Context: an optimization exercise on an open-source flow, tuned for small area, a short achievable clock period and few clock cycles per item. The choices shown serve that exercise and are no tape-out recipe.
RTL that was checked went through simulation tests only; none was proved equivalent to the original.
The series may have gaps, and a smaller design here may also do less where the tests do not look.
Function not checked in runs 2 and 3: the RTL went through the layout flow alone.

===== run.sh =====
#!/bin/bash
# synth_recipe.tcl (not shown) runs the flow's synth.tcl, then flattens the netlist and writes it again
# the make line also repeats each setting of config.mk as NAME=value (left out here)
make -C /OpenROAD-flow-scripts/flow DESIGN_CONFIG=/design/flow/config.mk WORK_HOME=/design/flow/orfs CLKGATE_MAP_FILE= SYNTH_SCRIPT=/design/flow/synth_recipe.tcl finish

===== constraint.sdc =====
create_clock -name core_clock -period 15.0 [get_ports {clk}]
set_input_delay 3.0000 -clock core_clock [delete_from_list [all_inputs] [get_ports {clk}]]
set_output_delay 3.0000 -clock core_clock [all_outputs]
set_load 0.01 [all_outputs]

===== design.v =====
module multiplier_unit #(
    parameter DATA_WIDTH = 32
) (
    input  wire                      clk,
    input  wire                      rst_n,
    input  wire                      req,
    input  wire [2:0]                funct3,
    input  wire                      funct7_bit5,
    output reg                       ready,
    output reg                       valid,
    input  wire [DATA_WIDTH-1:0]     operand_a,
    input  wire [DATA_WIDTH-1:0]     operand_b,
    output reg  [DATA_WIDTH-1:0]     result
);
    localparam OP_MUL    = 3'b000;   
    localparam OP_MULH   = 3'b001;   
    localparam OP_MULHSU = 3'b010;   
    localparam OP_MULHU  = 3'b011;   
    localparam OP_DIV    = 3'b100;   
    localparam OP_DIVU   = 3'b101;   
    localparam OP_REM    = 3'b110;   
    localparam OP_REMU   = 3'b111;   
    typedef enum logic [2:0] {
        IDLE,
        MUL_EXEC,
        DIV_SETUP,
        DIV_EXEC, 
        RESULT_READY
    } state_t;
    state_t current_state, next_state;
    reg [2:0]  operation;
    reg [63:0] product;
    reg [31:0] dividend, divisor, quotient, remainder;
    reg [5:0]  div_counter;
    reg        div_sign;
    wire signed [31:0] signed_a = $signed(operand_a);
    wire signed [31:0] signed_b = $signed(operand_b);
    wire [31:0] abs_a = (signed_a < 0) ? -signed_a : signed_a;
    wire [31:0] abs_b = (signed_b < 0) ? -signed_b : signed_b;
    wire [63:0] fast_product = operand_a * operand_b;
    wire [63:0] fast_signed_product = signed_a * signed_b;
    wire [63:0] fast_mixed_product = signed_a * $signed({1'b0, operand_b});
    wire [32:0] div_trial = {remainder, dividend[31]} - {1'b0, divisor};
    wire div_by_zero = (operand_b == 32'h0);
    always @(posedge clk or negedge rst_n) begin
        if (!rst_n) begin
            current_state <= IDLE;
        end else begin
            current_state <= next_state;
        end
    end
    always @(*) begin
        next_state = current_state;
        case (current_state)
            IDLE: begin
                if (req) begin
                    case (funct3)
                        OP_MUL, OP_MULH, OP_MULHSU, OP_MULHU: 
                            next_state = MUL_EXEC;
                        OP_DIV, OP_DIVU, OP_REM, OP_REMU:
                            next_state = div_by_zero ? RESULT_READY : DIV_SETUP;
                    endcase
                end
            end
            MUL_EXEC: begin
                next_state = RESULT_READY;   
            end
            DIV_SETUP: begin
                next_state = DIV_EXEC;
            end
            DIV_EXEC: begin
                if (div_counter == 6'd31) begin
                    next_state = RESULT_READY;
                end
            end
            RESULT_READY: begin
                next_state = IDLE;
            end
        endcase
    end
    always @(posedge clk or negedge rst_n) begin
        if (!rst_n) begin
            product <= 64'h0;
            operation <= 3'h0;
        end else if (current_state == IDLE && req) begin
            operation <= funct3;
            case (funct3)
                OP_MUL, OP_MULH: 
                    product <= fast_signed_product;
                OP_MULHSU:
                    product <= fast_mixed_product;
                OP_MULHU:
                    product <= fast_product;
            endcase
        end
    end
    always @(posedge clk or negedge rst_n) begin
        if (!rst_n) begin
            dividend <= 32'h0;
            divisor <= 32'h0;
            quotient <= 32'h0;
            remainder <= 32'h0;
            div_counter <= 6'h0;
            div_sign <= 1'b0;
        end else begin
            case (current_state)
                DIV_SETUP: begin
                    case (funct3)
                        OP_DIV: begin
                            dividend <= abs_a;
                            divisor <= abs_b;
                            div_sign <= (signed_a < 0) ^ (signed_b < 0);
                        end
                        OP_REM: begin
                            dividend <= abs_a;
                            divisor <= abs_b;
                            div_sign <= (signed_a < 0);
                        end
                        OP_DIVU, OP_REMU: begin
                            dividend <= operand_a;
                            divisor <= operand_b;
                            div_sign <= 1'b0;
                        end
                    endcase
                    quotient <= 32'h0;
                    remainder <= 32'h0;
                    div_counter <= 6'h0;
                end
                DIV_EXEC: begin
                    dividend <= dividend << 1;
                    if (!div_trial[32]) begin
                        remainder <= div_trial[31:0];
                        quotient <= (quotient << 1) | 1'b1;
                    end else begin
                        remainder <= (remainder << 1) | dividend[31];
                        quotient <= quotient << 1;
                    end
                    div_counter <= div_counter + 1;
                end
            endcase
        end
    end
    always @(*) begin
        ready = (current_state == IDLE);
        valid = (current_state == RESULT_READY);
        case (operation)
            OP_MUL:    result = product[31:0];
            OP_MULH:   result = product[63:32];
            OP_MULHSU: result = product[63:32];
            OP_MULHU:  result = product[63:32];
            OP_DIV: begin
                if (div_by_zero) begin
                    result = 32'hFFFFFFFF;   
                end else begin
                    result = div_sign ? -quotient : quotient;
                end
            end
            OP_DIVU: begin
                if (div_by_zero) begin
                    result = 32'hFFFFFFFF;   
                end else begin
                    result = quotient;
                end
            end
            OP_REM: begin
                if (div_by_zero) begin
                    result = operand_a;   
                end else begin
                    result = div_sign ? -remainder : remainder;
                end
            end
            OP_REMU: begin
                if (div_by_zero) begin
                    result = operand_a;   
                end else begin
                    result = remainder;
                end
            end
            default: result = 32'h0;
        endcase
    end
endmodule

===== config.mk =====
export PLATFORM = sky130hd
export DESIGN_NAME = multiplier_unit
export DESIGN_NICKNAME = multiplier_unit
export VERILOG_FILES = /design/flow/design.v
export SDC_FILE = /design/flow/constraint.sdc
export NUM_CORES = 4
export LEC_CHECK = 0
export CAP_MARGIN = 20
export CORE_MARGIN = 2
export CORE_UTILIZATION = 40
export SLEW_MARGIN = 20

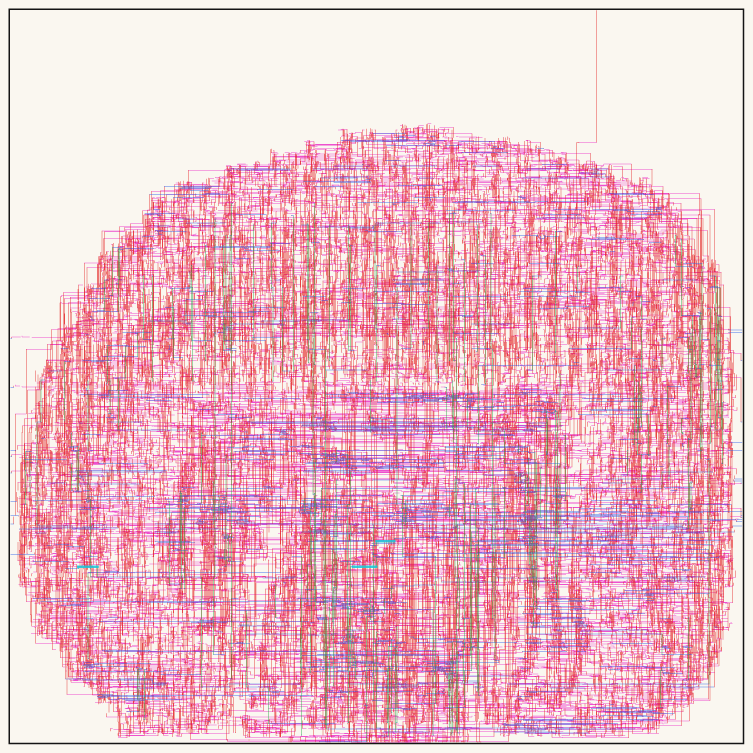
Run 1: routed metal, one color a layer
Scale: 1.5 px per µm.
Magenta shows M1, wire length 126 mm. Red shows M2, wire length 145 mm. Blue shows M3, wire length 20.5 mm. Cyan shows M5, wire length 40.5 µm. Green shows M4, wire length 11,500 µm.
wire per inst: 22.9 µm
GRT Util Overall: 26.0%

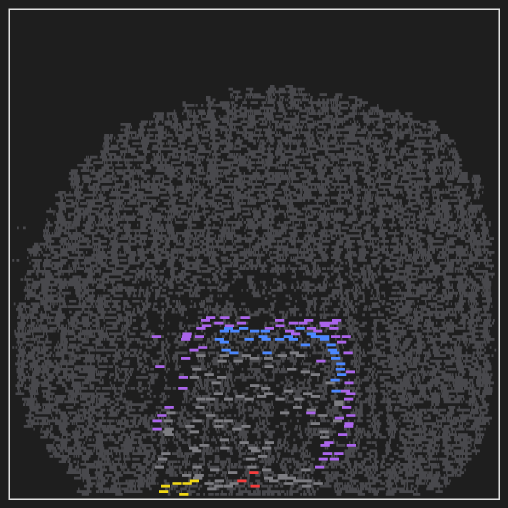
Run 1: register map, names as in the netlist
Scale: 1 px per µm.
Purple shows product, sequential cells 64. Blue shows dividend, sequential cells 32. Yellow shows div_counter, sequential cells 6. Red shows current_state, sequential cells 3.
Another 100 sequential cells are not colored.
Sequential Area: 5130 µm²
Layout Utilization: 42.4%
sequential cell area share: 5.20%

==> reports/results.ini, run 1 <==
[clock_network]
cts_setup_buffers=0
clockBufferDepth=3
cts_tree=built
cts_root_buffer=clkbuf_16
hold_buffers=0
insertion_delay_ps=570
postCtsResizedCells=0
htreeDepth=1
cts.clk_slew.worst_paths_ps=60
numClockSinks=205

[global_route]
met3_usage_pct=3.50
antenna_found_initial=18
grt_pass1_vias=76400
use_met1_pct=35.2
busiest_layer=met2
met2_usage_pct=43.1
grt_max_degree=103
grt-ovfl-total=0
grt_pass1_wl_um=468000

[timing]
worst_slew_margin_rel_pct=20.1
fin_tns_setup_ps=0
finalMaxSlewViolations=0
finalHoldViolCount=0
fin_crit_ps=12540
tightest_slew_ps=1200
setup_viol=0
max_freq_mhz=79.8
fin_skew_ps=19.8
rsz0062_at_grt=false
timing.final.crit_share_pct=83.6

[cells_and_area]
finish.net_count=13100
syn_to_final_growth_pct=5.12
drive_above_1_share_pct=2.92
layout_commonest_cell=inv_1
final_cell_area_um2=98700
most-common-layout-cells=2,714 x inv_1, 2,228 x fa_1, 931 x nand2_1, 764 x ha_1, 475 x and2_1
fin_cells=13200
fillers=22900

[synthesis]
async_reset_ff_share_pct=100
yosysWarnings=1
ys_seq_area_share_pct=5.46
ys_ff_latch=205
avgSynthCellArea_um2=9.15
synthAdderAreaFrac_pct=57.7
synth_cell_types=105
netlist_instances=10300
synth-xor-area-share_pct=3.63
synthMuxAreaShare_pct=0.700
synth_simple_gate_area_share_pct=11.0
synth_top_family_by_area=adder cells
synth_edf_count=0
synth_compound_area_share_pct=8.82
yosysTopAreaCellShare_pct=47.5
syn_area_um2=93900
ys_top_cells_by_area=fa_1 48%, inv_1 11%, ha_1 10%
synth_largest_area_cell=fa_1
synthFlopType=dfrtp_1
yosysMostFrequentCell=inv_1
synth_nets=13300
synth_common_cells=2,715 x inv_1, 2,228 x fa_1, 931 x nand2_1, 764 x ha_1, 475 x and2_1

[run]
drv_cap=0

[route]
routed_wl_um=303000
drtPass1Iterations=6
viasPerCell=5.26
drt_iter0_drc=5624
vias=69600
drc_errors=0
ant_nets=0

[die]
start_util_pct=40.3
rows=177
die_w_um=488
die_area_um2=239000
die-height_um=488
core_area_um2=233000

[worst_setup_path]
cpMostUsedCell=fa_1
ff2ff_setup_slack_ps=10430
endpoint_kind=flip-flop
critical_path.startpoint=operand_a[3]
crit_type=in -> reg
worstPathMaxFanout=21
start_kind=primary input
critPathBufInv=6
required_ps=15480
critPathTopFamily=adder cells
max_stage_delay_ps=840
slowest_stage=a41oi_1
reg2reg_from=dividend[31]$_DFFE_PN0P_
crit_arrival_ps=13020

[placement]
dpl_cell_area_um2=97800
hpwl_um=260000
routabilityCongestion=0.953
dpl.cell_count=13200

[outcome]
status=timing/DRC/antenna clean

[hold_path]
hp-start=divisor[28]$_DFFE_PN0P_
hold_class=reg -> reg

Testbench counts for the RTL of run 1, summed over its fixed seeds: cycles 38,207, ops 2,400.
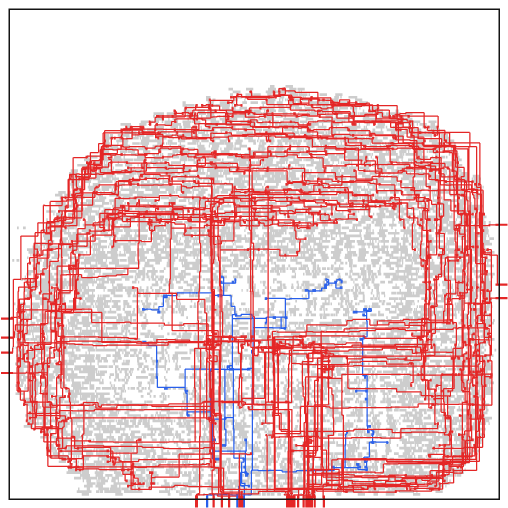
Run 1: I/O nets highlighted
Scale: 1 px per µm.
Red shows operand_a, bits 32, direction input, edge 25 bottom, 4 left, 3 right, end cells 1,167, wire 41.1 mm. Blue shows funct3, bits 3, direction input, edge bottom, end cells 75, wire 1,920 µm.
I/O Buffers: 103
I/O pins: 105

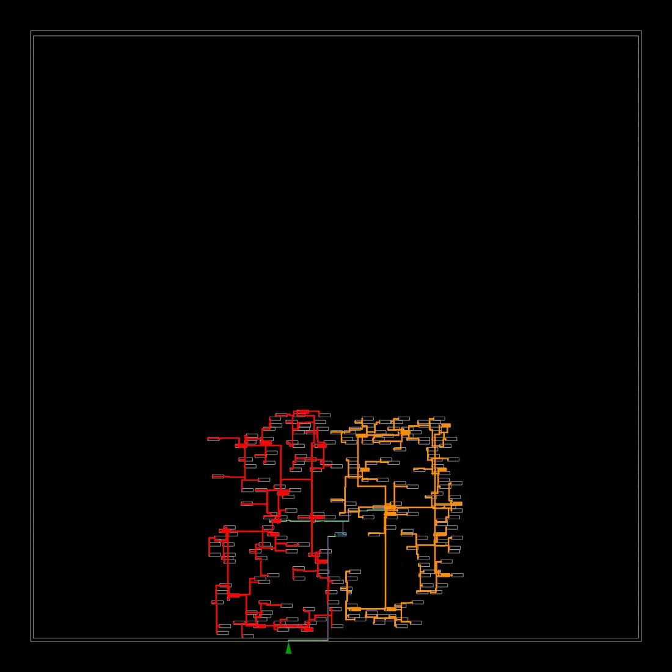
Run 1: clock tree after CTS
Num CTS Buffers: 26
layout sequential cell count: 205

-- run 1: layout make-up --
cell class | instances | area [µm²] | area share, %
Antenna cell | 9 | 22.5 | 0.0228
Clock buffer | 39 | 781 | 0.791
Clock inverter | 7 | 67.6 | 0.0685
Inverter | 2717 | 10200 | 10.3
Multi-Input combinational cell | 6906 | 76900 | 78.0
Sequential cell | 205 | 5130 | 5.20
Tap cell | 3132 | 3920 | 3.97
Timing Repair Buffer | 220 | 1630 | 1.65
-- run 1: flip-flops by register name, summed over array words and instances, names as in the netlist --
name           cells
quotient          32
product           64
divisor           32
dividend          32
current_state      3
remainder         32
div_sign           1
operation          3
div_counter        6
-- run 1: cells by family (layout without fill, tap and decap cells) --
logic type | count (synthesis) | after routing
AOI/OAI and AO/OA | 1295 | 1295
and+or+nand+nor | 2165 | 2165
other | 0 | 9
muxes | 65 | 65
adders and majority gates | 2993 | 2993
xor gates and xnor gates | 388 | 388
buffers and inverters | 3154 | 2983
DFF | 205 | 205
-- run 1: per-layer routing --
layer / up-vias / routed length [µm]
li1: 30600 / -
met5: - / 40
met3: 482 / 20500
met4: 6 / 11500
met2: 2396 / 145000
met1: 36100 / 126000
-- run 1: worst min-delay path, stage by stage, from the launching register on --
cell and delay, ps:
dfrtp_1 340, nand2_1 50, o21ai_0 60
-- run 1: stage by stage --
stage          setup WS [ps]  hold WS (ps)
4_1_cts                 2730           484
2_1_floorplan           3830           445
5_1_grt                 2150           512
3_3_place_gp            2180           460
6_report                2460           480
3_5_place_dp            2180           471
-- run 1: worst paths after layout --
| kind | to | cells after the start |
|---|---|---|
| min in group asynchronous | quotient[31]$_DFFE_PN0P_ | 1 |
| max in group asynchronous | product[21]$_DFFE_PN0P_ | 2 |
| setup reg to reg | remainder[0]$_DFFE_PN0P_ | 15 |
| hold / removal | divisor[28]$_DFFE_PN0P_ | 2 |
| setup / recovery | product[55]$_DFFE_PN0P_ | 29 |
| hold reg to reg | divisor[28]$_DFFE_PN0P_ | 2 |
==> run 2: a larger rewrite; changed files in full <==
==> design.v <==
module multiplier_unit #(
    parameter DATA_WIDTH = 32
) (
    input  wire                      clk,
    input  wire                      rst_n,
    input  wire                      req,
    input  wire [2:0]                funct3,
    input  wire                      funct7_bit5,
    output reg                       ready,
    output reg                       valid,
    input  wire [DATA_WIDTH-1:0]     operand_a,
    input  wire [DATA_WIDTH-1:0]     operand_b,
    output reg  [DATA_WIDTH-1:0]     result
);
    localparam [2:0] S_IDLE = 3'd0,
                     S_MUL  = 3'd1,
                     S_MUL9 = 3'd2,
                     S_NEG  = 3'd3,
                     S_DIV  = 3'd4,
                     S_FIX  = 3'd5,
                     S_DONE = 3'd6;
    reg  [2:0]  st;
    reg  [2:0]  op;
    reg  [5:0]  cnt;
    reg         asign;       
    reg         yprev;       
    reg  [32:0] P_hi;        
    reg  [31:0] P_lo;        
    reg  [32:0] M;           
    wire f_div  = funct3[2];
    wire sa_mul = ~funct3[2] & ~(funct3[1] & funct3[0]);    
    wire s_div  = funct3[2] & ~funct3[0];                    
    wire sb     = (~funct3[2] & ~funct3[1]) | s_div;         
    wire is_mul  = (st == S_MUL);
    wire is_mul9 = (st == S_MUL9);
    wire is_div  = (st == S_DIV);
    wire is_negl = (st == S_NEG) | ((st == S_FIX) & ~op[1]);    
    wire is_negh = (st == S_FIX) & op[1];                       
    wire y0 = P_lo[0], y1 = P_lo[1], y2 = P_lo[2], y3 = P_lo[3];
    wire b0_one = y0 ^ yprev;
    wire b0_two = (y1 & ~y0 & ~yprev) | (~y1 & y0 & yprev);
    wire b0_neg = y1;
    wire b1_one = y2 ^ y1;
    wire b1_two = (y3 & ~y2 & ~y1) | (~y3 & y2 & y1);
    wire b1_neg = y3;
    wire nb = M[32];
    wire r1_one = is_mul ? b0_one : (is_mul9 | is_div);
    wire r1_two = is_mul & b0_two;
    wire neg1   = is_mul ? b0_neg : (is_div & ~nb);
    wire r2_one = is_mul & b1_one;
    wire r2_two = is_mul & b1_two;
    wire neg2   = is_mul ? b1_neg : (is_negl | is_negh);
    wire [36:0] Mx = {{4{M[32]}}, M};
    wire [36:0] A  = {{4{P_hi[32]}}, P_hi};
    wire [36:0] r1 = ({37{r1_one}} & Mx) | ({37{r1_two}} & {Mx[35:0], 1'b0});
    wire [36:0] r2 = ({37{r2_one}} & {Mx[34:0], 2'b0}) |
                     ({37{r2_two}} & {Mx[33:0], 3'b0}) |
                     ({37{is_negl}} & {5'b0, P_lo}) |
                     ({37{is_negh}} & {3'b0, P_hi, 1'b0});
    wire [36:0] r1x = r1 ^ {37{neg1}};
    wire [36:0] r2x = r2 ^ {37{neg2}};
    wire [36:0] cs_s = A ^ r1x ^ r2x;
    wire [36:0] cs_c = {(A[35:0] & r1x[35:0]) | (A[35:0] & r2x[35:0]) | (r1x[35:0] & r2x[35:0]), neg1};
    wire [36:0] S = cs_s + cs_c + {36'b0, neg2};
    wire        t_neg = S[32];                        
    wire [31:0] newR  = t_neg ? P_hi[31:0] : S[31:0];
    wire [31:0] X8    = {P_hi[24:0], P_lo[31:25]};
    wire [32:0] cmp   = {1'b0, X8} + r1x[32:0] + {32'b0, neg1};
    wire        skip  = (cnt >= 6'd9) & (P_hi[32:25] == 8'd0) & cmp[32];
    wire        last  = ~skip & (cnt == 6'd1);
    wire bz  = (M[31:0] == 32'd0);
    wire fix = op[1] ? asign : ((asign ^ nb) & ~bz & ~op[0]);
    always @(posedge clk or negedge rst_n) begin
        if (!rst_n)
            st <= S_IDLE;
        else begin
            case (st)
                S_IDLE: if (req) st <= f_div ? ((s_div & operand_a[31]) ? S_NEG : S_DIV) : S_MUL;
                S_MUL:  if (cnt == 6'd1) st <= (~asign & y3) ? S_MUL9 : S_DONE;
                S_MUL9: st <= S_DONE;
                S_NEG:  st <= S_DIV;
                S_DIV:  if (last) st <= fix ? S_FIX : S_DONE;
                S_FIX:  st <= S_DONE;
                default: st <= S_IDLE;
            endcase
        end
    end
    always @(posedge clk) begin
        case (st)
            S_IDLE: begin
                op    <= funct3;
                cnt   <= f_div ? 6'd33 : 6'd8;
                asign <= (f_div ? s_div : sa_mul) & operand_a[31];
                yprev <= 1'b0;
                P_hi  <= 33'd0;
                P_lo  <= operand_a;
                M     <= {sb & operand_b[31], operand_b};
            end
            S_MUL: begin
                cnt   <= cnt - 6'd1;
                yprev <= y3;
                P_hi  <= S[36:4];
                P_lo  <= {S[3:0], P_lo[31:4]};
            end
            S_MUL9: begin
                P_hi  <= S[32:0];
            end
            S_NEG: begin
                P_lo  <= S[31:0];
            end
            S_DIV: begin
                if (skip) begin
                    cnt  <= cnt - 6'd8;
                    P_hi <= {P_hi[24:0], P_lo[31:24]};
                    P_lo <= {P_lo[23:0], 8'd0};
                end else begin
                    cnt  <= cnt - 6'd1;
                    P_lo <= {P_lo[30:0], ~t_neg};
                    if (last)
                        P_hi <= op[1] ? {1'b0, newR} : 33'd0;
                    else
                        P_hi <= {newR, P_lo[31]};
                end
            end
            S_FIX: begin
                if (op[1]) P_hi <= S[32:0];
                else       P_lo <= S[31:0];
            end
            default: ;
        endcase
    end
    wire res_lo = (op == 3'b000) | (op[2:1] == 2'b10);
    always @(*) begin
        ready  = (st == S_IDLE);
        valid  = (st == S_DONE);
        result = res_lo ? P_lo : P_hi[31:0];
    end
endmodule
==> run 2 against run 1 <==
Still clean. Synthesized cell count down 86%. Clock skew up 0.99 ps. Sequential cell count down 93. Critical endpoint is now P_hi[30]$_DFFE_PP_. Largest cell class unchanged.
==> reports/results.ini, run 2 <==
[outcome]
status=timing/DRC/antenna clean

[die]
io_pins=105
rows=64
die_w_um=181
start_util_pct=40.8
core_area_um2=30700
die_area_um2=32700
die-height_um=181

[global_route]
antenna_found_initial=0
grt_pass1_vias=11700
grt_usage_pct=29.6
grt_pass1_wl_um=73900
grt_max_degree=74
grt-ovfl-total=0

[synthesis]
ys_ff_latch=112
ys_seq_area_share_pct=26.8
synth_nets=1634
yosysTopAreaCellShare_pct=26.2
yosysWarnings=1
synthFlopType=edfxtp_1
synth_edf_count=109
yosysMostFrequentCell=nand2_1
synth_largest_area_cell=edfxtp_1
synth_common_cells=178 x nand2_1, 114 x a21oi_1, 109 x edfxtp_1, 105 x nor2_1, 91 x inv_1
syn_area_um2=12500
async_reset_ff_share_pct=2.68
synth_cell_types=84
netlist_instances=1456
avgSynthCellArea_um2=8.59
ys_top_cells_by_area=edfxtp_1 26%, ha_1 6.9%, xnor2_1 6.3%

[route]
viasPerCell=6.61
routed_wl_um=49700
drt_iter0_drc=1876
vias=12500
ant_nets=0
drtPass1Iterations=9
post_drt_wl_per_cell_um=26.2
drc_errors=0

[placement]
routabilityCongestion=0.910
hpwl_um=36000
port_buffers=103

[worst_setup_path]
crit_path_end=P_hi[30]$_DFFE_PP_
crit_type=reg -> reg
r2r_end=P_hi[30]$_DFFE_PP_
start_kind=flip-flop
reg2reg_from=st[0]$_DFFE_PN0P_
endpoint_kind=flip-flop
rr_worst_depth=20
required_ps=15130
critical_path.startpoint=st[0]$_DFFE_PN0P_
ff2ff_setup_slack_ps=6930
worstPathMaxFanout=71
crit_arrival_ps=8200

[hold_path]
hold_class=reg -> reg
hp-start=cnt[0]$_DFFE_PP_

[clock_network]
clockBufferDepth=2
cts_buffers=9
insertion_delay_ps=380
cts.clk_slew.worst_paths_ps=100
cts_setup_buffers=0
hold_buffers=0
cts_root_buffer=clkbuf_16
postCtsResizedCells=0
htreeDepth=3
cts_tree=built
numClockSinks=112

[cells_and_area]
most-common-layout-cells=178 x nand2_1, 113 x a21oi_1, 109 x edfxtp_1, 103 x clkdlybuf4s50_1, 100 x nor2_1
syn_to_final_growth_pct=13.3
layout_commonest_cell=nand2_1
multi_input_area_um2=8470
num_antenna_cells=0
top_regs=M x33, P_hi x33, P_lo x32
fillers=2940
finish.net_count=1675
regArea_um2=3350
drive_above_1_share_pct=6.19

[timing]
finalHoldViolCount=0
tightest_slew_ps=1090
setup_viol=0
finalHoldWorstSlack_ps=686
timing.final.crit_share_pct=53.8
rsz0062_at_grt=false
worst_slew_margin_rel_pct=27.0
max_freq_mhz=124
fin_skew_ps=20.7
fin_tns_setup_ps=0
finalMaxSlewViolations=0
fin_crit_ps=8070

[run]
drv_cap=0

[run 2: cell type report]
type                    instances  share of cell area [%]
well taps                     396                    3.50
multi-input cells            1157                    59.8
inverters                      93                    2.46
repair buffers                124                    8.39
clock buffers                   9                    1.59
clock inverters                 7                   0.662
flip-flops and latches        112                    23.6
[run 2: worst min-delay path by stage]
stage / endpoint / cells after the start
after CTS: cnt[0]$_DFFE_PP_ / 1
after floorplan: P_hi[11]$_DFFE_PP_ / 2
after detailed placement: cnt[0]$_DFFE_PP_ / 1
final: cnt[0]$_DFFE_PP_ / 1
after global routing: cnt[0]$_DFFE_PP_ / 1
after global placement: cnt[0]$_DFFE_PP_ / 1
[run 2: cells by family after synthesis]
logic type | Yosys count | share of synthesized area (%)
buf+inv | 187 | 5.95
fa+ha+maj | 107 | 13.0
simple gates | 397 | 14.2
flops | 112 | 26.8
mux | 71 | 6.00
xor+xnor | 107 | 7.55
compound gates | 475 | 26.6
[run 2: critical path: stages (launching register included)]
cell and delay (ps):
dfrtp_2 350, buf_4 590, inv_1 540, nor2_1 660, and3_1 870, buf_4 370
a222oi_1 120, nand2_1 120, xnor2_1 140, fa_1 450, ha_1 380, a21oi_1 200
o211ai_1 160, a211oi_2 370, a211oi_4 160, a211oi_4 450, o31ai_4 170, xnor2_1 810
o21ai_0 490, a22oi_1 260, nand3_1 110
[run 2: through the flow]
| step | instance area, µm² | worst slack, ps | std cells | util, % |
|---|---|---|---|---|
| final | 14200 | 6930 | 1898 | 46.2 |
| after global routing | 14200 | 6700 | 1898 | 46.2 |
| after CTS | 14200 | 7170 | 1898 | 46.2 |
| after detailed placement | 13900 | 7180 | 1882 | 45.2 |
| after global placement | 13900 | 7240 | 1882 | 45.2 |
| after floorplan | 12500 | 9150 | 1456 | - |
[run 2: routing by layer]
metal  vias to the layer above  global-route usage, %  routed length [µm]
li1                       5533                      -                   -
met1                      6010                   40.1               20000
met2                       877                   44.3               21500
met3                       124                   7.52                5810
met4                         0                   13.7                2380
met5                         -                      0                   0
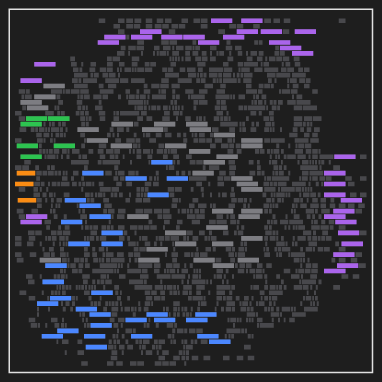
Run 2: register map, names as in the netlist
Scale: 2 px per µm.
Green shows cnt, sequential cells 6. Blue shows P_lo, sequential cells 32. Purple shows M, sequential cells 33. Orange shows st, sequential cells 3.
Another 38 sequential cells are not colored.
sequential cell area share: 23.6%

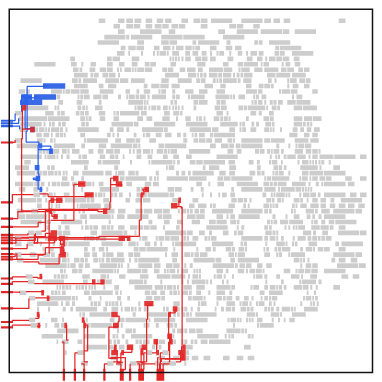
Run 2: I/O nets highlighted
Scale: 2 px per µm.
Blue shows funct3, bits 3, direction input, edge left, end cells 11, wire 152 µm. Red shows operand_a, bits 32, direction input, edge 18 left, 14 bottom, end cells 56, wire 1,190 µm.

--- run 3 (changed files replaced; the others as in run 2) ---
==> design.v <==
module multiplier_unit #(
    parameter DATA_WIDTH = 32
) (
    input  wire                      clk,
    input  wire                      rst_n,
    input  wire                      req,
    input  wire [2:0]                funct3,
    input  wire                      funct7_bit5,
    output reg                       ready,
    output reg                       valid,
    input  wire [DATA_WIDTH-1:0]     operand_a,
    input  wire [DATA_WIDTH-1:0]     operand_b,
    output reg  [DATA_WIDTH-1:0]     result
);
    reg s_idle, s_mul, s_mul9, s_neg, s_div, s_fix, s_done;
    reg  [2:0]  op;
    reg  [5:0]  cnt;
    reg         asign;       
    reg         res_lo;      
    reg  [32:0] P_hi;        
    reg  [31:0] P_lo;        
    reg  [32:0] M;           
    reg c1_one, c1_two, c1_neg;      
    reg c2_one, c2_two, c2_neg;      
    reg c2_lo, c2_hi;                
    wire f_div  = funct3[2];
    wire sa_mul = ~funct3[2] & ~(funct3[1] & funct3[0]);    
    wire sdv    = funct3[2] & ~funct3[0];                    
    wire sb     = (~funct3[2] & ~funct3[1]) | sdv;           
    wire [36:0] Mx = {{4{M[32]}}, M};
    wire [36:0] A  = {{4{P_hi[32]}}, P_hi};
    wire [36:0] r1 = ({37{c1_one}} & Mx) | ({37{c1_two}} & {Mx[35:0], 1'b0});
    wire [36:0] r2 = ({37{c2_one}} & {Mx[34:0], 2'b0}) |
                     ({37{c2_two}} & {Mx[33:0], 3'b0}) |
                     ({37{c2_lo}}  & {5'b0, P_lo}) |
                     ({37{c2_hi}}  & {3'b0, P_hi, 1'b0});
    wire [36:0] r1x = r1 ^ {37{c1_neg}};
    wire [36:0] r2x = r2 ^ {37{c2_neg}};
    wire [36:0] cs_s = A ^ r1x ^ r2x;
    wire [36:0] cs_c = {(A[35:0] & r1x[35:0]) | (A[35:0] & r2x[35:0]) | (r1x[35:0] & r2x[35:0]), c1_neg};
    wire [36:0] S = cs_s + cs_c + {36'b0, c2_neg};
    wire        nb    = M[32];
    wire        t_neg = S[32];                        
    wire [31:0] newR  = t_neg ? P_hi[31:0] : S[31:0];
    wire [31:0] X8    = {P_hi[24:0], P_lo[31:25]};
    wire [32:0] cmp   = {1'b0, X8} + r1x[32:0] + {32'b0, c1_neg};
    wire        skip  = (cnt >= 6'd9) & (P_hi[32:25] == 8'd0) & cmp[32];
    wire        last  = ~skip & (cnt == 6'd1);
    wire bz  = (M[31:0] == 32'd0);
    wire fix = op[1] ? asign : ((asign ^ nb) & ~bz & ~op[0]);
    function [2:0] booth;    
        input [2:0] w;
        begin
            booth[2] = w[1] ^ w[0];
            booth[1] = (w[2] & ~w[1] & ~w[0]) | (~w[2] & w[1] & w[0]);
            booth[0] = w[2];
        end
    endfunction
    wire [2:0] bn0_ld = booth({operand_a[1:0], 1'b0});
    wire [2:0] bn1_ld = booth(operand_a[3:1]);
    wire [2:0] bn0    = booth(P_lo[5:3]);
    wire [2:0] bn1    = booth(P_lo[7:5]);
    wire mul_end = s_mul & (cnt == 6'd1);
    wire go_mul9 = mul_end & ~asign & P_lo[3];
    wire div_end = s_div & last;
    wire go_fix  = div_end & fix;
    wire ld     = s_idle | s_done;
    wire dv_one = s_div & ~skip;                  
    wire h_mul  = s_mul;
    wire h_S    = s_mul9 | (s_fix & op[1]);
    wire h_sub  = dv_one & ~last & ~t_neg;
    wire h_rst  = dv_one & ~last & t_neg;
    wire h_lsub = dv_one & last & op[1] & ~t_neg;
    wire h_lrst = dv_one & last & op[1] & t_neg;
    wire h_skip = s_div & skip;
    wire [32:0] hi_nx = ({33{h_mul}}  & S[36:4]) |
                        ({33{h_S}}    & S[32:0]) |
                        ({33{h_sub}}  & {S[31:0], P_lo[31]}) |
                        ({33{h_rst}}  & {P_hi[31:0], P_lo[31]}) |
                        ({33{h_lsub}} & {1'b0, S[31:0]}) |
                        ({33{h_lrst}} & {1'b0, P_hi[31:0]}) |
                        ({33{h_skip}} & {P_hi[24:0], P_lo[31:24]});
    wire l_S    = s_neg | (s_fix & ~op[1]);
    wire [31:0] lo_nx = ({32{ld}}     & operand_a) |
                        ({32{s_mul}}  & {S[3:0], P_lo[31:4]}) |
                        ({32{l_S}}    & S[31:0]) |
                        ({32{dv_one}} & {P_lo[30:0], ~t_neg}) |
                        ({32{h_skip}} & {P_lo[23:0], 8'd0}) |
                        ({32{s_mul9}} & P_lo);
    wire [5:0] cnt_nx = ld ? (f_div ? 6'd33 : 6'd8) :
                        (cnt - (h_skip ? 6'd8 : {5'd0, s_mul | dv_one}));
    always @(posedge clk or negedge rst_n) begin
        if (!rst_n) begin
            s_idle <= 1'b1;
            s_mul  <= 1'b0;
            s_mul9 <= 1'b0;
            s_neg  <= 1'b0;
            s_div  <= 1'b0;
            s_fix  <= 1'b0;
            s_done <= 1'b0;
        end else begin
            s_idle <= (s_idle & ~req) | s_done;
            s_mul  <= (s_idle & req & ~f_div) | (s_mul & ~mul_end);
            s_mul9 <= go_mul9;
            s_neg  <= s_idle & req & sdv & operand_a[31];
            s_div  <= (s_idle & req & f_div & ~(sdv & operand_a[31])) | s_neg | (s_div & ~div_end);
            s_fix  <= go_fix;
            s_done <= (mul_end & ~go_mul9) | s_mul9 | (div_end & ~fix) | s_fix;
        end
    end
    always @(posedge clk) begin
        c1_one <= 1'b0; c1_two <= 1'b0; c1_neg <= 1'b0;
        c2_one <= 1'b0; c2_two <= 1'b0; c2_neg <= 1'b0;
        c2_lo  <= 1'b0; c2_hi  <= 1'b0;
        if (s_idle) begin
            if (f_div) begin
                c1_one <= ~(sdv & operand_a[31]);
                c1_neg <= ~(sb & operand_b[31]);
                c2_lo  <= sdv & operand_a[31];
                c2_neg <= sdv & operand_a[31];
            end else begin
                {c1_one, c1_two, c1_neg} <= bn0_ld;
                {c2_one, c2_two, c2_neg} <= bn1_ld;
            end
        end else if (s_mul) begin
            if (mul_end) begin
                c1_one <= go_mul9;
            end else begin
                {c1_one, c1_two, c1_neg} <= bn0;
                {c2_one, c2_two, c2_neg} <= bn1;
            end
        end else if (s_neg | (s_div & ~div_end)) begin
            c1_one <= 1'b1;
            c1_neg <= ~nb;
        end else if (go_fix) begin
            c2_lo  <= ~op[1];
            c2_hi  <= op[1];
            c2_neg <= 1'b1;
        end
        if (s_idle | s_done) begin
            op     <= funct3;
            res_lo <= (funct3 == 3'b000) | (funct3[2:1] == 2'b10);
            asign  <= (f_div ? sdv : sa_mul) & operand_a[31];
            M      <= {sb & operand_b[31], operand_b};
        end
        cnt  <= cnt_nx;
        P_hi <= hi_nx;
        P_lo <= lo_nx;
    end
    always @(*) begin
        ready  = s_idle;
        valid  = s_done;
        result = res_lo ? P_lo : P_hi[31:0];
    end
endmodule
==> config.mk <==
export PLATFORM = sky130hd
export DESIGN_NAME = multiplier_unit
export DESIGN_NICKNAME = multiplier_unit
export VERILOG_FILES = /design/flow/design.v
export SDC_FILE = /design/flow/constraint.sdc
export NUM_CORES = 4
export LEC_CHECK = 0
export CAP_MARGIN = 80
export CORE_MARGIN = 2
export CORE_UTILIZATION = 55
export SLEW_MARGIN = 80
==> run 3 against run 2 <==
Largest cell class unchanged. Critical endpoint is now P_hi[27]$_DFF_P_. Still clean on timing, DRC and antenna. Clock skew shrank 4.5 ps. Die area shrank 33%. Critical path depth grew 2. Via count shrank 1.3%.
==> reports/results.ini, run 3 <==
[cells_and_area]
nonClkBufAreaFrac_pct=13.6
seq_cells=123
num-multi-input-gates=1029
fillers=1468
multi_input_area_um2=9080
layout.non_clock_buffers=214
clkCellAreaFrac_pct=3.94
syn_to_final_growth_pct=33.3
finish.net_count=1616
num_antenna_cells=0
largestClassByArea=multi-input combinational cells
inverters=53
multi_input_area_share_pct=59.5
fin_cells=1721

[clock_network]
cts_tree=built
insertion_delay_ps=450
numClockSinks=123
postCtsResizedCells=0
cts_setup_buffers=0
cts_root_buffer=clkbuf_16

[synthesis]
yosysWarnings=1
ys_ff_latch=123
synth_edf_count=37
synth_nets=1471
synth_cell_types=83
synth_largest_area_cell=dfxtp_1
syn_area_um2=11400
yosysMostFrequentCell=nand2_1
async_reset_ff_share_pct=5.69
ys_top_cells_by_area=dfxtp_1 14%, edfxtp_1 9.7%, ha_1 7.5%
synth_common_cells=136 x nand2_1, 94 x xnor2_1, 79 x dfxtp_1, 72 x a21oi_1, 69 x ha_1
synthFlopType=dfxtp_1

[die]
rows=52
die_area_um2=22000
core_area_um2=20300
die_w_um=148
start_util_pct=56.4
io_pins=105
tap_cells=270

[worst_setup_path]
start_kind=flip-flop
crit_arrival_ps=5960
max_stage_delay_ps=480
critPathBufInv=9
critical_path.startpoint=c1_one$_DFF_P_
crit_type=reg -> reg
critPathTopFamily=buffers and inverters
required_ps=15330
endpoint_kind=flip-flop
worstPathMaxFanout=34
slowest_stage=clkdlybuf4s50_1

[hold_path]
hp-start=cnt[2]$_SDFF_PN0_
hold_class=reg -> reg

[timing]
finalMaxSlewViolations=0
fin_skew_ps=16.2
finalHoldViolCount=0
tightest_slew_ps=339
fin_crit_ps=5630
timing.final.crit_share_pct=37.5
max_freq_mhz=178

[global_route]
grt_max_degree=42
antenna_found_initial=0
grt-ovfl-total=0

[placement]
routabilityCongestion=0.917
hpwl_um=34300
dpl.cell_count=1666

[outcome]
status=timing/DRC/antenna clean

[route]
drc_errors=0
ant_nets=0
drt_iter0_drc=2265

## run 3: cell types whose count changed in the layout (fill, tap and decap cells not counted), sizes merged, moves of 25 or more
cell and delta:
edfxtp -72, inv -32, a221oi +27, nor2 -55, a21oi -42, nand3 +25
o21ai -27, dfxtp +79, buf +64, nand2 -41
## run 3: per-stage QoR
stage	instance area, µm²	util, %	hold slack (ps)	setup slack (ps)
4_1_cts	14700	72.3	499	9730
5_1_grt	15300	75.2	533	9250
3_3_place_gp	12600	61.9	482	9330
2_1_floorplan	11400	-	466	10550
3_5_place_dp	14100	69.4	492	9810
6_report	15300	75.2	518	9370
## run 3: worst register-to-register path, stage by stage, from the launching register on
cell             delay, ps
dfxtp_1                340
buf_8                  280
a22oi_1                160
clkdlybuf4s50_1        480
xnor2_2                190
inv_1                   70
fa_1                   480
inv_1                   40
ha_1                   360
and2_1                 190
a221o_1                370
o211ai_1               330
buf_1                  210
clkdlybuf4s25_1        300
buf_1                  140
a211oi_4                80
clkdlybuf4s15_2        260
o21ai_4                300
nor2b_1                280
xnor2_2                110
buf_1                  170
a222oi_1               290
nand2_1                 90
## run 3: final timing paths
kind                       slack (ps)           endpoint  cells after the start
max                              9370   P_hi[27]$_DFF_P_                     22
min                               520  cnt[2]$_SDFF_PN0_                      2
max reg2reg                      9370   P_hi[27]$_DFF_P_                     22
min reg2reg                       520  cnt[2]$_SDFF_PN0_                      2
max in group asynchronous       12400   s_idle$_DFF_PN1_                      1
min in group asynchronous        2360   s_done$_DFF_PN0_                      1
## run 3: routing by layer
metal	track usage, %	wire (µm)
met5	0	0
met1	51.0	16800
met2	65.2	21200
met3	9.39	5400
met4	26.0	3340
## run 3: cells by family after synthesis
logic type      share of synthesized area [%]
flops                                    25.1
fa+ha+maj                                14.2
simple gates                             12.9
buf+inv                                  5.13
compound gates                           28.8
mux                                      5.52
xor+xnor                                 8.34
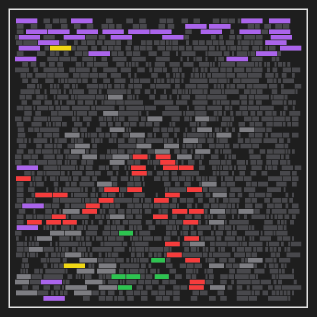
Run 3: register map, names as in the netlist
Scale: 2 px per µm.
Green shows cnt, sequential cells 6, where bottom middle. Red shows P_lo, sequential cells 32. Yellow shows op, sequential cells 2. Purple shows M, sequential cells 33.
Another 50 sequential cells are not colored.
sequential cell area share: 19.4%
Layout Utilization: 75.2%
Sequential Area: 2960 µm²

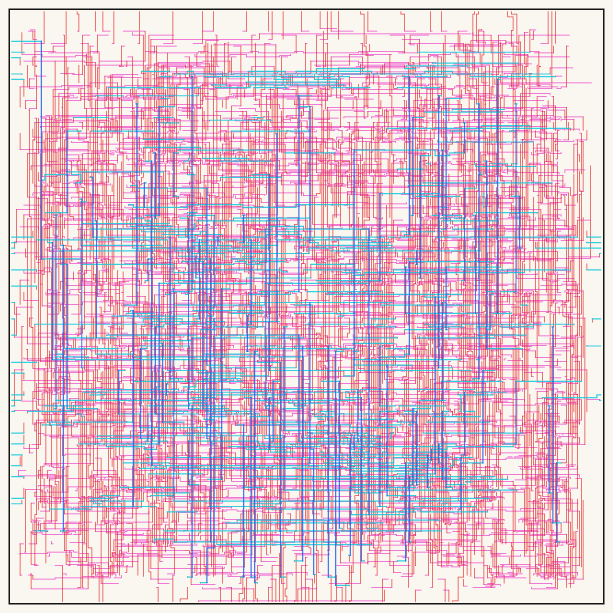
Run 3: routed metal, one color a layer
Scale: 4 px per µm.
Blue shows M4, wire length 3,340 µm. Magenta shows M1, wire length 16,800 µm. Red shows M2, wire length 21.2 mm. Cyan shows M3, wire length 5,400 µm.
WL final: 46,800 µm
vias: 12,400
wire per inst: 27.2 µm
GRT Util Overall: 41.2%

==> run 4: a larger rewrite; changed files in full <==
==> design.v <==
module multiplier_unit #(
    parameter DATA_WIDTH = 32
) (
    input  wire                      clk,
    input  wire                      rst_n,
    input  wire                      req,
    input  wire [2:0]                funct3,
    input  wire                      funct7_bit5,
    output reg                       ready,
    output reg                       valid,
    input  wire [DATA_WIDTH-1:0]     operand_a,
    input  wire [DATA_WIDTH-1:0]     operand_b,
    output reg  [DATA_WIDTH-1:0]     result
);
    reg s_idle, s_mul, s_mul9, s_neg, s_div, s_fix, s_done;
    reg  [2:0]  op;
    reg  [5:0]  cnt;
    reg         asign;       
    reg         sub;         
    reg  [32:0] P_hi;        
    reg  [31:0] P_lo;        
    reg  [32:0] M;           
    reg c1_one, c1_two, c1_neg;      
    reg c2_one, c2_two, c2_neg;      
    reg c2_lo, c2_hi;                
    wire f_div  = funct3[2];
    wire sa_mul = ~funct3[2] & ~(funct3[1] & funct3[0]);    
    wire sdv    = funct3[2] & ~funct3[0];                    
    wire sb     = (~funct3[2] & ~funct3[1]) | sdv;           
    wire neg_a  = sdv & operand_a[31];
    wire [36:0] Mx = {{4{M[32]}}, M};
    wire [36:0] A  = {{4{P_hi[32]}}, P_hi};
    wire [36:0] r1 = ({37{c1_one}} & Mx) | ({37{c1_two}} & {Mx[35:0], 1'b0});
    wire [36:0] r2 = ({37{c2_one}} & {Mx[34:0], 2'b0}) |
                     ({37{c2_two}} & {Mx[33:0], 3'b0}) |
                     ({37{c2_lo}}  & {5'b0, P_lo}) |
                     ({37{c2_hi}}  & {3'b0, P_hi, 1'b0});
    wire [36:0] r1x = r1 ^ {37{c1_neg}};
    wire [36:0] r2x = r2 ^ {37{c2_neg}};
    wire [36:0] cs_s = A ^ r1x ^ r2x;
    wire [36:0] cs_c = {(A[35:0] & r1x[35:0]) | (A[35:0] & r2x[35:0]) | (r1x[35:0] & r2x[35:0]), c1_neg};
    wire [36:0] S = cs_s + cs_c + {36'b0, c2_neg};
    wire        nb    = M[32];
    wire        t_neg = S[32];                        
    wire [31:0] X8    = {P_hi[24:0], P_lo[31:25]};
    wire [32:0] cmp   = {1'b0, X8} + r1x[32:0] + {32'b0, c1_neg};    
    wire        skip  = sub & (cnt >= 6'd9) & (P_hi[32:25] == 8'd0) & cmp[32];
    wire        last  = ~skip & (cnt == 6'd1);
    wire bz     = (M[31:0] == 32'd0);
    wire fixdiv = (asign ^ nb) & ~bz & ~op[0];        
    function [2:0] booth;    
        input [2:0] w;
        begin
            booth[2] = w[1] ^ w[0];
            booth[1] = (w[2] & ~w[1] & ~w[0]) | (~w[2] & w[1] & w[0]);
            booth[0] = w[2];
        end
    endfunction
    wire [2:0] bn0_ld = booth({operand_a[1:0], 1'b0});
    wire [2:0] bn1_ld = booth(operand_a[3:1]);
    wire [2:0] bn0    = booth(P_lo[5:3]);
    wire [2:0] bn1    = booth(P_lo[7:5]);
    wire mul_end = s_mul & (cnt == 6'd1);
    wire go_mul9 = mul_end & ~asign & P_lo[3];
    wire mulh_end = mul_end & ~go_mul9 & (op[1:0] != 2'b00);
    wire div_end = s_div & last;
    wire rem_end = div_end & op[1];
    wire go_fix  = div_end & (op[1] ? (asign | t_neg) : fixdiv);
    wire ld     = s_idle | s_done;
    wire dv_one = s_div & ~skip;                  
    wire h_skip = s_div & skip;
    wire [32:0] hi_nx = ({33{s_mul}}               & S[36:4]) |
                        ({33{rem_end}}             & S[32:0]) |
                        ({33{dv_one & ~last}}      & {S[31:0], P_lo[31]}) |
                        ({33{h_skip}}              & {P_hi[24:0], P_lo[31:24]});
    wire l_S = s_neg | s_fix | s_mul9 | rem_end;
    wire [31:0] lo_nx = ({32{ld}}                  & operand_a) |
                        ({32{s_mul & ~mulh_end}}   & {S[3:0], P_lo[31:4]}) |
                        ({32{mulh_end}}            & S[35:4]) |
                        ({32{l_S}}                 & S[31:0]) |
                        ({32{dv_one & ~rem_end}}   & {P_lo[30:0], ~t_neg}) |
                        ({32{h_skip}}              & {P_lo[23:0], 8'd0});
    wire [5:0] cnt_nx = ld ? (f_div ? 6'd33 : 6'd8) :
                        (cnt - (h_skip ? 6'd8 : {5'd0, s_mul | dv_one}));
    always @(posedge clk or negedge rst_n) begin
        if (!rst_n) begin
            s_idle <= 1'b1;
            s_mul  <= 1'b0;
            s_mul9 <= 1'b0;
            s_neg  <= 1'b0;
            s_div  <= 1'b0;
            s_fix  <= 1'b0;
            s_done <= 1'b0;
        end else begin
            s_idle <= (s_idle & ~req) | s_done;
            s_mul  <= (s_idle & req & ~f_div) | (s_mul & ~mul_end);
            s_mul9 <= go_mul9;
            s_neg  <= s_idle & req & neg_a;
            s_div  <= (s_idle & req & f_div & ~neg_a) | s_neg | (s_div & ~div_end);
            s_fix  <= go_fix;
            s_done <= (mul_end & ~go_mul9) | s_mul9 | (div_end & ~go_fix) | s_fix;
        end
    end
    always @(posedge clk) begin
        c1_one <= 1'b0; c1_two <= 1'b0; c1_neg <= 1'b0;
        c2_one <= 1'b0; c2_two <= 1'b0; c2_neg <= 1'b0;
        c2_lo  <= 1'b0; c2_hi  <= 1'b0;
        if (s_idle) begin
            if (f_div) begin
                c1_one <= ~neg_a;
                c1_neg <= ~(sb & operand_b[31]);
                c2_lo  <= neg_a;
                c2_neg <= neg_a;
            end else begin
                {c1_one, c1_two, c1_neg} <= bn0_ld;
                {c2_one, c2_two, c2_neg} <= bn1_ld;
            end
        end else if (s_mul) begin
            if (mul_end) begin
                c1_one <= go_mul9;
            end else begin
                {c1_one, c1_two, c1_neg} <= bn0;
                {c2_one, c2_two, c2_neg} <= bn1;
            end
        end else if (s_neg) begin
            c1_one <= 1'b1;
            c1_neg <= ~nb;
        end else if (s_div) begin
            if (~div_end) begin
                c1_one <= 1'b1;
                c1_neg <= (skip | ~t_neg) ^ nb;
            end else if (op[1]) begin
                c1_one <= t_neg;
                c1_neg <= t_neg & (asign ^ nb);
                c2_hi  <= asign;
                c2_neg <= asign;
            end else begin
                c2_lo  <= 1'b1;
                c2_neg <= 1'b1;
            end
        end
        sub <= ~s_div | skip | ~t_neg;
        if (ld) begin
            op     <= funct3;
            asign  <= (f_div ? sdv : sa_mul) & operand_a[31];
            M      <= {sb & operand_b[31], operand_b};
        end
        cnt  <= cnt_nx;
        P_hi <= hi_nx;
        P_lo <= lo_nx;
    end
    always @(*) begin
        ready  = s_idle;
        valid  = s_done;
        result = P_lo;
    end
endmodule
==> config.mk <==
export PLATFORM = sky130hd
export DESIGN_NAME = multiplier_unit
export DESIGN_NICKNAME = multiplier_unit
export VERILOG_FILES = /design/flow/design.v
export SDC_FILE = /design/flow/constraint.sdc
export NUM_CORES = 4
export LEC_CHECK = 0
export CAP_MARGIN = 40
export CORE_MARGIN = 2
export CORE_UTILIZATION = 45
export SLEW_MARGIN = 40
==> run 4 against run 3 <==
Still clean on timing, DRC and antenna. Synthesized cell count decreased by 8.9%. Maximum frequency increased by 3.0%. Cell area decreased by 18%. Register-to-register slack improved by 170 ps. Non-clock buffer count decreased by 94. Critical endpoint is now s_done$_DFF_PN0_. Highest routed layer unchanged.
==> reports/results.ini, run 4 <==
[outcome]
status=timing/DRC/antenna clean

[route]
post_drt_wl_per_cell_um=25.9
routed_wl_um=40600
drtPass1Iterations=12
ant_nets=0
drc_errors=0
drt_iter0_drc=1529
vias=10500
viasPerCell=6.69

[synthesis]
yosysTopAreaCellShare_pct=15.1
synth_nets=1356
yosysMostFrequentCell=nand2_1
synthFlopType=dfxtp_1
avgSynthCellArea_um2=9.02
yosysWarnings=1
ys_ff_latch=123
synth_edf_count=36
synth_common_cells=104 x nand2_1, 93 x xnor2_1, 80 x dfxtp_1, 69 x ha_1, 62 x clkbuf_1
synth_cell_types=83
async_reset_ff_share_pct=5.69
syn_area_um2=10600
ys_seq_area_share_pct=26.9
netlist_instances=1178
synth_largest_area_cell=dfxtp_1
ys_top_cells_by_area=dfxtp_1 15%, edfxtp_1 10%, ha_1 8.1%

[cells_and_area]
finish.utilization_pct=53.6
finish.net_count=1409
fillers=2172
final_cell_area_um2=12500
syn_to_final_growth_pct=17.7
top_regs=M x33, P_hi x33, P_lo x32
most-common-layout-cells=104 x nand2_1, 103 x clkdlybuf4s50_1, 90 x xnor2_1, 78 x dfxtp_1, 69 x ha_1
drive_above_1_share_pct=6.75
num_antenna_cells=0

[hold_path]
hp-start=cnt[2]$_SDFF_PN0_
hold_depth=2
hold_end=cnt[2]$_SDFF_PN0_
hold_class=reg -> reg

[worst_setup_path]
crit_arrival_ps=5730
start_kind=flip-flop
rr_worst_depth=16
required_ps=15270
crit_type=reg -> reg
r2r_end=s_done$_DFF_PN0_
ff2ff_setup_slack_ps=9540
reg2reg_from=c1_neg$_DFF_P_
worstPathMaxFanout=34
endpoint_kind=flip-flop

[run]
drv_cap=0

[timing]
worst_slew_margin_rel_pct=39.4
finalHoldWorstSlack_ps=507
max_freq_mhz=183
finalMaxSlewViolations=0
fin_skew_ps=13.9
finalHoldViolCount=0
setup_viol=0
tightest_slew_ps=903
fin_ws_ps=9540
fin_tns_setup_ps=0
fin_crit_ps=5460
rsz0062_at_grt=false
timing.final.crit_share_pct=36.4

[die]
start_util_pct=45.5
rows=56
core_area_um2=23300
die_w_um=158
io_pins=105
die_area_um2=24900
die-height_um=158

[global_route]
grt_usage_pct=32.3
grt_pass1_wl_um=59700
grt_max_degree=71
grt_pass1_vias=9617
antenna_found_initial=0
grt-ovfl-total=0

[placement]
dpl.cell_count=1530
hpwl_um=30600
dpl_cell_area_um2=11900
pre_cts_slack_ps=9610
routabilityCongestion=0.938
port_buffers=103

[clock_network]
numClockSinks=123
cts_setup_buffers=0
insertion_delay_ps=420
cts.clk_slew.worst_paths_ps=70
cts_tree=built
hold_buffers=0
cts_root_buffer=clkbuf_16
postCtsResizedCells=0
htreeDepth=4
clockBufferDepth=2

Testbench counts for the RTL of run 4, summed over its fixed seeds: cycles 26,822, ops 2,400.
-- run 4: cell count changes in the layout (fill, tap and decap cells not counted), moves of 23 or more --
cell / delta
dfxtp_2: -55
nand2_1: -30
dfxtp_1: +61
buf_2: -26
xnor2_1: +39
buf_1: -23
mux2i_1: -26
xnor2_2: -39
mux2_2: -28
-- run 4: cell type report --
type                    instances  area [µm²]  area share, %
clock inverters                13         153           1.22
inverters                      50         188           1.50
well taps                     319         399           3.19
multi-input cells             919        7270           58.1
repair buffers                120        1180           9.45
flip-flops and latches        123        2860           22.9
clock buffers                  19         454           3.63
-- run 4: worst max-delay path, cell delays in order, from the launching register on --
cell,delay (ps)
dfxtp_2,310
buf_4,470
inv_1,320
xnor2_1,220
fa_1,490
inv_1,50
fa_1,410
fa_1,470
nand2b_1,190
a21o_1,250
a2111oi_4,380
nor2_1,180
o211ai_2,420
xor2_2,570
nand2_1,150
a22oi_1,250
o211ai_1,160
-- run 4: per-layer routing --
| metal | track usage, % | share of wire (%) |
|---|---|---|
| met1 | 46.0 | 43 |
| met4 | 13.1 | 4.0 |
| met3 | 6.82 | 10 |
| met5 | 0.621 | 0 |
| met2 | 47.5 | 43 |
-- run 4: worst max-delay path by stage --
stage | slack, ps | depth (start not counted) | end | start
finish | 9540 | 16 | s_done$_DFF_PN0_ | c1_neg$_DFF_P_
global route | 9350 | 16 | s_done$_DFF_PN0_ | c1_neg$_DFF_P_
CTS | 9570 | 16 | s_done$_DFF_PN0_ | c1_neg$_DFF_P_
detailed placement | 9610 | 16 | s_done$_DFF_PN0_ | c1_neg$_DFF_P_
global placement | 9640 | 16 | s_done$_DFF_PN0_ | c1_neg$_DFF_P_
floorplan | 10560 | 16 | P_hi[29]$_DFF_P_ | c2_neg$_DFF_P_
-- run 4: logic make-up after synthesis --
logic type / count (synthesis) / share of synthesized area, %
AO/OA/AOI/OAI: 401 / 29.5
multiplexers: 3 / 0.283
adder cells (fa/ha/maj): 107 / 15.3
flip-flops: 123 / 26.9
AND/OR/NAND/NOR: 302 / 14.0
buffers and inverters: 136 / 5.21
XOR/XNOR: 106 / 8.88
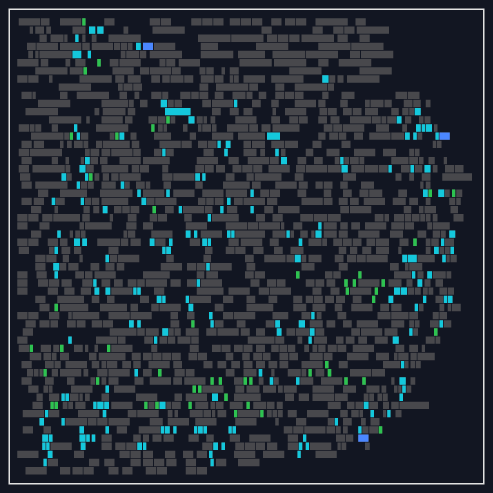
Run 4: logic cells by family
Scale: 3 px per µm.
Blue shows mux cells, cells 3. Green shows inv cells, cells 50. Cyan shows nand cells, cells 177, where all over the die.
fraction of area in multi-input gates: 58.1%
Post-Layout Cell Count: 1,563
commonest non-fill, non-tap cell in the layout: nand2_1

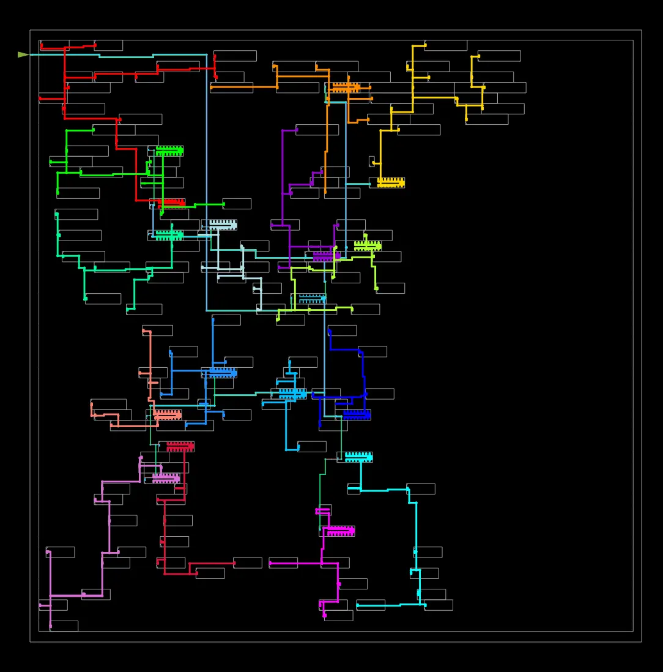
Run 4: clock tree after CTS
Num CTS Buffers: 17
layout sequential cell count: 123

==> run 5: changes to the inputs <==
==> flow/run.sh (new file) <==
#!/bin/bash
# The standard layout (standard.sh, unchanged synthesis), with
# repair_timing asked to leave extra setup slack so that the layout is
# optimised below the (loose) constraint period. The SDC is not changed.
set -o pipefail
bash standard.sh SETUP_SLACK_MARGIN=10.4 finish > standard.log 2>&1
==> standard.sh (new file) <==
#!/bin/bash
# synth_recipe.tcl (not shown) runs the flow's synth.tcl, then flattens the netlist and writes it again
# the make line also repeats each setting of config.mk as NAME=value (left out here)
make -C /OpenROAD-flow-scripts/flow DESIGN_CONFIG=/design/flow/config.mk WORK_HOME=/design/flow/orfs CLKGATE_MAP_FILE= SYNTH_SCRIPT=/design/flow/synth_recipe.tcl "${@:-finish}"
--- a/config.mk
+++ b/config.mk
@@ -6,6 +6,6 @@
 export NUM_CORES = 4
 export LEC_CHECK = 0
-export CAP_MARGIN = 40
+export CAP_MARGIN = 20
 export CORE_MARGIN = 2
 export CORE_UTILIZATION = 45
-export SLEW_MARGIN = 40
+export SLEW_MARGIN = 20
removed: run.sh
==> run 5 against run 4 <==
Clock skew decreased by 3.4 ps. Count of clock-buffer cells in the layout unchanged. Sequential share of layout area decreased by 0.54 points. Register-to-register slack improved by 940 ps. Critical endpoint is now result[20]. Critical path depth decreased by 15.
==> reports/results.ini, run 5 <==
[outcome]
status=timing/DRC/antenna clean

[cells_and_area]
num_antenna_cells=0
regArea_um2=2880
finish.utilization_pct=55.4
multi_input_area_um2=7430
drive_above_1_share_pct=11.0
syn_to_final_growth_pct=21.6
layout_commonest_cell=nand2_1
most-common-layout-cells=104 x nand2_1, 103 x clkdlybuf4s50_1, 89 x xnor2_1, 67 x ha_1, 62 x dfxtp_1

[synthesis]
synth_nets=1356
yosysTopAreaCellShare_pct=15.1
synth_largest_area_cell=dfxtp_1
synth_cell_types=83
async_reset_ff_share_pct=5.69
synthFlopType=dfxtp_1
ys_seq_area_share_pct=26.9
netlist_instances=1178
ys_top_cells_by_area=dfxtp_1 15%, edfxtp_1 10%, ha_1 8.1%
syn_area_um2=10600
avgSynthCellArea_um2=9.02
ys_ff_latch=123
yosysWarnings=1

[global_route]
grt_pass1_wl_um=60500
grt_usage_pct=32.9

[worst_setup_path]
slowest_stage=clkdlybuf4s50_1
critPathTopFamily=buffers and inverters
start_kind=flip-flop
required_ps=12000
endpoint_kind=output port
max_stage_delay_ps=620
worstPathMaxFanout=5

[timing]
fin_crit_ps=4590
tightest_slew_ps=1170
finalHoldViolCount=0
worst_slew_margin_rel_pct=21.5
fin_ws_ps=10410
fin_tns_setup_ps=0
max_freq_mhz=218
fin_skew_ps=10.5
setup_viol=0

[route]
drt_iter0_drc=1482
wl_met2_um=18000
drc_errors=0
routed_wl_um=41900
viasPerCell=6.69
ant_nets=0
post_drt_wl_per_cell_um=26.6
m1WireLength_um=17600
wl_met3_um=4420

[clock_network]
cts_root_buffer=clkbuf_16
cts.clk_slew.worst_paths_ps=60
hold_buffers=0
htreeDepth=4
cts_buffers=17

[hold_path]
hold_class=reg -> reg

[die]
core_area_um2=23300
die_area_um2=24900

[placement]
dpl.cell_count=1530
hpwl_um=30600
routabilityCongestion=0.938

[run]
drv_cap=0

==> run 5: cell counts after synthesis <==
No cell type changed its count.
==> run 5: final timing paths <==
check / from / endpoint / slack, ps / cells after the start
setup / recovery: P_lo[20]$_DFF_P_ / result[20] / 10410 / 1
hold / removal: cnt[2]$_SDFF_PN0_ / cnt[2]$_SDFF_PN0_ / 510 / 2
setup reg to reg: M[0]$_DFFE_PN_ / P_lo[12]$_DFF_P_ / 10480 / 14
hold reg to reg: cnt[2]$_SDFF_PN0_ / cnt[2]$_SDFF_PN0_ / 510 / 2
max in group asynchronous: rst_n / s_idle$_DFF_PN1_ / 11820 / 1
min in group asynchronous: rst_n / s_div$_DFF_PN0_ / 2860 / 1
==> run 5: area by class of cell <==
type / instances / area share (%)
clock buffer: 19 / 3.52
tap: 319 / 3.09
multi-input combinational: 919 / 57.5
inverter: 50 / 1.48
clock inverter: 13 / 1.19
timing repair buffer: 135 / 10.9
sequential: 123 / 22.3
==> run 5: cell families (layout without fill, tap and decap cells) <==
family	Yosys count	after routing	synth area share, %
xor gates and xnor gates	106	106	8.88
muxes	3	3	0.283
buffers and inverters	136	217	5.21
and+or+nand+nor	302	302	14.0
DFF	123	123	26.9
adders and majority gates	107	107	15.3
AOI/OAI and AO/OA	401	401	29.5
==> run 5: routing by layer <==
layer	vias to the layer above	track usage, %
met5	-	0
met4	0	14.8
met3	106	8.38
met2	638	48.4
met1	5149	45.5
li1	4670	-
==> run 5: timing repair <==
item,in CTS,in global routing
pin swaps,9,12
endpoints found under the setup margin,56,51
buffers inserted,9,4
gates resized for setup,29,38
cloned,1,2
==> run 5: through the flow <==
step                      cell area [µm²]  hold WS (ps)
after floorplan                     10600           452
after global placement              11800           487
after detailed placement            11800           491
after CTS                           12700           510
after global routing                12900           542
final                               12900           512
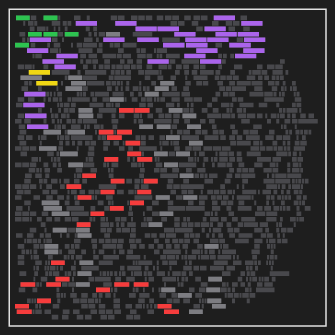
Run 5: register map, names as in the netlist
Scale: 2 px per µm.
Green shows cnt, sequential cells 6, where top left. Purple shows M, sequential cells 33, where a horizontal strip, top. Yellow shows op, sequential cells 2. Red shows P_lo, sequential cells 32.
Another 50 sequential cells are not colored.
sequential cell area share: 22.3%

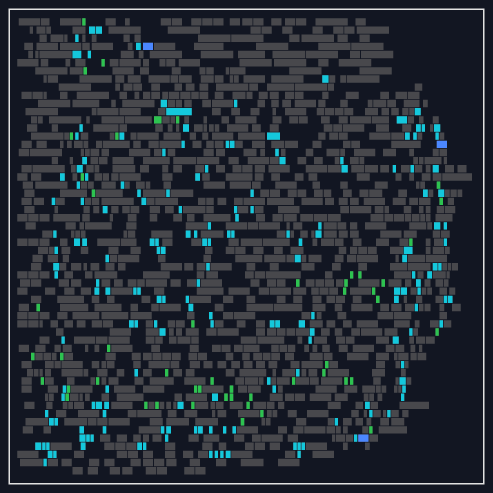
Run 5: logic cells by family
Scale: 3 px per µm.
Blue shows mux cells, cells 3. Cyan shows nand cells, cells 177, where all over the die. Green shows inv cells, cells 50.
Post-Layout Cell Count: 1,578
fraction of area in multi-input gates: 57.5%

==> run 6: changes to the inputs <==
--- a/flow/run.sh
+++ b/flow/run.sh
@@ -4,3 +4,3 @@
 # optimised below the (loose) constraint period. The SDC is not changed.
 set -o pipefail
-bash standard.sh SETUP_SLACK_MARGIN=10.4 finish > standard.log 2>&1
+bash standard.sh SETUP_SLACK_MARGIN=10.6 finish > standard.log 2>&1
--- a/config.mk
+++ b/config.mk
@@ -6,4 +6,5 @@
 export NUM_CORES = 4
 export LEC_CHECK = 0
+export ABC_AREA = 1
 export CAP_MARGIN = 20
 export CORE_MARGIN = 2
==> run 6 against run 5 <==
Utilization increased by 1.4 points. Register-to-register slack better by 260 ps. Non-clock buffer count down 1. Final cell count increased by 16%. Via count up 6.0%. Hold slack got worse by 30 ps. Setup slack improved by 190 ps. Maximum frequency increased by 4.4%. Still clean on timing, DRC and antenna.
==> reports/results.ini, run 6 <==
[outcome]
status=timing/DRC/antenna clean

[timing]
finalMaxSlewViolations=0
tightest_slew_ps=1020
setup_viol=0
fin_tns_setup_ps=0
finalHoldWorstSlack_ps=481
fin_ws_ps=10600
finalHoldViolCount=0
max_freq_mhz=227
fin_skew_ps=12.1

[synthesis]
synth_cell_types=62
yosysMostFrequentCell=nand2_1
synthAdderAreaFrac_pct=15.1
synth_simple_gate_area_share_pct=17.8
ys_top_cells_by_area=dfxtp_1 15%, edfxtp_1 10%, nand2_1 10%
synthMuxAreaShare_pct=0
netlist_instances=1386
ys_seq_area_share_pct=26.5
async_reset_ff_share_pct=5.69
synth_compound_area_share_pct=23.2
synth_top_family_by_area=compound AO/OA/AOI/OAI gates
synth_common_cells=286 x nand2_1, 182 x inv_1, 93 x xor2_1, 88 x a21oi_1, 80 x dfxtp_1
yosysWarnings=1
syn_area_um2=10800
yosysTopAreaCellShare_pct=14.9
ys_ff_latch=123
avgSynthCellArea_um2=7.77
synth-xor-area-share_pct=8.47
synthFlopType=dfxtp_1
synth_largest_area_cell=dfxtp_1

[worst_setup_path]
critPathBufInv=1
endpoint_kind=output port
crit_arrival_ps=1400
required_ps=12000
max_stage_delay_ps=560
crit_chain=clkdlybuf4s50_1
rr_worst_depth=18
critical_path.startpoint=P_lo[16]$_DFF_P_
crit_cells=1
crit_type=reg -> out
start_kind=flip-flop
worstPathMaxFanout=4
slowest_stage=clkdlybuf4s50_1

[cells_and_area]
syn_to_final_growth_pct=23.7
num_antenna_cells=0
fin_cells=1826
fillers=2208
layout_commonest_cell=nand2_1
final_cell_area_um2=13300
top_regs=M x33, P_hi x33, P_lo x32

[route]
viasPerCell=6.13
drt_iter0_drc=1460
vias=11200
routed_wl_um=43300
ant_nets=0
drtPass1Iterations=6

[global_route]
grt_usage_pct=33.2
grt_pass1_wl_um=63900
grt_pass1_vias=10600
grt-ovfl-total=0

[placement]
dpl.cell_count=1765
routabilityCongestion=0.991
hpwl_um=32200
dpl_cell_area_um2=12000
port_buffers=103
pre_cts_slack_ps=9860

[clock_network]
insertion_delay_ps=420
cts_tree=built
clockBufferDepth=2
htreeDepth=4
cts_buffers=17
cts.clk_slew.worst_paths_ps=60
cts_root_buffer=clkbuf_16
hold_buffers=0

[hold_path]
hp-start=cnt[2]$_SDFF_PN0_
hold_depth=2

[die]
start_util_pct=45.9
rows=56
die-height_um=159
die_area_um2=25200
die_w_um=159
core_area_um2=23500

[run]
drv_cap=0

==> run 6: changes by cell type in the layout (fill, tap and decap cells not counted), moves of 25 or more <==
cell | before | now
xnor2_1 | 89 | 7
o21ai_0 | 33 | 59
o22ai_1 | 3 | 69
a222oi_1 | 29 | 0
a221o_1 | 27 | 0
inv_1 | 47 | 178
xor2_1 | 9 | 80
clkdlybuf4s50_1 | 103 | 78
a21oi_1 | 56 | 85
a22o_1 | 54 | 1
nand2_1 | 104 | 279
a22oi_1 | 59 | 15
==> run 6: worst paths after layout <==
path	end	slack, ps
setup reg to reg	P_lo[11]$_DFF_P_	10740
min in group asynchronous	s_div$_DFF_PN0_	2850
hold / removal	cnt[2]$_SDFF_PN0_	480
hold reg to reg	cnt[2]$_SDFF_PN0_	480
max in group asynchronous	s_idle$_DFF_PN1_	11850
setup / recovery	result[16]	10600
==> run 6: worst register-to-register path: stages, from the launching register on <==
cell	delay, ps
dfxtp_1	320
inv_1	80
buf_8	230
o22ai_1	160
a221oi_1	340
xor2_1	240
fa_1	460
ha_1	370
nand2_1	110
o21ai_0	260
a21oi_1	120
o31ai_1	440
nand2_1	90
nand2_1	110
xor2_2	450
nand2_1	100
nand3_1	100
a21oi_1	60
o221ai_2	90
==> run 6: layer usage <==
metal | global-route usage [%] | wire [µm] | up-vias
met2 | 48.4 | 17700 | 763
met5 | 0 | 0 | -
met1 | 47.9 | 18200 | 5251
met4 | 12.6 | 1740 | 0
met3 | 7.24 | 5590 | 116
li1 | - | - | 5064
==> run 6: layout make-up <==
| type | instances | share of cell area (%) |
|---|---|---|
| Multi-Input combinational cell | 1023 | 54.0 |
| Sequential cell | 123 | 22.1 |
| Timing Repair Buffer | 134 | 10.4 |
| Inverter | 192 | 5.55 |
| Clock buffer | 17 | 3.19 |
| Tap cell | 319 | 3.00 |
| Clock inverter | 15 | 1.60 |
| Timing Repair inverter | 3 | 0.169 |
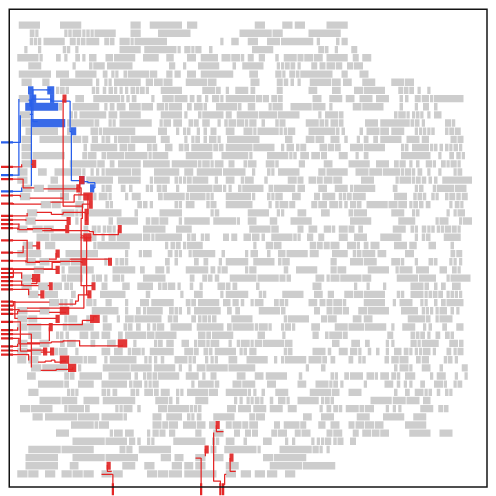
Run 6: I/O nets highlighted
Scale: 3 px per µm.
Red shows operand_a, bits 32, direction input, edge 28 left, 4 bottom, end cells 37, wire 710 µm. Blue shows funct3, bits 3, direction input, edge left, end cells 9, wire 146 µm.

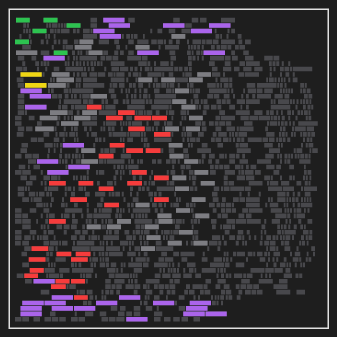
Run 6: register map, names as in the netlist
Scale: 2 px per µm.
Red shows P_lo, sequential cells 32. Purple shows M, sequential cells 33. Yellow shows op, sequential cells 2. Green shows cnt, sequential cells 6, where top left.
Sequential Area: 2940 µm²
sequential cell area share: 22.1%
Layout Utilization: 56.8%

==> run 7: changes to the inputs <==
--- a/flow/run.sh
+++ b/flow/run.sh
@@ -4,3 +4,3 @@
 # optimised below the (loose) constraint period. The SDC is not changed.
 set -o pipefail
-bash standard.sh SETUP_SLACK_MARGIN=10.6 finish > standard.log 2>&1
+bash standard.sh SETUP_SLACK_MARGIN=10.8 finish > standard.log 2>&1
--- a/config.mk
+++ b/config.mk
@@ -6,5 +6,4 @@
 export NUM_CORES = 4
 export LEC_CHECK = 0
-export ABC_AREA = 1
 export CAP_MARGIN = 20
 export CORE_MARGIN = 2
==> run 7 against run 6 <==
Count of clock-buffer cells in the layout rose by 2. Final cell count fell by 12%. Maximum frequency fell by 0.35%. Utilization rose by 3.2 points. Cell area rose by 5.0%.
==> reports/results.ini, run 7 <==
[route]
ant_nets=0
vias=11000
routed_wl_um=44000
drc_errors=0
drtPass1Iterations=8
post_drt_wl_per_cell_um=27.2

[worst_setup_path]
critPathBufInv=5
max_stage_delay_ps=530
crit_arrival_ps=4730
crit_type=reg -> reg
ff2ff_setup_slack_ps=10590
critPathTopFamily=compound AO/OA/AOI/OAI gates
required_ps=15320

[synthesis]
synth_edf_count=36
ys_top_cells_by_area=dfxtp_1 15%, edfxtp_1 10%, ha_1 8.1%
synth_cell_types=83
async_reset_ff_share_pct=5.69
yosysTopAreaCellShare_pct=15.1
yosysWarnings=1
avgSynthCellArea_um2=9.02
ys_ff_latch=123
syn_area_um2=10600
synth_nets=1356
synth_largest_area_cell=dfxtp_1
netlist_instances=1178

[cells_and_area]
drive_above_1_share_pct=21.1
multi_input_area_um2=8080
layout_commonest_cell=nand2_1
most-common-layout-cells=97 x nand2_1, 77 x xnor2_1, 69 x clkdlybuf4s50_1, 57 x a21oi_1, 54 x a22o_1

[clock_network]
cts.clk_slew.worst_paths_ps=60
insertion_delay_ps=430
cts_root_buffer=clkbuf_16
numClockSinks=123
hold_buffers=0
cts_buffers=17

[outcome]
status=timing/DRC/antenna clean

[timing]
fin_tns_setup_ps=0
tightest_slew_ps=919
finalHoldViolCount=0
worst_slew_margin_rel_pct=38.6
max_freq_mhz=227

[die]
core_area_um2=23300
start_util_pct=45.5
io_pins=105
die_w_um=158
rows=56
die_area_um2=24900
die-height_um=158

[hold_path]
hold_class=reg -> reg

[global_route]
grt-ovfl-total=0
grt_pass1_vias=10000
grt_usage_pct=34.2
grt_max_degree=71
grt_pass1_wl_um=62700
antenna_found_initial=0

[placement]
routabilityCongestion=0.916
hpwl_um=30500

-- run 7: metal layers --
metal / vias up / share of wire [%] / track usage, %
li1: 4744 / - / -
met4: 0 / 5.4 / 18.0
met1: 5343 / 41 / 49.1
met3: 127 / 11 / 5.53
met5: - / 0 / 0
met2: 810 / 43 / 49.1
-- run 7: through the flow --
stage	setup WS (ps)	hold WS, ps	cells	instance area [µm²]
5_1_grt	10500	516	1615	14000
3_5_place_dp	9710	479	1530	11800
3_3_place_gp	9680	487	1530	11800
6_report	10590	509	1615	14000
2_1_floorplan	10850	452	1178	10600
4_1_cts	10590	505	1588	13200
-- run 7: final cells by class --
cell class	instances	share of cell area (%)
Clock buffer	19	3.25
Clock inverter	13	0.939
Inverter	50	1.37
Multi-Input combinational cell	919	57.8
Sequential cell	123	21.2
Tap cell	319	2.85
Timing Repair Buffer	172	12.6
-- run 7: cells by family (layout without fill, tap and decap cells) --
family                     Yosys count  after routing  share of synthesized area [%]
AOI/OAI and AO/OA                  401            401                           29.5
and+or+nand+nor                    302            302                           14.0
buffers and inverters              136            254                           5.21
DFF                                123            123                           26.9
adders and majority gates          107            107                           15.3
xor gates and xnor gates           106            106                           8.88
muxes                                3              3                          0.283
-- run 7: repair_timing --
action / in CTS / in global routing
pin swaps: 32 / 53
buffers inserted: 24 / 23
cloned: 2 / 4
gates resized for setup: 181 / 90
endpoints found under the setup margin: 102 / 57
-- run 7: worst paths after layout --
path,startpoint,cells past startpoint,endpoint
worst max-delay path,c2_lo$_DFF_P_,18,P_hi[28]$_DFF_P_
worst min-delay path,s_done$_DFF_PN0_,1,s_idle$_DFF_PN1_
worst max register to register,c2_lo$_DFF_P_,18,P_hi[28]$_DFF_P_
worst min register to register,s_done$_DFF_PN0_,1,s_idle$_DFF_PN1_
max in group asynchronous,rst_n,1,s_idle$_DFF_PN1_
min in group asynchronous,rst_n,1,s_neg$_DFF_PN0_
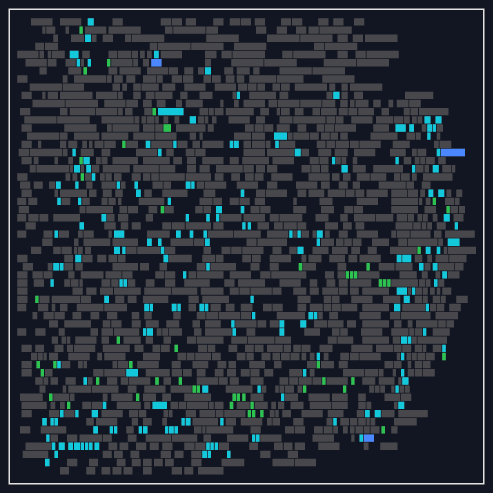
Run 7: logic cells by family
Scale: 3 px per µm.
Green shows inv cells, cells 50. Blue shows mux cells, cells 3. Cyan shows nand cells, cells 177, where all over the die.
Post-Layout Cell Count: 1,615
fraction of area in multi-input gates: 57.8%

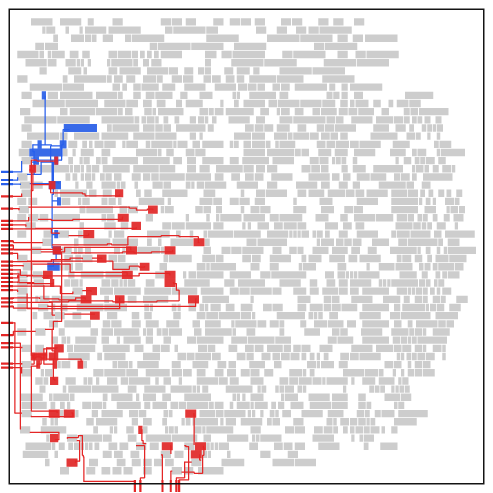
Run 7: I/O nets highlighted
Scale: 3 px per µm.
Blue shows funct3, bits 3, direction input, edge left, end cells 14, wire 153 µm. Red shows operand_a, bits 32, direction input, edge 26 left, 6 bottom, end cells 42, wire 1,260 µm.

==> run 8: changes to the inputs <==
--- a/design.v
+++ b/design.v
@@ -23,5 +23,5 @@
     reg c1_one, c1_two, c1_neg;      
     reg c2_one, c2_two, c2_neg;      
-    reg c2_lo, c2_hi;                
+    reg c2_lo;                       
     wire f_div  = funct3[2];
     wire sa_mul = ~funct3[2] & ~(funct3[1] & funct3[0]);    
@@ -34,6 +34,5 @@
     wire [36:0] r2 = ({37{c2_one}} & {Mx[34:0], 2'b0}) |
                      ({37{c2_two}} & {Mx[33:0], 3'b0}) |
-                     ({37{c2_lo}}  & {5'b0, P_lo}) |
-                     ({37{c2_hi}}  & {3'b0, P_hi, 1'b0});
+                     ({37{c2_lo}}  & {5'b0, P_lo});
     wire [36:0] r1x = r1 ^ {37{c1_neg}};
     wire [36:0] r2x = r2 ^ {37{c2_neg}};
@@ -71,5 +70,4 @@
     wire h_skip = s_div & skip;
     wire [32:0] hi_nx = ({33{s_mul}}               & S[36:4]) |
-                        ({33{rem_end}}             & S[32:0]) |
                         ({33{dv_one & ~last}}      & {S[31:0], P_lo[31]}) |
                         ({33{h_skip}}              & {P_hi[24:0], P_lo[31:24]});
@@ -105,5 +103,5 @@
         c1_one <= 1'b0; c1_two <= 1'b0; c1_neg <= 1'b0;
         c2_one <= 1'b0; c2_two <= 1'b0; c2_neg <= 1'b0;
-        c2_lo  <= 1'b0; c2_hi  <= 1'b0;
+        c2_lo  <= 1'b0;
         if (s_idle) begin
             if (f_div) begin
@@ -133,5 +131,5 @@
                 c1_one <= t_neg;
                 c1_neg <= t_neg & (asign ^ nb);
-                c2_hi  <= asign;
+                c2_lo  <= 1'b1;
                 c2_neg <= asign;
             end else begin
--- a/flow/run.sh
+++ b/flow/run.sh
@@ -4,3 +4,3 @@
 # optimised below the (loose) constraint period. The SDC is not changed.
 set -o pipefail
-bash standard.sh SETUP_SLACK_MARGIN=10.8 finish > standard.log 2>&1
+bash standard.sh SETUP_SLACK_MARGIN=10.4 finish > standard.log 2>&1
==> run 8 against run 7 <==
Die area down 4.3%. Final cell count down 8.2%. Synthesized area down 4.4%. Largest cell class unchanged. Setup slack worse by 150 ps. Critical path depth down 17. Global-route usage down 2.2 points. Still clean on timing, DRC and antenna. First-iteration DRC count down 11%. Register-to-register slack worse by 20 ps. Via count down 11%.
==> reports/results.ini, run 8 <==
[hold_path]
hold_class=reg -> reg
hold_depth=2

[global_route]
grt-ovfl-total=0
antenna_found_initial=0
grt_max_degree=72
grt_pass1_vias=9355
grt_pass1_wl_um=57100
grt_usage_pct=31.9

[cells_and_area]
syn_to_final_growth_pct=21.2
finish.net_count=1368
layout_commonest_cell=clkdlybuf4s50_1
drive_above_1_share_pct=11.5
final_cell_area_um2=12300
finish.utilization_pct=56.1
num_antenna_cells=0
top_regs=M x33, P_hi x33, P_lo x32
most-common-layout-cells=103 x clkdlybuf4s50_1, 95 x nand2_1, 87 x xnor2_1, 75 x a22oi_1, 65 x a21oi_1
fin_cells=1483

[synthesis]
ys_ff_latch=122
yosysWarnings=1
netlist_instances=1113
syn_area_um2=10200
synth_edf_count=36
ys_seq_area_share_pct=27.9
synth_common_cells=95 x nand2_1, 93 x xnor2_1, 79 x dfxtp_1, 75 x a22oi_1, 69 x ha_1
async_reset_ff_share_pct=5.74
yosysTopAreaCellShare_pct=15.6
yosysMostFrequentCell=nand2_1
avgSynthCellArea_um2=9.13
synth_nets=1291
synth_cell_types=87
ys_top_cells_by_area=dfxtp_1 16%, edfxtp_1 11%, ha_1 8.5%
synthFlopType=dfxtp_1
synth_largest_area_cell=dfxtp_1

[worst_setup_path]
worstPathMaxFanout=5
ff2ff_setup_slack_ps=10570
crit_chain=clkdlybuf4s50_1
endpoint_kind=output port
max_stage_delay_ps=620
required_ps=12000
slowest_stage=clkdlybuf4s50_1
crit_cells=1
crit_path_end=result[24]
rr_worst_depth=17
crit_arrival_ps=1570
critical_path.startpoint=P_lo[24]$_DFF_P_
crit_type=reg -> out
r2r_end=c1_neg$_DFF_P_
critPathTopFamily=buffers and inverters
reg2reg_from=c1_neg$_DFF_P_
start_kind=flip-flop
critPathBufInv=1

[timing]
timing.final.crit_share_pct=30.4
finalMaxSlewViolations=0
finalHoldWorstSlack_ps=491
setup_viol=0
max_freq_mhz=219
worst_slew_margin_rel_pct=19.8
fin_tns_setup_ps=0
finalHoldViolCount=0
tightest_slew_ps=1200
fin_ws_ps=10430
fin_skew_ps=13.4
rsz0062_at_grt=true
fin_crit_ps=4570

[outcome]
status=timing/DRC/antenna clean

[placement]
pre_cts_slack_ps=9750
dpl.cell_count=1434
hpwl_um=28800
dpl_cell_area_um2=11300
port_buffers=103
routabilityCongestion=0.971

[die]
die_w_um=154
rows=54
die-height_um=154
die_area_um2=23800
core_area_um2=22000
io_pins=105
start_util_pct=46.3

[route]
drt_iter0_drc=1492
vias=9825
post_drt_wl_per_cell_um=26.3
drtPass1Iterations=9
ant_nets=0
drc_errors=0
routed_wl_um=39000
viasPerCell=6.63

[clock_network]
clockBufferDepth=2
cts_buffers=17
cts.clk_slew.worst_paths_ps=70
cts_tree=built
hold_buffers=0
insertion_delay_ps=430

[run]
drv_cap=0

Testbench counts for the RTL of run 8, summed over its fixed seeds: cycles 26,822, ops 2,400.
run 8: area by class of cell:
cell class / count / area [µm²]
fillers: 1980 / 9640
clock inverters: 14 / 160
inverters: 54 / 205
repair buffers: 130 / 1320
flip-flops and latches: 122 / 2860
multi-input cells: 865 / 6990
clock buffers: 18 / 429
well taps: 280 / 350
run 8: worst min-delay path by stage:
stage                            startpoint                end  slack [ps]
after floorplan            s_mul9$_DFF_PN0_   s_done$_DFF_PN0_         460
after global placement    cnt[2]$_SDFF_PN0_  cnt[2]$_SDFF_PN0_         480
after detailed placement  cnt[2]$_SDFF_PN0_  cnt[2]$_SDFF_PN0_         480
after CTS                 cnt[2]$_SDFF_PN0_  cnt[2]$_SDFF_PN0_         500
after global routing      cnt[2]$_SDFF_PN0_  cnt[2]$_SDFF_PN0_         510
final                     cnt[2]$_SDFF_PN0_  cnt[2]$_SDFF_PN0_         490
run 8: logic make-up (layout without fill, tap and decap cells):
group           Yosys count  count (layout)  synth area share, %
compound gates          385             385                 27.8
mux                       1               1               0.0985
fa+ha+maj               107             107                 16.0
buf+inv                 126             216                 5.60
flops                   122             122                 27.9
simple gates            260             260                 12.9
xor+xnor                112             112                 9.73
run 8: timing repair:
action                                  CTS  global route
pin swaps                                 2            22
gates resized for setup                  33            38
cloned                                    0             2
buffers inserted                          2            13
endpoints found under the setup margin   60            70
run 8: routing by layer:
layer	global-route usage (%)	wire length [µm]	vias to the layer above
li1	-	-	4384
met1	44.4	16400	4754
met2	49.6	17500	592
met3	6.89	3760	95
met4	10.7	1290	0
met5	0	0	-
run 8: worst register-to-register path, stage by stage (launching register included):
cell      delay (ps)
dfxtp_2          410
buf_12           210
inv_1            150
xnor2_2          190
fa_1             450
fa_2             400
fa_1             410
nand2b_1         190
a21oi_2          210
o211ai_1         120
buf_4            170
a21oi_2          110
buf_4            150
a21oi_4           90
xnor2_4          410
nor4bb_2         410
nor3_1            80
a31oi_1          180
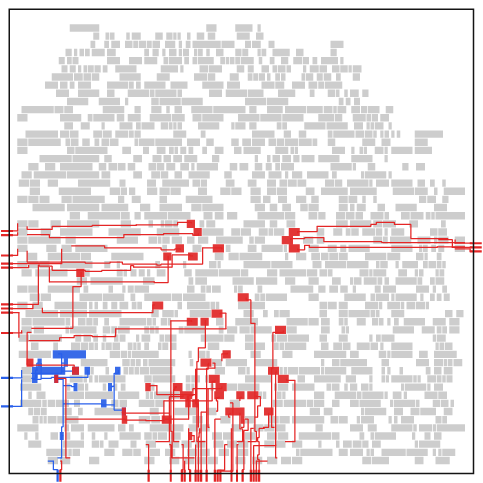
Run 8: I/O nets highlighted
Scale: 3 px per µm.
Blue shows funct3, bits 3, direction input, edge 2 left, 1 bottom, end cells 14, wire 158 µm. Red shows operand_a, bits 32, direction input, edge 20 bottom, 9 left, 3 right, end cells 42, wire 1,680 µm.

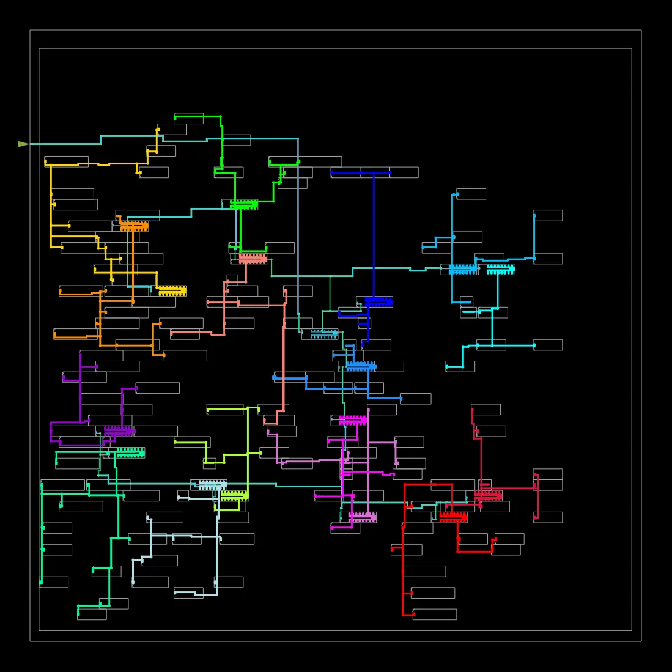
Run 8: clock tree after CTS
CTS Sinks: 122
layout sequential cell count: 122
CTS H-tree lvls: 4
Clock Tree Root: clkbuf_16

==> run 9: changes to the inputs <==
--- a/flow/run.sh
+++ b/flow/run.sh
@@ -4,3 +4,3 @@
 # optimised below the (loose) constraint period. The SDC is not changed.
 set -o pipefail
-bash standard.sh SETUP_SLACK_MARGIN=10.4 finish > standard.log 2>&1
+bash standard.sh SETUP_SLACK_MARGIN=10.5 finish > standard.log 2>&1
--- a/config.mk
+++ b/config.mk
@@ -6,4 +6,5 @@
 export NUM_CORES = 4
 export LEC_CHECK = 0
+export ABC_AREA = 1
 export CAP_MARGIN = 20
 export CORE_MARGIN = 2
==> run 9 against run 8 <==
Count of clock-buffer cells in the layout did not move. Setup slack improved by 69 ps. Global-route usage rose by 0.94 points. Die area about the same. Routed wire length rose by 2.0%. Register-to-register slack better by 30 ps. Utilization grew 1.5 points. Largest cell class unchanged.
==> reports/results.ini, run 9 <==
[outcome]
status=timing/DRC/antenna clean

[timing]
tightest_slew_ps=1060
finalHoldViolCount=0
max_freq_mhz=222
fin_crit_ps=4500
finalMaxSlewViolations=0
fin_skew_ps=12.5
setup_viol=0
fin_ws_ps=10500
worst_slew_margin_rel_pct=29.4
finalHoldWorstSlack_ps=479
timing.final.crit_share_pct=30.0
rsz0062_at_grt=false
fin_tns_setup_ps=0

[global_route]
grt_pass1_vias=9798
antenna_found_initial=0
grt_pass1_wl_um=58400
grt_usage_pct=32.9
grt-ovfl-total=0
grt_max_degree=57

[route]
drtPass1Iterations=6
post_drt_wl_per_cell_um=23.2
vias=10400
viasPerCell=6.10
routed_wl_um=39700
ant_nets=0
drc_errors=0
drt_iter0_drc=1187

[die]
core_area_um2=22000
die_area_um2=23800
die_w_um=154
start_util_pct=46.2
die-height_um=154
io_pins=105
rows=54

[synthesis]
async_reset_ff_share_pct=5.74
yosysTopAreaCellShare_pct=15.6
yosysMostFrequentCell=nand2_1
synthFlopType=dfxtp_1
synth_common_cells=249 x nand2_1, 180 x inv_1, 84 x xor2_1, 82 x a21oi_1, 79 x dfxtp_1
avgSynthCellArea_um2=7.80
netlist_instances=1302
ys_top_cells_by_area=dfxtp_1 16%, edfxtp_1 11%, nand2_1 9.2%
yosysWarnings=1
synth_nets=1480
synth_largest_area_cell=dfxtp_1
syn_area_um2=10200
synth_edf_count=36
synth_cell_types=52
ys_ff_latch=122
ys_seq_area_share_pct=28.0

[worst_setup_path]
crit_arrival_ps=1500
crit_type=reg -> out
worstPathMaxFanout=4
critPathTopFamily=buffers and inverters
critPathBufInv=1
crit_chain=clkdlybuf4s50_1
slowest_stage=clkdlybuf4s50_1
start_kind=flip-flop
required_ps=12000
max_stage_delay_ps=590
endpoint_kind=output port

[placement]
port_buffers=103
routabilityCongestion=0.964
hpwl_um=31300
dpl.cell_count=1647
dpl_cell_area_um2=11400
pre_cts_slack_ps=10030

[cells_and_area]
syn_to_final_growth_pct=24.5
most-common-layout-cells=246 x nand2_1, 174 x inv_1, 102 x clkdlybuf4s50_1, 78 x a21oi_1
layout_commonest_cell=nand2_1
finish.net_count=1596
top_regs=M x33, P_hi x33, P_lo x32
final_cell_area_um2=12600
drive_above_1_share_pct=9.99
num_antenna_cells=0

[clock_network]
insertion_delay_ps=440
cts_root_buffer=clkbuf_16
hold_buffers=0
clockBufferDepth=2
cts.clk_slew.worst_paths_ps=60
cts_buffers=17
numClockSinks=122
cts_tree=built
htreeDepth=4

[hold_path]
hold_class=reg -> reg

[run]
drv_cap=0

[run 9: cell types whose count changed after synthesis, moves of 14 or more]
cell,delta
a222oi_1,-41
o22ai_1,+38
xor2_1,+66
nand2_1,+154
clkbuf_1,-22
nor2_1,+22
o221ai_1,+61
xnor2_1,-74
o211ai_1,+14
a21oi_1,+14
a221o_1,-27
a22oi_1,-66
inv_1,+128
[run 9: final cells by class]
cell class,instances,area (µm²)
multi-input combinational,947,6670
timing repair inverter,5,37.5
tap,280,350
sequential,122,2850
fill,2090,9310
clock inverter,14,174
clock buffer,18,429
inverter,188,733
timing repair buffer,137,1410
[run 9: path summary, 6_finish.rpt]
kind	slack, ps	startpoint	depth (start not counted)	end
max	10500	P_lo[30]$_DFF_P_	1	result[30]
min	480	cnt[4]$_SDFF_PN0_	1	cnt[4]$_SDFF_PN0_
max reg2reg	10600	c2_two$_DFF_P_	15	P_lo[30]$_DFF_P_
min reg2reg	480	cnt[4]$_SDFF_PN0_	1	cnt[4]$_SDFF_PN0_
max in group asynchronous	11870	rst_n	1	s_idle$_DFF_PN1_
min in group asynchronous	2830	rst_n	1	s_neg$_DFF_PN0_
[run 9: layer usage]
metal	share of wire (%)	wire length [µm]	vias up	track usage (%)
met2	43	17100	647	48.6
met5	0	0	-	0
met1	43	16900	4959	47.7
li1	-	-	4739	-
met4	3.7	1460	0	12.2
met3	11	4220	90	6.36
[run 9: cells by family (layout without fill, tap and decap cells)]
kind of cell             Yosys count  count (layout)  synth area share, %
AO/OA/AOI/OAI                    345             345                 22.2
XOR/XNOR                         103             103                 8.88
adder cells (fa/ha/maj)          107             107                 16.0
buffers and inverters            233             362                 8.86
flip-flops                       122             122                 28.0
AND/OR/NAND/NOR                  392             392                 16.1
[run 9: repair_timing]
item                                    4_1_cts  5_1_grt
buffers inserted                              9       16
pin swaps                                     1        5
endpoints found under the setup margin       65       66
cloned                                        5        2
resized for setup                            29       52
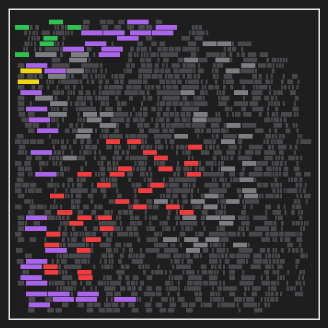
Run 9: register map, names as in the netlist
Scale: 2 px per µm.
Purple shows M, sequential cells 33. Yellow shows op, sequential cells 2. Green shows cnt, sequential cells 6, where top left. Red shows P_lo, sequential cells 32.
Another 49 sequential cells are not colored.
Sequential Area: 2850 µm²
sequential cell area share: 22.5%
Layout Utilization: 57.6%

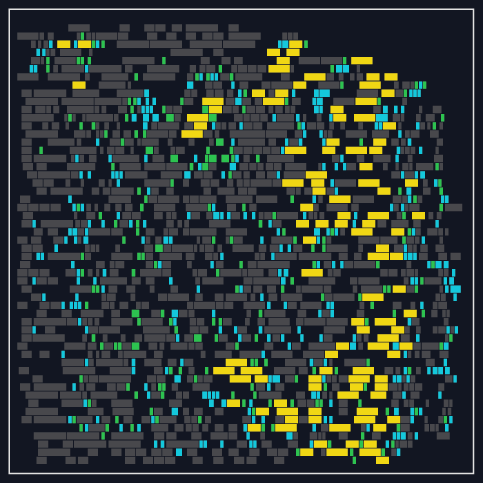
Run 9: logic cells by family
Scale: 3 px per µm.
Yellow shows fa/ha/maj cells, cells 107. Cyan shows nand cells, cells 297, where all over the die. Green shows inv cells, cells 193, where all over the die.
fraction of area in multi-input gates: 52.7%
Post-Layout Cell Count: 1,711

==> run 10: changes to the inputs <==
==> flow/run.sh (replaced) <==
#!/bin/bash
# The standard layout (standard.sh, unchanged synthesis and SDC) with
# two changes to how the layout is optimised:
#  - repair_timing is asked to leave extra setup slack, so the layout is
#    optimised below the (loose) constraint period;
#  - every input and output port still gets a buffer, but a plain buf_2
#    instead of the delay buffer that buffer_ports would pick by default.
set -o pipefail
bash standard.sh SETUP_SLACK_MARGIN=10.75 \
    "BUFFER_PORTS_ARGS=-buffer_cell sky130_fd_sc_hd__buf_2" \
    finish > standard.log 2>&1
==> run 10 against run 9 <==
Hold slack better by 4.2 ps. Maximum frequency up 6.7%. Setup slack better by 280 ps. Non-clock buffer count rose by 9. Synthesized cell count unchanged. Sequential share of layout area rose by 0.17 points. Register-to-register slack better by 270 ps. Critical path depth did not move. Clock skew grew 0.51 ps. Synthesized area unchanged.
==> reports/results.ini, run 10 <==
[synthesis]
ys_seq_area_share_pct=28.0
netlist_instances=1302
synth_nets=1480
yosysWarnings=1
synth_common_cells=249 x nand2_1, 180 x inv_1, 84 x xor2_1, 82 x a21oi_1, 79 x dfxtp_1
ys_top_cells_by_area=dfxtp_1 16%, edfxtp_1 11%, nand2_1 9.2%
yosysTopAreaCellShare_pct=15.6
avgSynthCellArea_um2=7.80
synthFlopType=dfxtp_1
synth_cell_types=52
yosysMostFrequentCell=nand2_1
synth_edf_count=36
async_reset_ff_share_pct=5.74

[hold_path]
hold_class=reg -> reg

[cells_and_area]
layout_commonest_cell=nand2_1
syn_to_final_growth_pct=23.6
drive_above_1_share_pct=20.8
fin_cells=1719

[die]
rows=54
die-height_um=154
die_w_um=154
start_util_pct=46.2
io_pins=105

[run]
drv_cap=0

[route]
viasPerCell=6.04
drtPass1Iterations=6
drt_iter0_drc=1319
ant_nets=0
top_layer=met4
drc_errors=0
wl_met2_um=17300
wl_met3_um=4320

[worst_setup_path]
critPathTopFamily=flip-flops
crit_arrival_ps=1210
endpoint_kind=output port
start_kind=flip-flop
required_ps=12000

[global_route]
grt_pass1_wl_um=58300
antenna_found_initial=0
grt_usage_pct=32.8
grt-ovfl-total=0

[clock_network]
cts.clk_slew.worst_paths_ps=60
numClockSinks=122
htreeDepth=4
cts_root_buffer=clkbuf_16
cts_buffers=17
hold_buffers=0
insertion_delay_ps=440

[placement]
routabilityCongestion=0.996
port_buffers=103
hpwl_um=30600
dpl.cell_count=1648

[timing]
setup_viol=0
fin_tns_setup_ps=0
worst_slew_margin_rel_pct=31.5
fin_skew_ps=13.0
fin_crit_ps=4210
tightest_slew_ps=1030
finalHoldViolCount=0
finalMaxSlewViolations=0

[outcome]
status=timing/DRC/antenna clean

run 10: cell counts after synthesis:
Identical to the previous run, type by type.
run 10: final timing paths:
kind | start | end | slack [ps] | cells past startpoint
min reg2reg | cnt[4]$_SDFF_PN0_ | cnt[4]$_SDFF_PN0_ | 480 | 1
max reg2reg | c2_two$_DFF_P_ | P_hi[24]$_DFF_P_ | 10870 | 19
max in group asynchronous | rst_n | s_idle$_DFF_PN1_ | 12370 | 1
max | s_idle$_DFF_PN1_ | ready | 10790 | 1
min in group asynchronous | rst_n | s_done$_DFF_PN0_ | 2390 | 1
min | cnt[4]$_SDFF_PN0_ | cnt[4]$_SDFF_PN0_ | 480 | 1
run 10: area by class of cell:
class	instances	area (µm²)
multi-input combinational	947	6990
sequential	122	2850
clock buffer	20	479
timing repair buffer	146	1020
timing repair inverter	4	30.0
clock inverter	12	91.3
fill	2019	9410
inverter	188	742
tap	280	350
run 10: routing by layer:
layer,track usage [%],vias up
met2,49.2,633
li1,-,4748
met5,0,-
met4,11.8,0
met3,6.89,98
met1,46.6,4912
run 10: kinds of logic (layout without fill, tap and decap cells):
group                      Yosys count  in the layout  synth area share (%)
AOI/OAI and AO/OA                  345            345                  22.2
xor gates and xnor gates           103            103                  8.88
adders and majority gates          107            107                  16.0
buffers and inverters              233            370                  8.86
DFF                                122            122                  28.0
and+or+nand+nor                    392            392                  16.1
run 10: repair_timing:
item                                    in CTS  in global routing
endpoints found under the setup margin      73                 55
gates cloned                                 6                  1
gates resized for setup                     54                 84
buffers inserted                            17                 15
pin swaps                                    4                 21
run 10: per-stage QoR:
stage                     instance area, µm²  util (%)  setup WS [ps]  hold slack [ps]
final                                  12500      57.1          10790              483
after CTS                              11900      54.4          10760              485
after floorplan                        10200         -          11050              443
after global placement                 10900      49.6          10000              466
after global routing                   12500      57.1          10700              513
after detailed placement               10900      49.6           9940              477
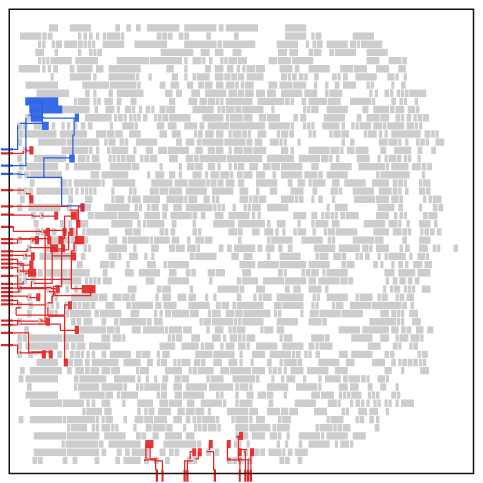
Run 10: I/O nets highlighted
Scale: 3 px per µm.
Blue shows funct3, bits 3, direction input, edge left, end cells 8, wire 133 µm. Red shows operand_a, bits 32, direction input, edge 23 left, 9 bottom, end cells 40, wire 604 µm.

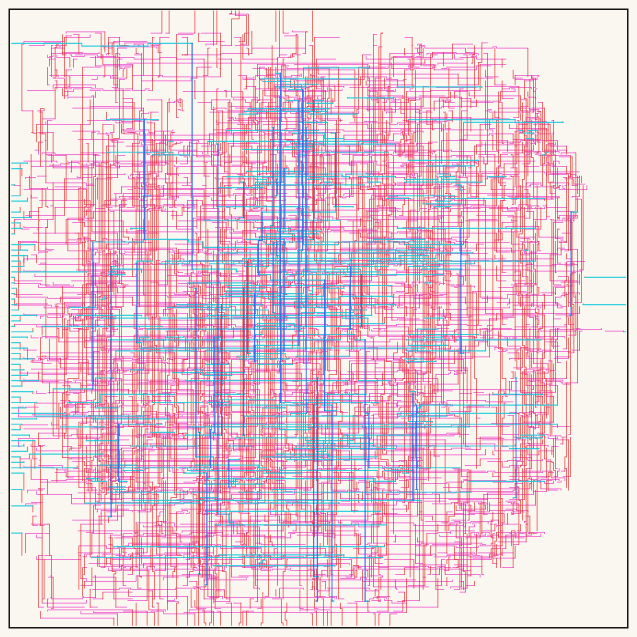
Run 10: routed metal, one color a layer
Scale: 4 px per µm.
Magenta shows M1, wire length 16,700 µm. Red shows M2, wire length 17,300 µm. Blue shows M4, wire length 1,420 µm. Cyan shows M3, wire length 4,320 µm.
wire per inst: 23.1 µm
vias: 10,400
WL final: 39,700 µm

==> run 11: changes to the inputs <==
--- a/flow/run.sh
+++ b/flow/run.sh
@@ -7,5 +7,5 @@
 #    instead of the delay buffer that buffer_ports would pick by default.
 set -o pipefail
-bash standard.sh SETUP_SLACK_MARGIN=10.75 \
+bash standard.sh SETUP_SLACK_MARGIN=10.5 \
     "BUFFER_PORTS_ARGS=-buffer_cell sky130_fd_sc_hd__buf_2" \
     finish > standard.log 2>&1
==> run 11 against run 10 <==
Still clean. Sequential cell count did not move. Sequential share of layout area is 1.1 points higher. Critical endpoint is now P_hi[22]$_DFF_P_.
==> reports/results.ini, run 11 <==
[clock_network]
htreeDepth=4
cts_root_buffer=clkbuf_16
clockBufferDepth=2
insertion_delay_ps=430
cts_buffers=17
postCtsResizedCells=26
hold_buffers=0
numClockSinks=122
cts_tree=built
cts_setup_buffers=8
cts.clk_slew.worst_paths_ps=60

[cells_and_area]
num_antenna_cells=0
most-common-layout-cells=245 x nand2_1, 175 x inv_1, 103 x buf_2, 80 x a21oi_1, 74 x dfxtp_1
final_cell_area_um2=12000
finish.net_count=1582
layout_commonest_cell=nand2_1
fillers=2092
top_regs=M x33, P_hi x33, P_lo x32
syn_to_final_growth_pct=17.9
drive_above_1_share_pct=16.0

[route]
drc_errors=0
routed_wl_um=38800
drtPass1Iterations=5
vias=10200
drt_iter0_drc=1390
viasPerCell=5.99
post_drt_wl_per_cell_um=22.9
ant_nets=0

[worst_setup_path]
max_stage_delay_ps=440
start_kind=flip-flop
reg2reg_from=c2_neg$_DFF_P_
slowest_stage=fa_1
crit_chain=buf_12 -> inv_6 -> xor2_1 -> inv_1 -> fa_1 -> fa_1 -> fa_1 -> nand3b_1 -> nand2_1 -> a21oi_1 -> o21bai_2 -> nand2_1 -> nand2_2 -> a21boi_1 -> o21ai_2 -> a21oi_1 -> xnor2_2 -> buf_4 -> nand2_1 -> o211ai_1
endpoint_kind=flip-flop
required_ps=15350
crit_arrival_ps=4670
crit_type=reg -> reg
worstPathMaxFanout=15
critical_path.startpoint=c2_neg$_DFF_P_

[synthesis]
async_reset_ff_share_pct=5.74
synth_nets=1480
yosysMostFrequentCell=nand2_1
ys_top_cells_by_area=dfxtp_1 16%, edfxtp_1 11%, nand2_1 9.2%
synth_edf_count=36
synth_largest_area_cell=dfxtp_1
ys_seq_area_share_pct=28.0
yosysWarnings=1
yosysTopAreaCellShare_pct=15.6
ys_ff_latch=122
synth_common_cells=249 x nand2_1, 180 x inv_1, 84 x xor2_1, 82 x a21oi_1, 79 x dfxtp_1
syn_area_um2=10200
synthFlopType=dfxtp_1
avgSynthCellArea_um2=7.80
synth_cell_types=52
netlist_instances=1302

[die]
die_w_um=154
die_area_um2=23800
rows=54
io_pins=105
die-height_um=154
core_area_um2=22000
start_util_pct=46.2

[placement]
routabilityCongestion=0.996
hpwl_um=30600
dpl.cell_count=1648
dpl_cell_area_um2=10900
port_buffers=103

[global_route]
grt_usage_pct=32.3
grt-ovfl-total=0
grt_pass1_vias=9536
grt_pass1_wl_um=57700
antenna_found_initial=0
grt_max_degree=58

[timing]
fin_crit_ps=4310
timing.final.crit_share_pct=28.8
finalHoldViolCount=0
max_freq_mhz=232
fin_tns_setup_ps=0
rsz0062_at_grt=true
finalHoldWorstSlack_ps=483
tightest_slew_ps=1060
setup_viol=0
fin_skew_ps=11.0
worst_slew_margin_rel_pct=28.9
finalMaxSlewViolations=0

[hold_path]
hp-start=cnt[4]$_SDFF_PN0_
hold_class=reg -> reg

[run]
drv_cap=0

[outcome]
status=timing/DRC/antenna clean

## run 11: cell types whose count changed in the layout (fill, tap and decap cells not counted), sizes merged
cell,change
clkinvlp,-2
bufbuf,-1
clkinv,+1
inv,+1
buf,-21
## run 11: metrics by stage
stage / setup slack (ps)
after CTS: 10510
final: 10690
after global routing: 10460
after floorplan: 11050
after global placement: 10000
after detailed placement: 9940
## run 11: kinds of logic (layout without fill, tap and decap cells)
logic type	Yosys count	count (layout)	synth area share, %
xor gates and xnor gates	103	103	8.88
buffers and inverters	233	348	8.86
DFF	122	122	28.0
adders and majority gates	107	107	16.0
and+or+nand+nor	392	392	16.1
AOI/OAI and AO/OA	345	345	22.2
## run 11: path summary, 6_finish.rpt
kind | slack [ps] | depth (start not counted) | to
min | 480 | 1 | cnt[4]$_SDFF_PN0_
min in group asynchronous | 2400 | 1 | s_done$_DFF_PN0_
max reg2reg | 10690 | 20 | P_hi[22]$_DFF_P_
min reg2reg | 480 | 1 | cnt[4]$_SDFF_PN0_
max in group asynchronous | 12360 | 1 | s_idle$_DFF_PN1_
max | 10690 | 20 | P_hi[22]$_DFF_P_
## run 11: routing by layer
metal  up-vias  track usage, %  share of wire (%)
li1       4707               -                  -
met1      4728            46.6                 43
met2       635            48.9                 43
met3        91            6.42                 10
met4         0            9.97                3.7
met5         -               0                  0
## run 11: layout make-up
| class | count | area [µm²] | share of cell area, % |
|---|---|---|---|
| Clock buffer | 20 | 479 | 4.00 |
| Timing Repair Buffer | 124 | 773 | 6.46 |
| Tap cell | 280 | 350 | 2.93 |
| Timing Repair inverter | 4 | 30.0 | 0.251 |
| Clock inverter | 12 | 91.3 | 0.763 |
| Multi-Input combinational cell | 947 | 6670 | 55.7 |
| Inverter | 188 | 732 | 6.11 |
| Sequential cell | 122 | 2850 | 23.8 |
## run 11: critical path: cells and delay by family, from the launching register on
family          cells  cell delay (ps)
fa+ha+maj           3             1290
compound gates      6             1000
simple gates        5              600
buf+inv             4              570
xor+xnor            2              400
flops               1              380
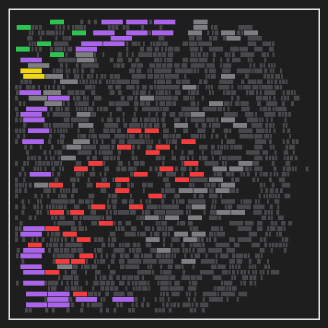
Run 11: register map, names as in the netlist
Scale: 2 px per µm.
Green shows cnt, sequential cells 6, where top left. Yellow shows op, sequential cells 2. Red shows P_lo, sequential cells 32. Purple shows M, sequential cells 33.
Another 49 sequential cells are not colored.
sequential cell area share: 23.8%
Sequential Area: 2850 µm²
Layout Utilization: 54.5%

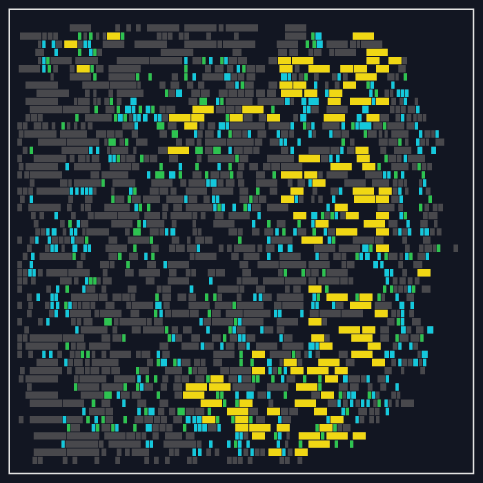
Run 11: logic cells by family
Scale: 3 px per µm.
Yellow shows fa/ha/maj cells, cells 107. Cyan shows nand cells, cells 297, where all over the die. Green shows inv cells, cells 192, where all over the die.
Post-Layout Cell Count: 1,697
fraction of area in multi-input gates: 55.7%

==> run 12: changes to the inputs <==
--- a/config.mk
+++ b/config.mk
@@ -9,4 +9,4 @@
 export CAP_MARGIN = 20
 export CORE_MARGIN = 2
-export CORE_UTILIZATION = 45
+export CORE_UTILIZATION = 60
 export SLEW_MARGIN = 20
==> run 12 against run 11 <==
Cell area down 2.5%. Largest cell class unchanged. Sequential share of layout area is 0.58 points higher. Critical path depth down 2. Non-clock buffer count shrank 7. Count of clock-buffer cells in the layout fell by 2. First-iteration DRC count up 12%. Synthesized cell count did not move. Routed wire length decreased by 5.0%. Hold slack worse by 1.2 ps. Critical endpoint is now P_lo[19]$_DFF_P_.
==> reports/results.ini, run 12 <==
[synthesis]
yosysMostFrequentCell=nand2_1
yosysTopAreaCellShare_pct=15.6
ys_ff_latch=122
synth-xor-area-share_pct=8.88
synth_edf_count=36
synthAdderAreaFrac_pct=16.0
syn_area_um2=10200
ys_seq_area_share_pct=28.0
synthMuxAreaShare_pct=0
netlist_instances=1302
synth_cell_types=52
yosysWarnings=1
synth_simple_gate_area_share_pct=16.1
avgSynthCellArea_um2=7.80
ys_top_cells_by_area=dfxtp_1 16%, edfxtp_1 11%, nand2_1 9.2%
synthFlopType=dfxtp_1
synth_top_family_by_area=compound AO/OA/AOI/OAI gates
async_reset_ff_share_pct=5.74
synth_largest_area_cell=dfxtp_1
synth_compound_area_share_pct=22.2
synth_nets=1480
synth_common_cells=249 x nand2_1, 180 x inv_1, 84 x xor2_1, 82 x a21oi_1, 79 x dfxtp_1

[placement]
dpl_cell_area_um2=10800
hpwl_um=28800
dpl.cell_count=1587
routabilityCongestion=1.01
port_buffers=103

[clock_network]
clockBufferDepth=2
insertion_delay_ps=430
cts.clk_slew.worst_paths_ps=60
htreeDepth=4
hold_buffers=0
cts_buffers=17
cts_tree=built
cts_root_buffer=clkbuf_16
numClockSinks=122

[worst_setup_path]
crit_arrival_ps=4660
worstPathMaxFanout=12
required_ps=15270
ff2ff_setup_slack_ps=10610
crit_type=reg -> reg
start_kind=flip-flop
endpoint_kind=flip-flop

[route]
post_drt_wl_per_cell_um=22.7
drt_iter0_drc=1552
drc_errors=0
drtPass1Iterations=6
viasPerCell=6.47
routed_wl_um=36900
vias=10500
ant_nets=0

[cells_and_area]
fin_cells=1629
drive_above_1_share_pct=14.3
most-common-layout-cells=248 x nand2_1, 176 x inv_1, 103 x buf_2, 81 x a21oi_1, 80 x xor2_1
finish.net_count=1574
layout_commonest_cell=nand2_1
fillers=1405
top_regs=M x33, P_hi x33, P_lo x32
syn_to_final_growth_pct=15.0
num_antenna_cells=0
final_cell_area_um2=11700

[timing]
fin_tns_setup_ps=0
worst_slew_margin_rel_pct=29.2
fin_skew_ps=7.86
max_freq_mhz=228
fin_crit_ps=4390
timing.final.crit_share_pct=29.2
rsz0062_at_grt=true
finalMaxSlewViolations=0
tightest_slew_ps=1060
finalHoldViolCount=0
setup_viol=0

[die]
die-height_um=134
rows=47
io_pins=105
core_area_um2=16600
die_area_um2=18000
start_util_pct=61.2
die_w_um=134

[global_route]
grt_pass1_vias=9700
grt-ovfl-total=0
antenna_found_initial=0
grt_max_degree=70
grt_usage_pct=40.7
grt_pass1_wl_um=54900

[run]
drv_cap=0

[outcome]
status=timing/DRC/antenna clean

[hold_path]
hold_class=reg -> reg

-- run 12: cell counts after synthesis --
No cell type changed its count.
-- run 12: what timing repair did --
action,in CTS,in global routing
endpoints found under the hold margin,0,0
pin swaps,0,1
resized for setup,19,33
setup endpoints to repair,37,55
buffers inserted,3,3
gates cloned,2,2
-- run 12: final timing paths --
| check | startpoint | end | depth (start not counted) |
|---|---|---|---|
| setup / recovery | c2_lo$_DFF_P_ | P_lo[19]$_DFF_P_ | 18 |
| hold / removal | cnt[2]$_SDFF_PN0_ | cnt[2]$_SDFF_PN0_ | 2 |
| setup reg to reg | c2_lo$_DFF_P_ | P_lo[19]$_DFF_P_ | 18 |
| hold reg to reg | cnt[2]$_SDFF_PN0_ | cnt[2]$_SDFF_PN0_ | 2 |
| max in group asynchronous | rst_n | s_idle$_DFF_PN1_ | 1 |
| min in group asynchronous | rst_n | s_neg$_DFF_PN0_ | 1 |
-- run 12: area by class of cell --
cell class,count,area [µm²],share of cell area [%]
clock buffer,18,429,3.68
clock inverter,14,124,1.06
inverter,188,726,6.22
multi-input combinational,947,6570,56.3
sequential,122,2840,24.4
tap,220,275,2.36
timing repair buffer,117,683,5.85
timing repair inverter,3,22.5,0.193
-- run 12: worst max-delay path: stages (launching register included) --
cell and delay, ps:
dfxtp_2 450, clkinvlp_4 120, buf_4 200, o221ai_1 240, xor2_1 420, fa_1 500
ha_1 390, nand2_1 130, nor2_1 140, nand2_1 90, nor2_1 160, nand2_1 70
nand3_1 170, nand2_1 70, nand2_1 70, xor2_1 310, inv_1 160, a221oi_1 360
o221ai_1 180
-- run 12: through the flow --
step	hold slack, ps	worst slack [ps]
6_report	482	10610
5_1_grt	502	10420
4_1_cts	484	10520
3_5_place_dp	475	10100
3_3_place_gp	466	10100
2_1_floorplan	443	11050
-- run 12: routing by layer --
| metal | GRT usage [%] | wire [µm] | vias to the layer above |
|---|---|---|---|
| met3 | 6.88 | 4800 | 120 |
| met1 | 57.8 | 14700 | 4852 |
| met2 | 62.0 | 15700 | 851 |
| met5 | 0 | 0 | - |
| met4 | 16.4 | 1690 | 0 |
| li1 | - | - | 4711 |
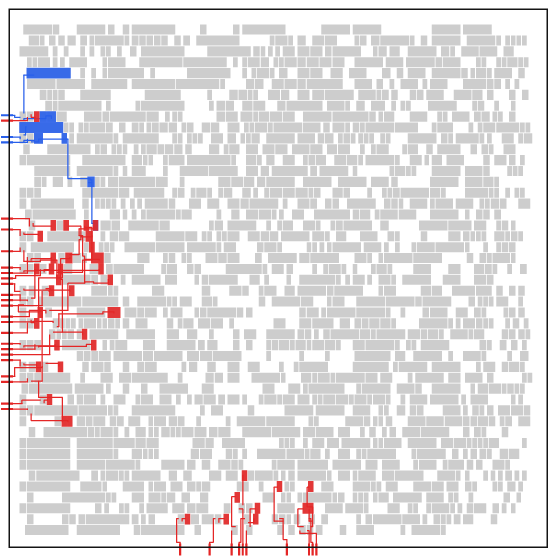
Run 12: I/O nets highlighted
Scale: 4 px per µm.
Blue shows funct3, bits 3, direction input, edge left, end cells 8, wire 76.2 µm. Red shows operand_a, bits 32, direction input, edge 22 left, 10 bottom, end cells 40, wire 592 µm.

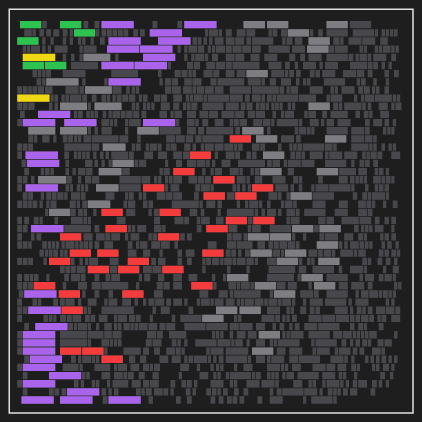
Run 12: register map, names as in the netlist
Scale: 3 px per µm.
Red shows P_lo, sequential cells 32. Yellow shows op, sequential cells 2. Purple shows M, sequential cells 33. Green shows cnt, sequential cells 6, where top left.
Another 49 sequential cells are not colored.
sequential cell area share: 24.4%
Sequential Area: 2840 µm²
Layout Utilization: 70.4%


==> notes/layouts.md <==
Pictures saved along the way, in no particular order.

Logic cells by family.
image #1
Scale: 4 px per µm.
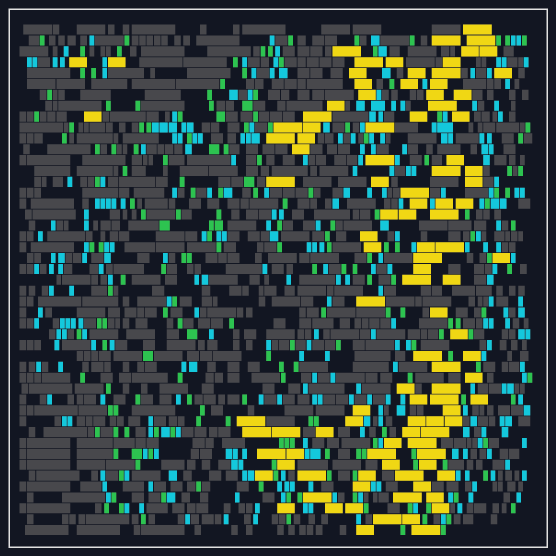
image #2
Scale: 3 px per µm.
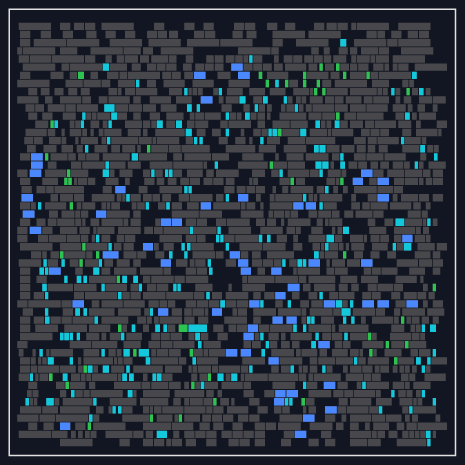
image #3
Scale: 3 px per µm.
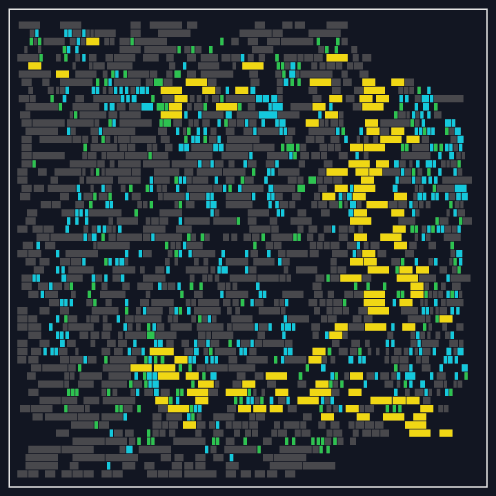
image #4
Scale: 3 px per µm.
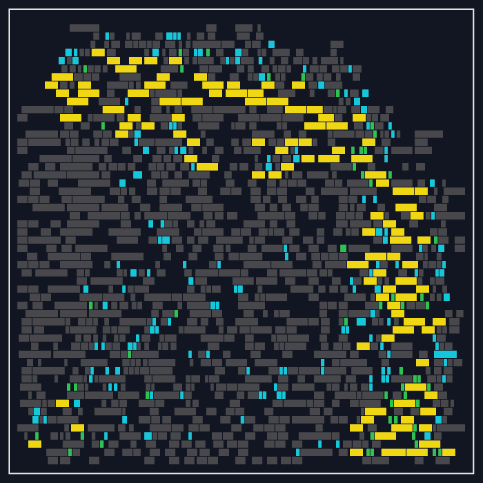
image #5
Scale: 2 px per µm.
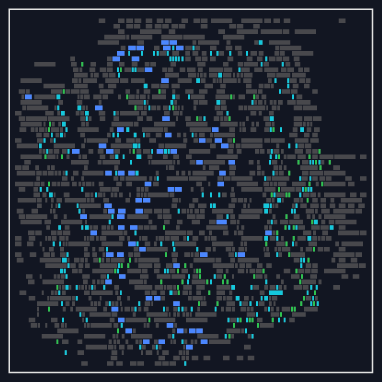
- largest die: image #5
| from | picture |
|---|---|
| run 6 | image #3 |
| run 2 | image #5 |
| run 8 | image #4 |
| run 3 | image #2 |
| run 12 | image #1 |


==> gallery <==
Register map, names as in the netlist.
Scale: 2 px per µm.
(a)
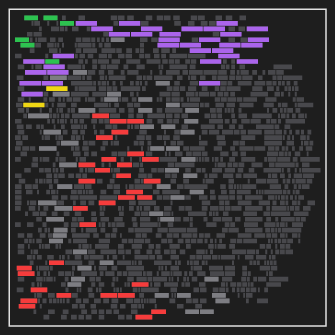
(b)
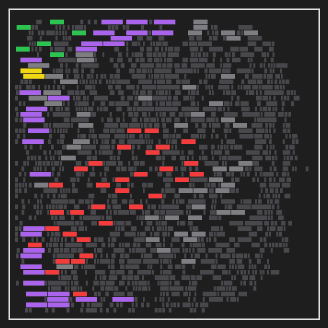
(c)
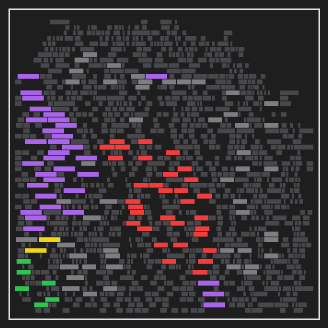
(b) comes from run 10.
(c) comes from run 8.
(a) comes from run 7.

Key to (c):
Red shows P_lo, sequential cells 32. Green shows cnt, sequential cells 6, where bottom left. Yellow shows op, sequential cells 2. Purple shows M, sequential cells 33, where left middle.

## what the ideal ports hide
Ports are ideal in the flow. The routed layouts listed here were re-timed in OpenROAD. Step 1, drivers: a clkbuf_16 drives clk and a buf_2 each remaining input, both assumed. Step 2 adds t to the input delays and takes it off the output delays; t is the mean of the earliest and latest rising clock arrival at the registers after step 1. Input paths then give back, and output paths get back, about the clock's delay inside the block. Three values: ideal, step 1, step 2; two values: the first two.
| run | t, ns | slack for setup (ns) | worst setup path after step 2 | slew at the worst register clock pin (ns) | pins driven straight from the clock port |
|---|---|---|---|---|---|
| run 1 | 0.603 | 2.464 / 2.474 / 1.870 | input to register | 0.06 / 0.06 | 1 |
| run 2 | 0.424 | 6.935 / 6.935 / 6.935 | register to register | 0.10 / 0.10 | 1 |
| run 3 | 0.494 | 9.371 / 9.371 / 9.371 | register to register | 0.07 / 0.07 | 1 |
| run 4 | 0.465 | 9.536 / 9.536 / 9.536 | register to register | 0.07 / 0.07 | 1 |
| run 5 | 0.469 | 10.409 / 10.363 / 10.399 | input to register | 0.06 / 0.06 | 1 |
| run 6 | 0.462 | 10.601 / 10.556 / 10.352 | input to register | 0.07 / 0.07 | 1 |
| run 7 | 0.476 | 10.585 / 10.585 / 10.439 | input to register | 0.07 / 0.07 | 1 |
| run 8 | 0.470 | 10.434 / 10.388 / 10.506 | input to register | 0.07 / 0.07 | 1 |
| run 9 | 0.475 | 10.503 / 10.458 / 10.290 | input to register | 0.06 / 0.06 | 1 |
| run 10 | 0.475 | 10.785 / 10.742 / 10.512 | input to register | 0.07 / 0.07 | 1 |
| run 11 | 0.473 | 10.686 / 10.686 / 10.553 | input to register | 0.07 / 0.07 | 1 |
| run 12 | 0.469 | 10.615 / 10.615 / 10.615 | register to register | 0.06 / 0.06 | 1 |
After both steps every run listed still meets setup and hold. For run 1, which loses most, drivers alone change the setup slack by +0.010 ns; drivers and shift together by -0.594 ns.
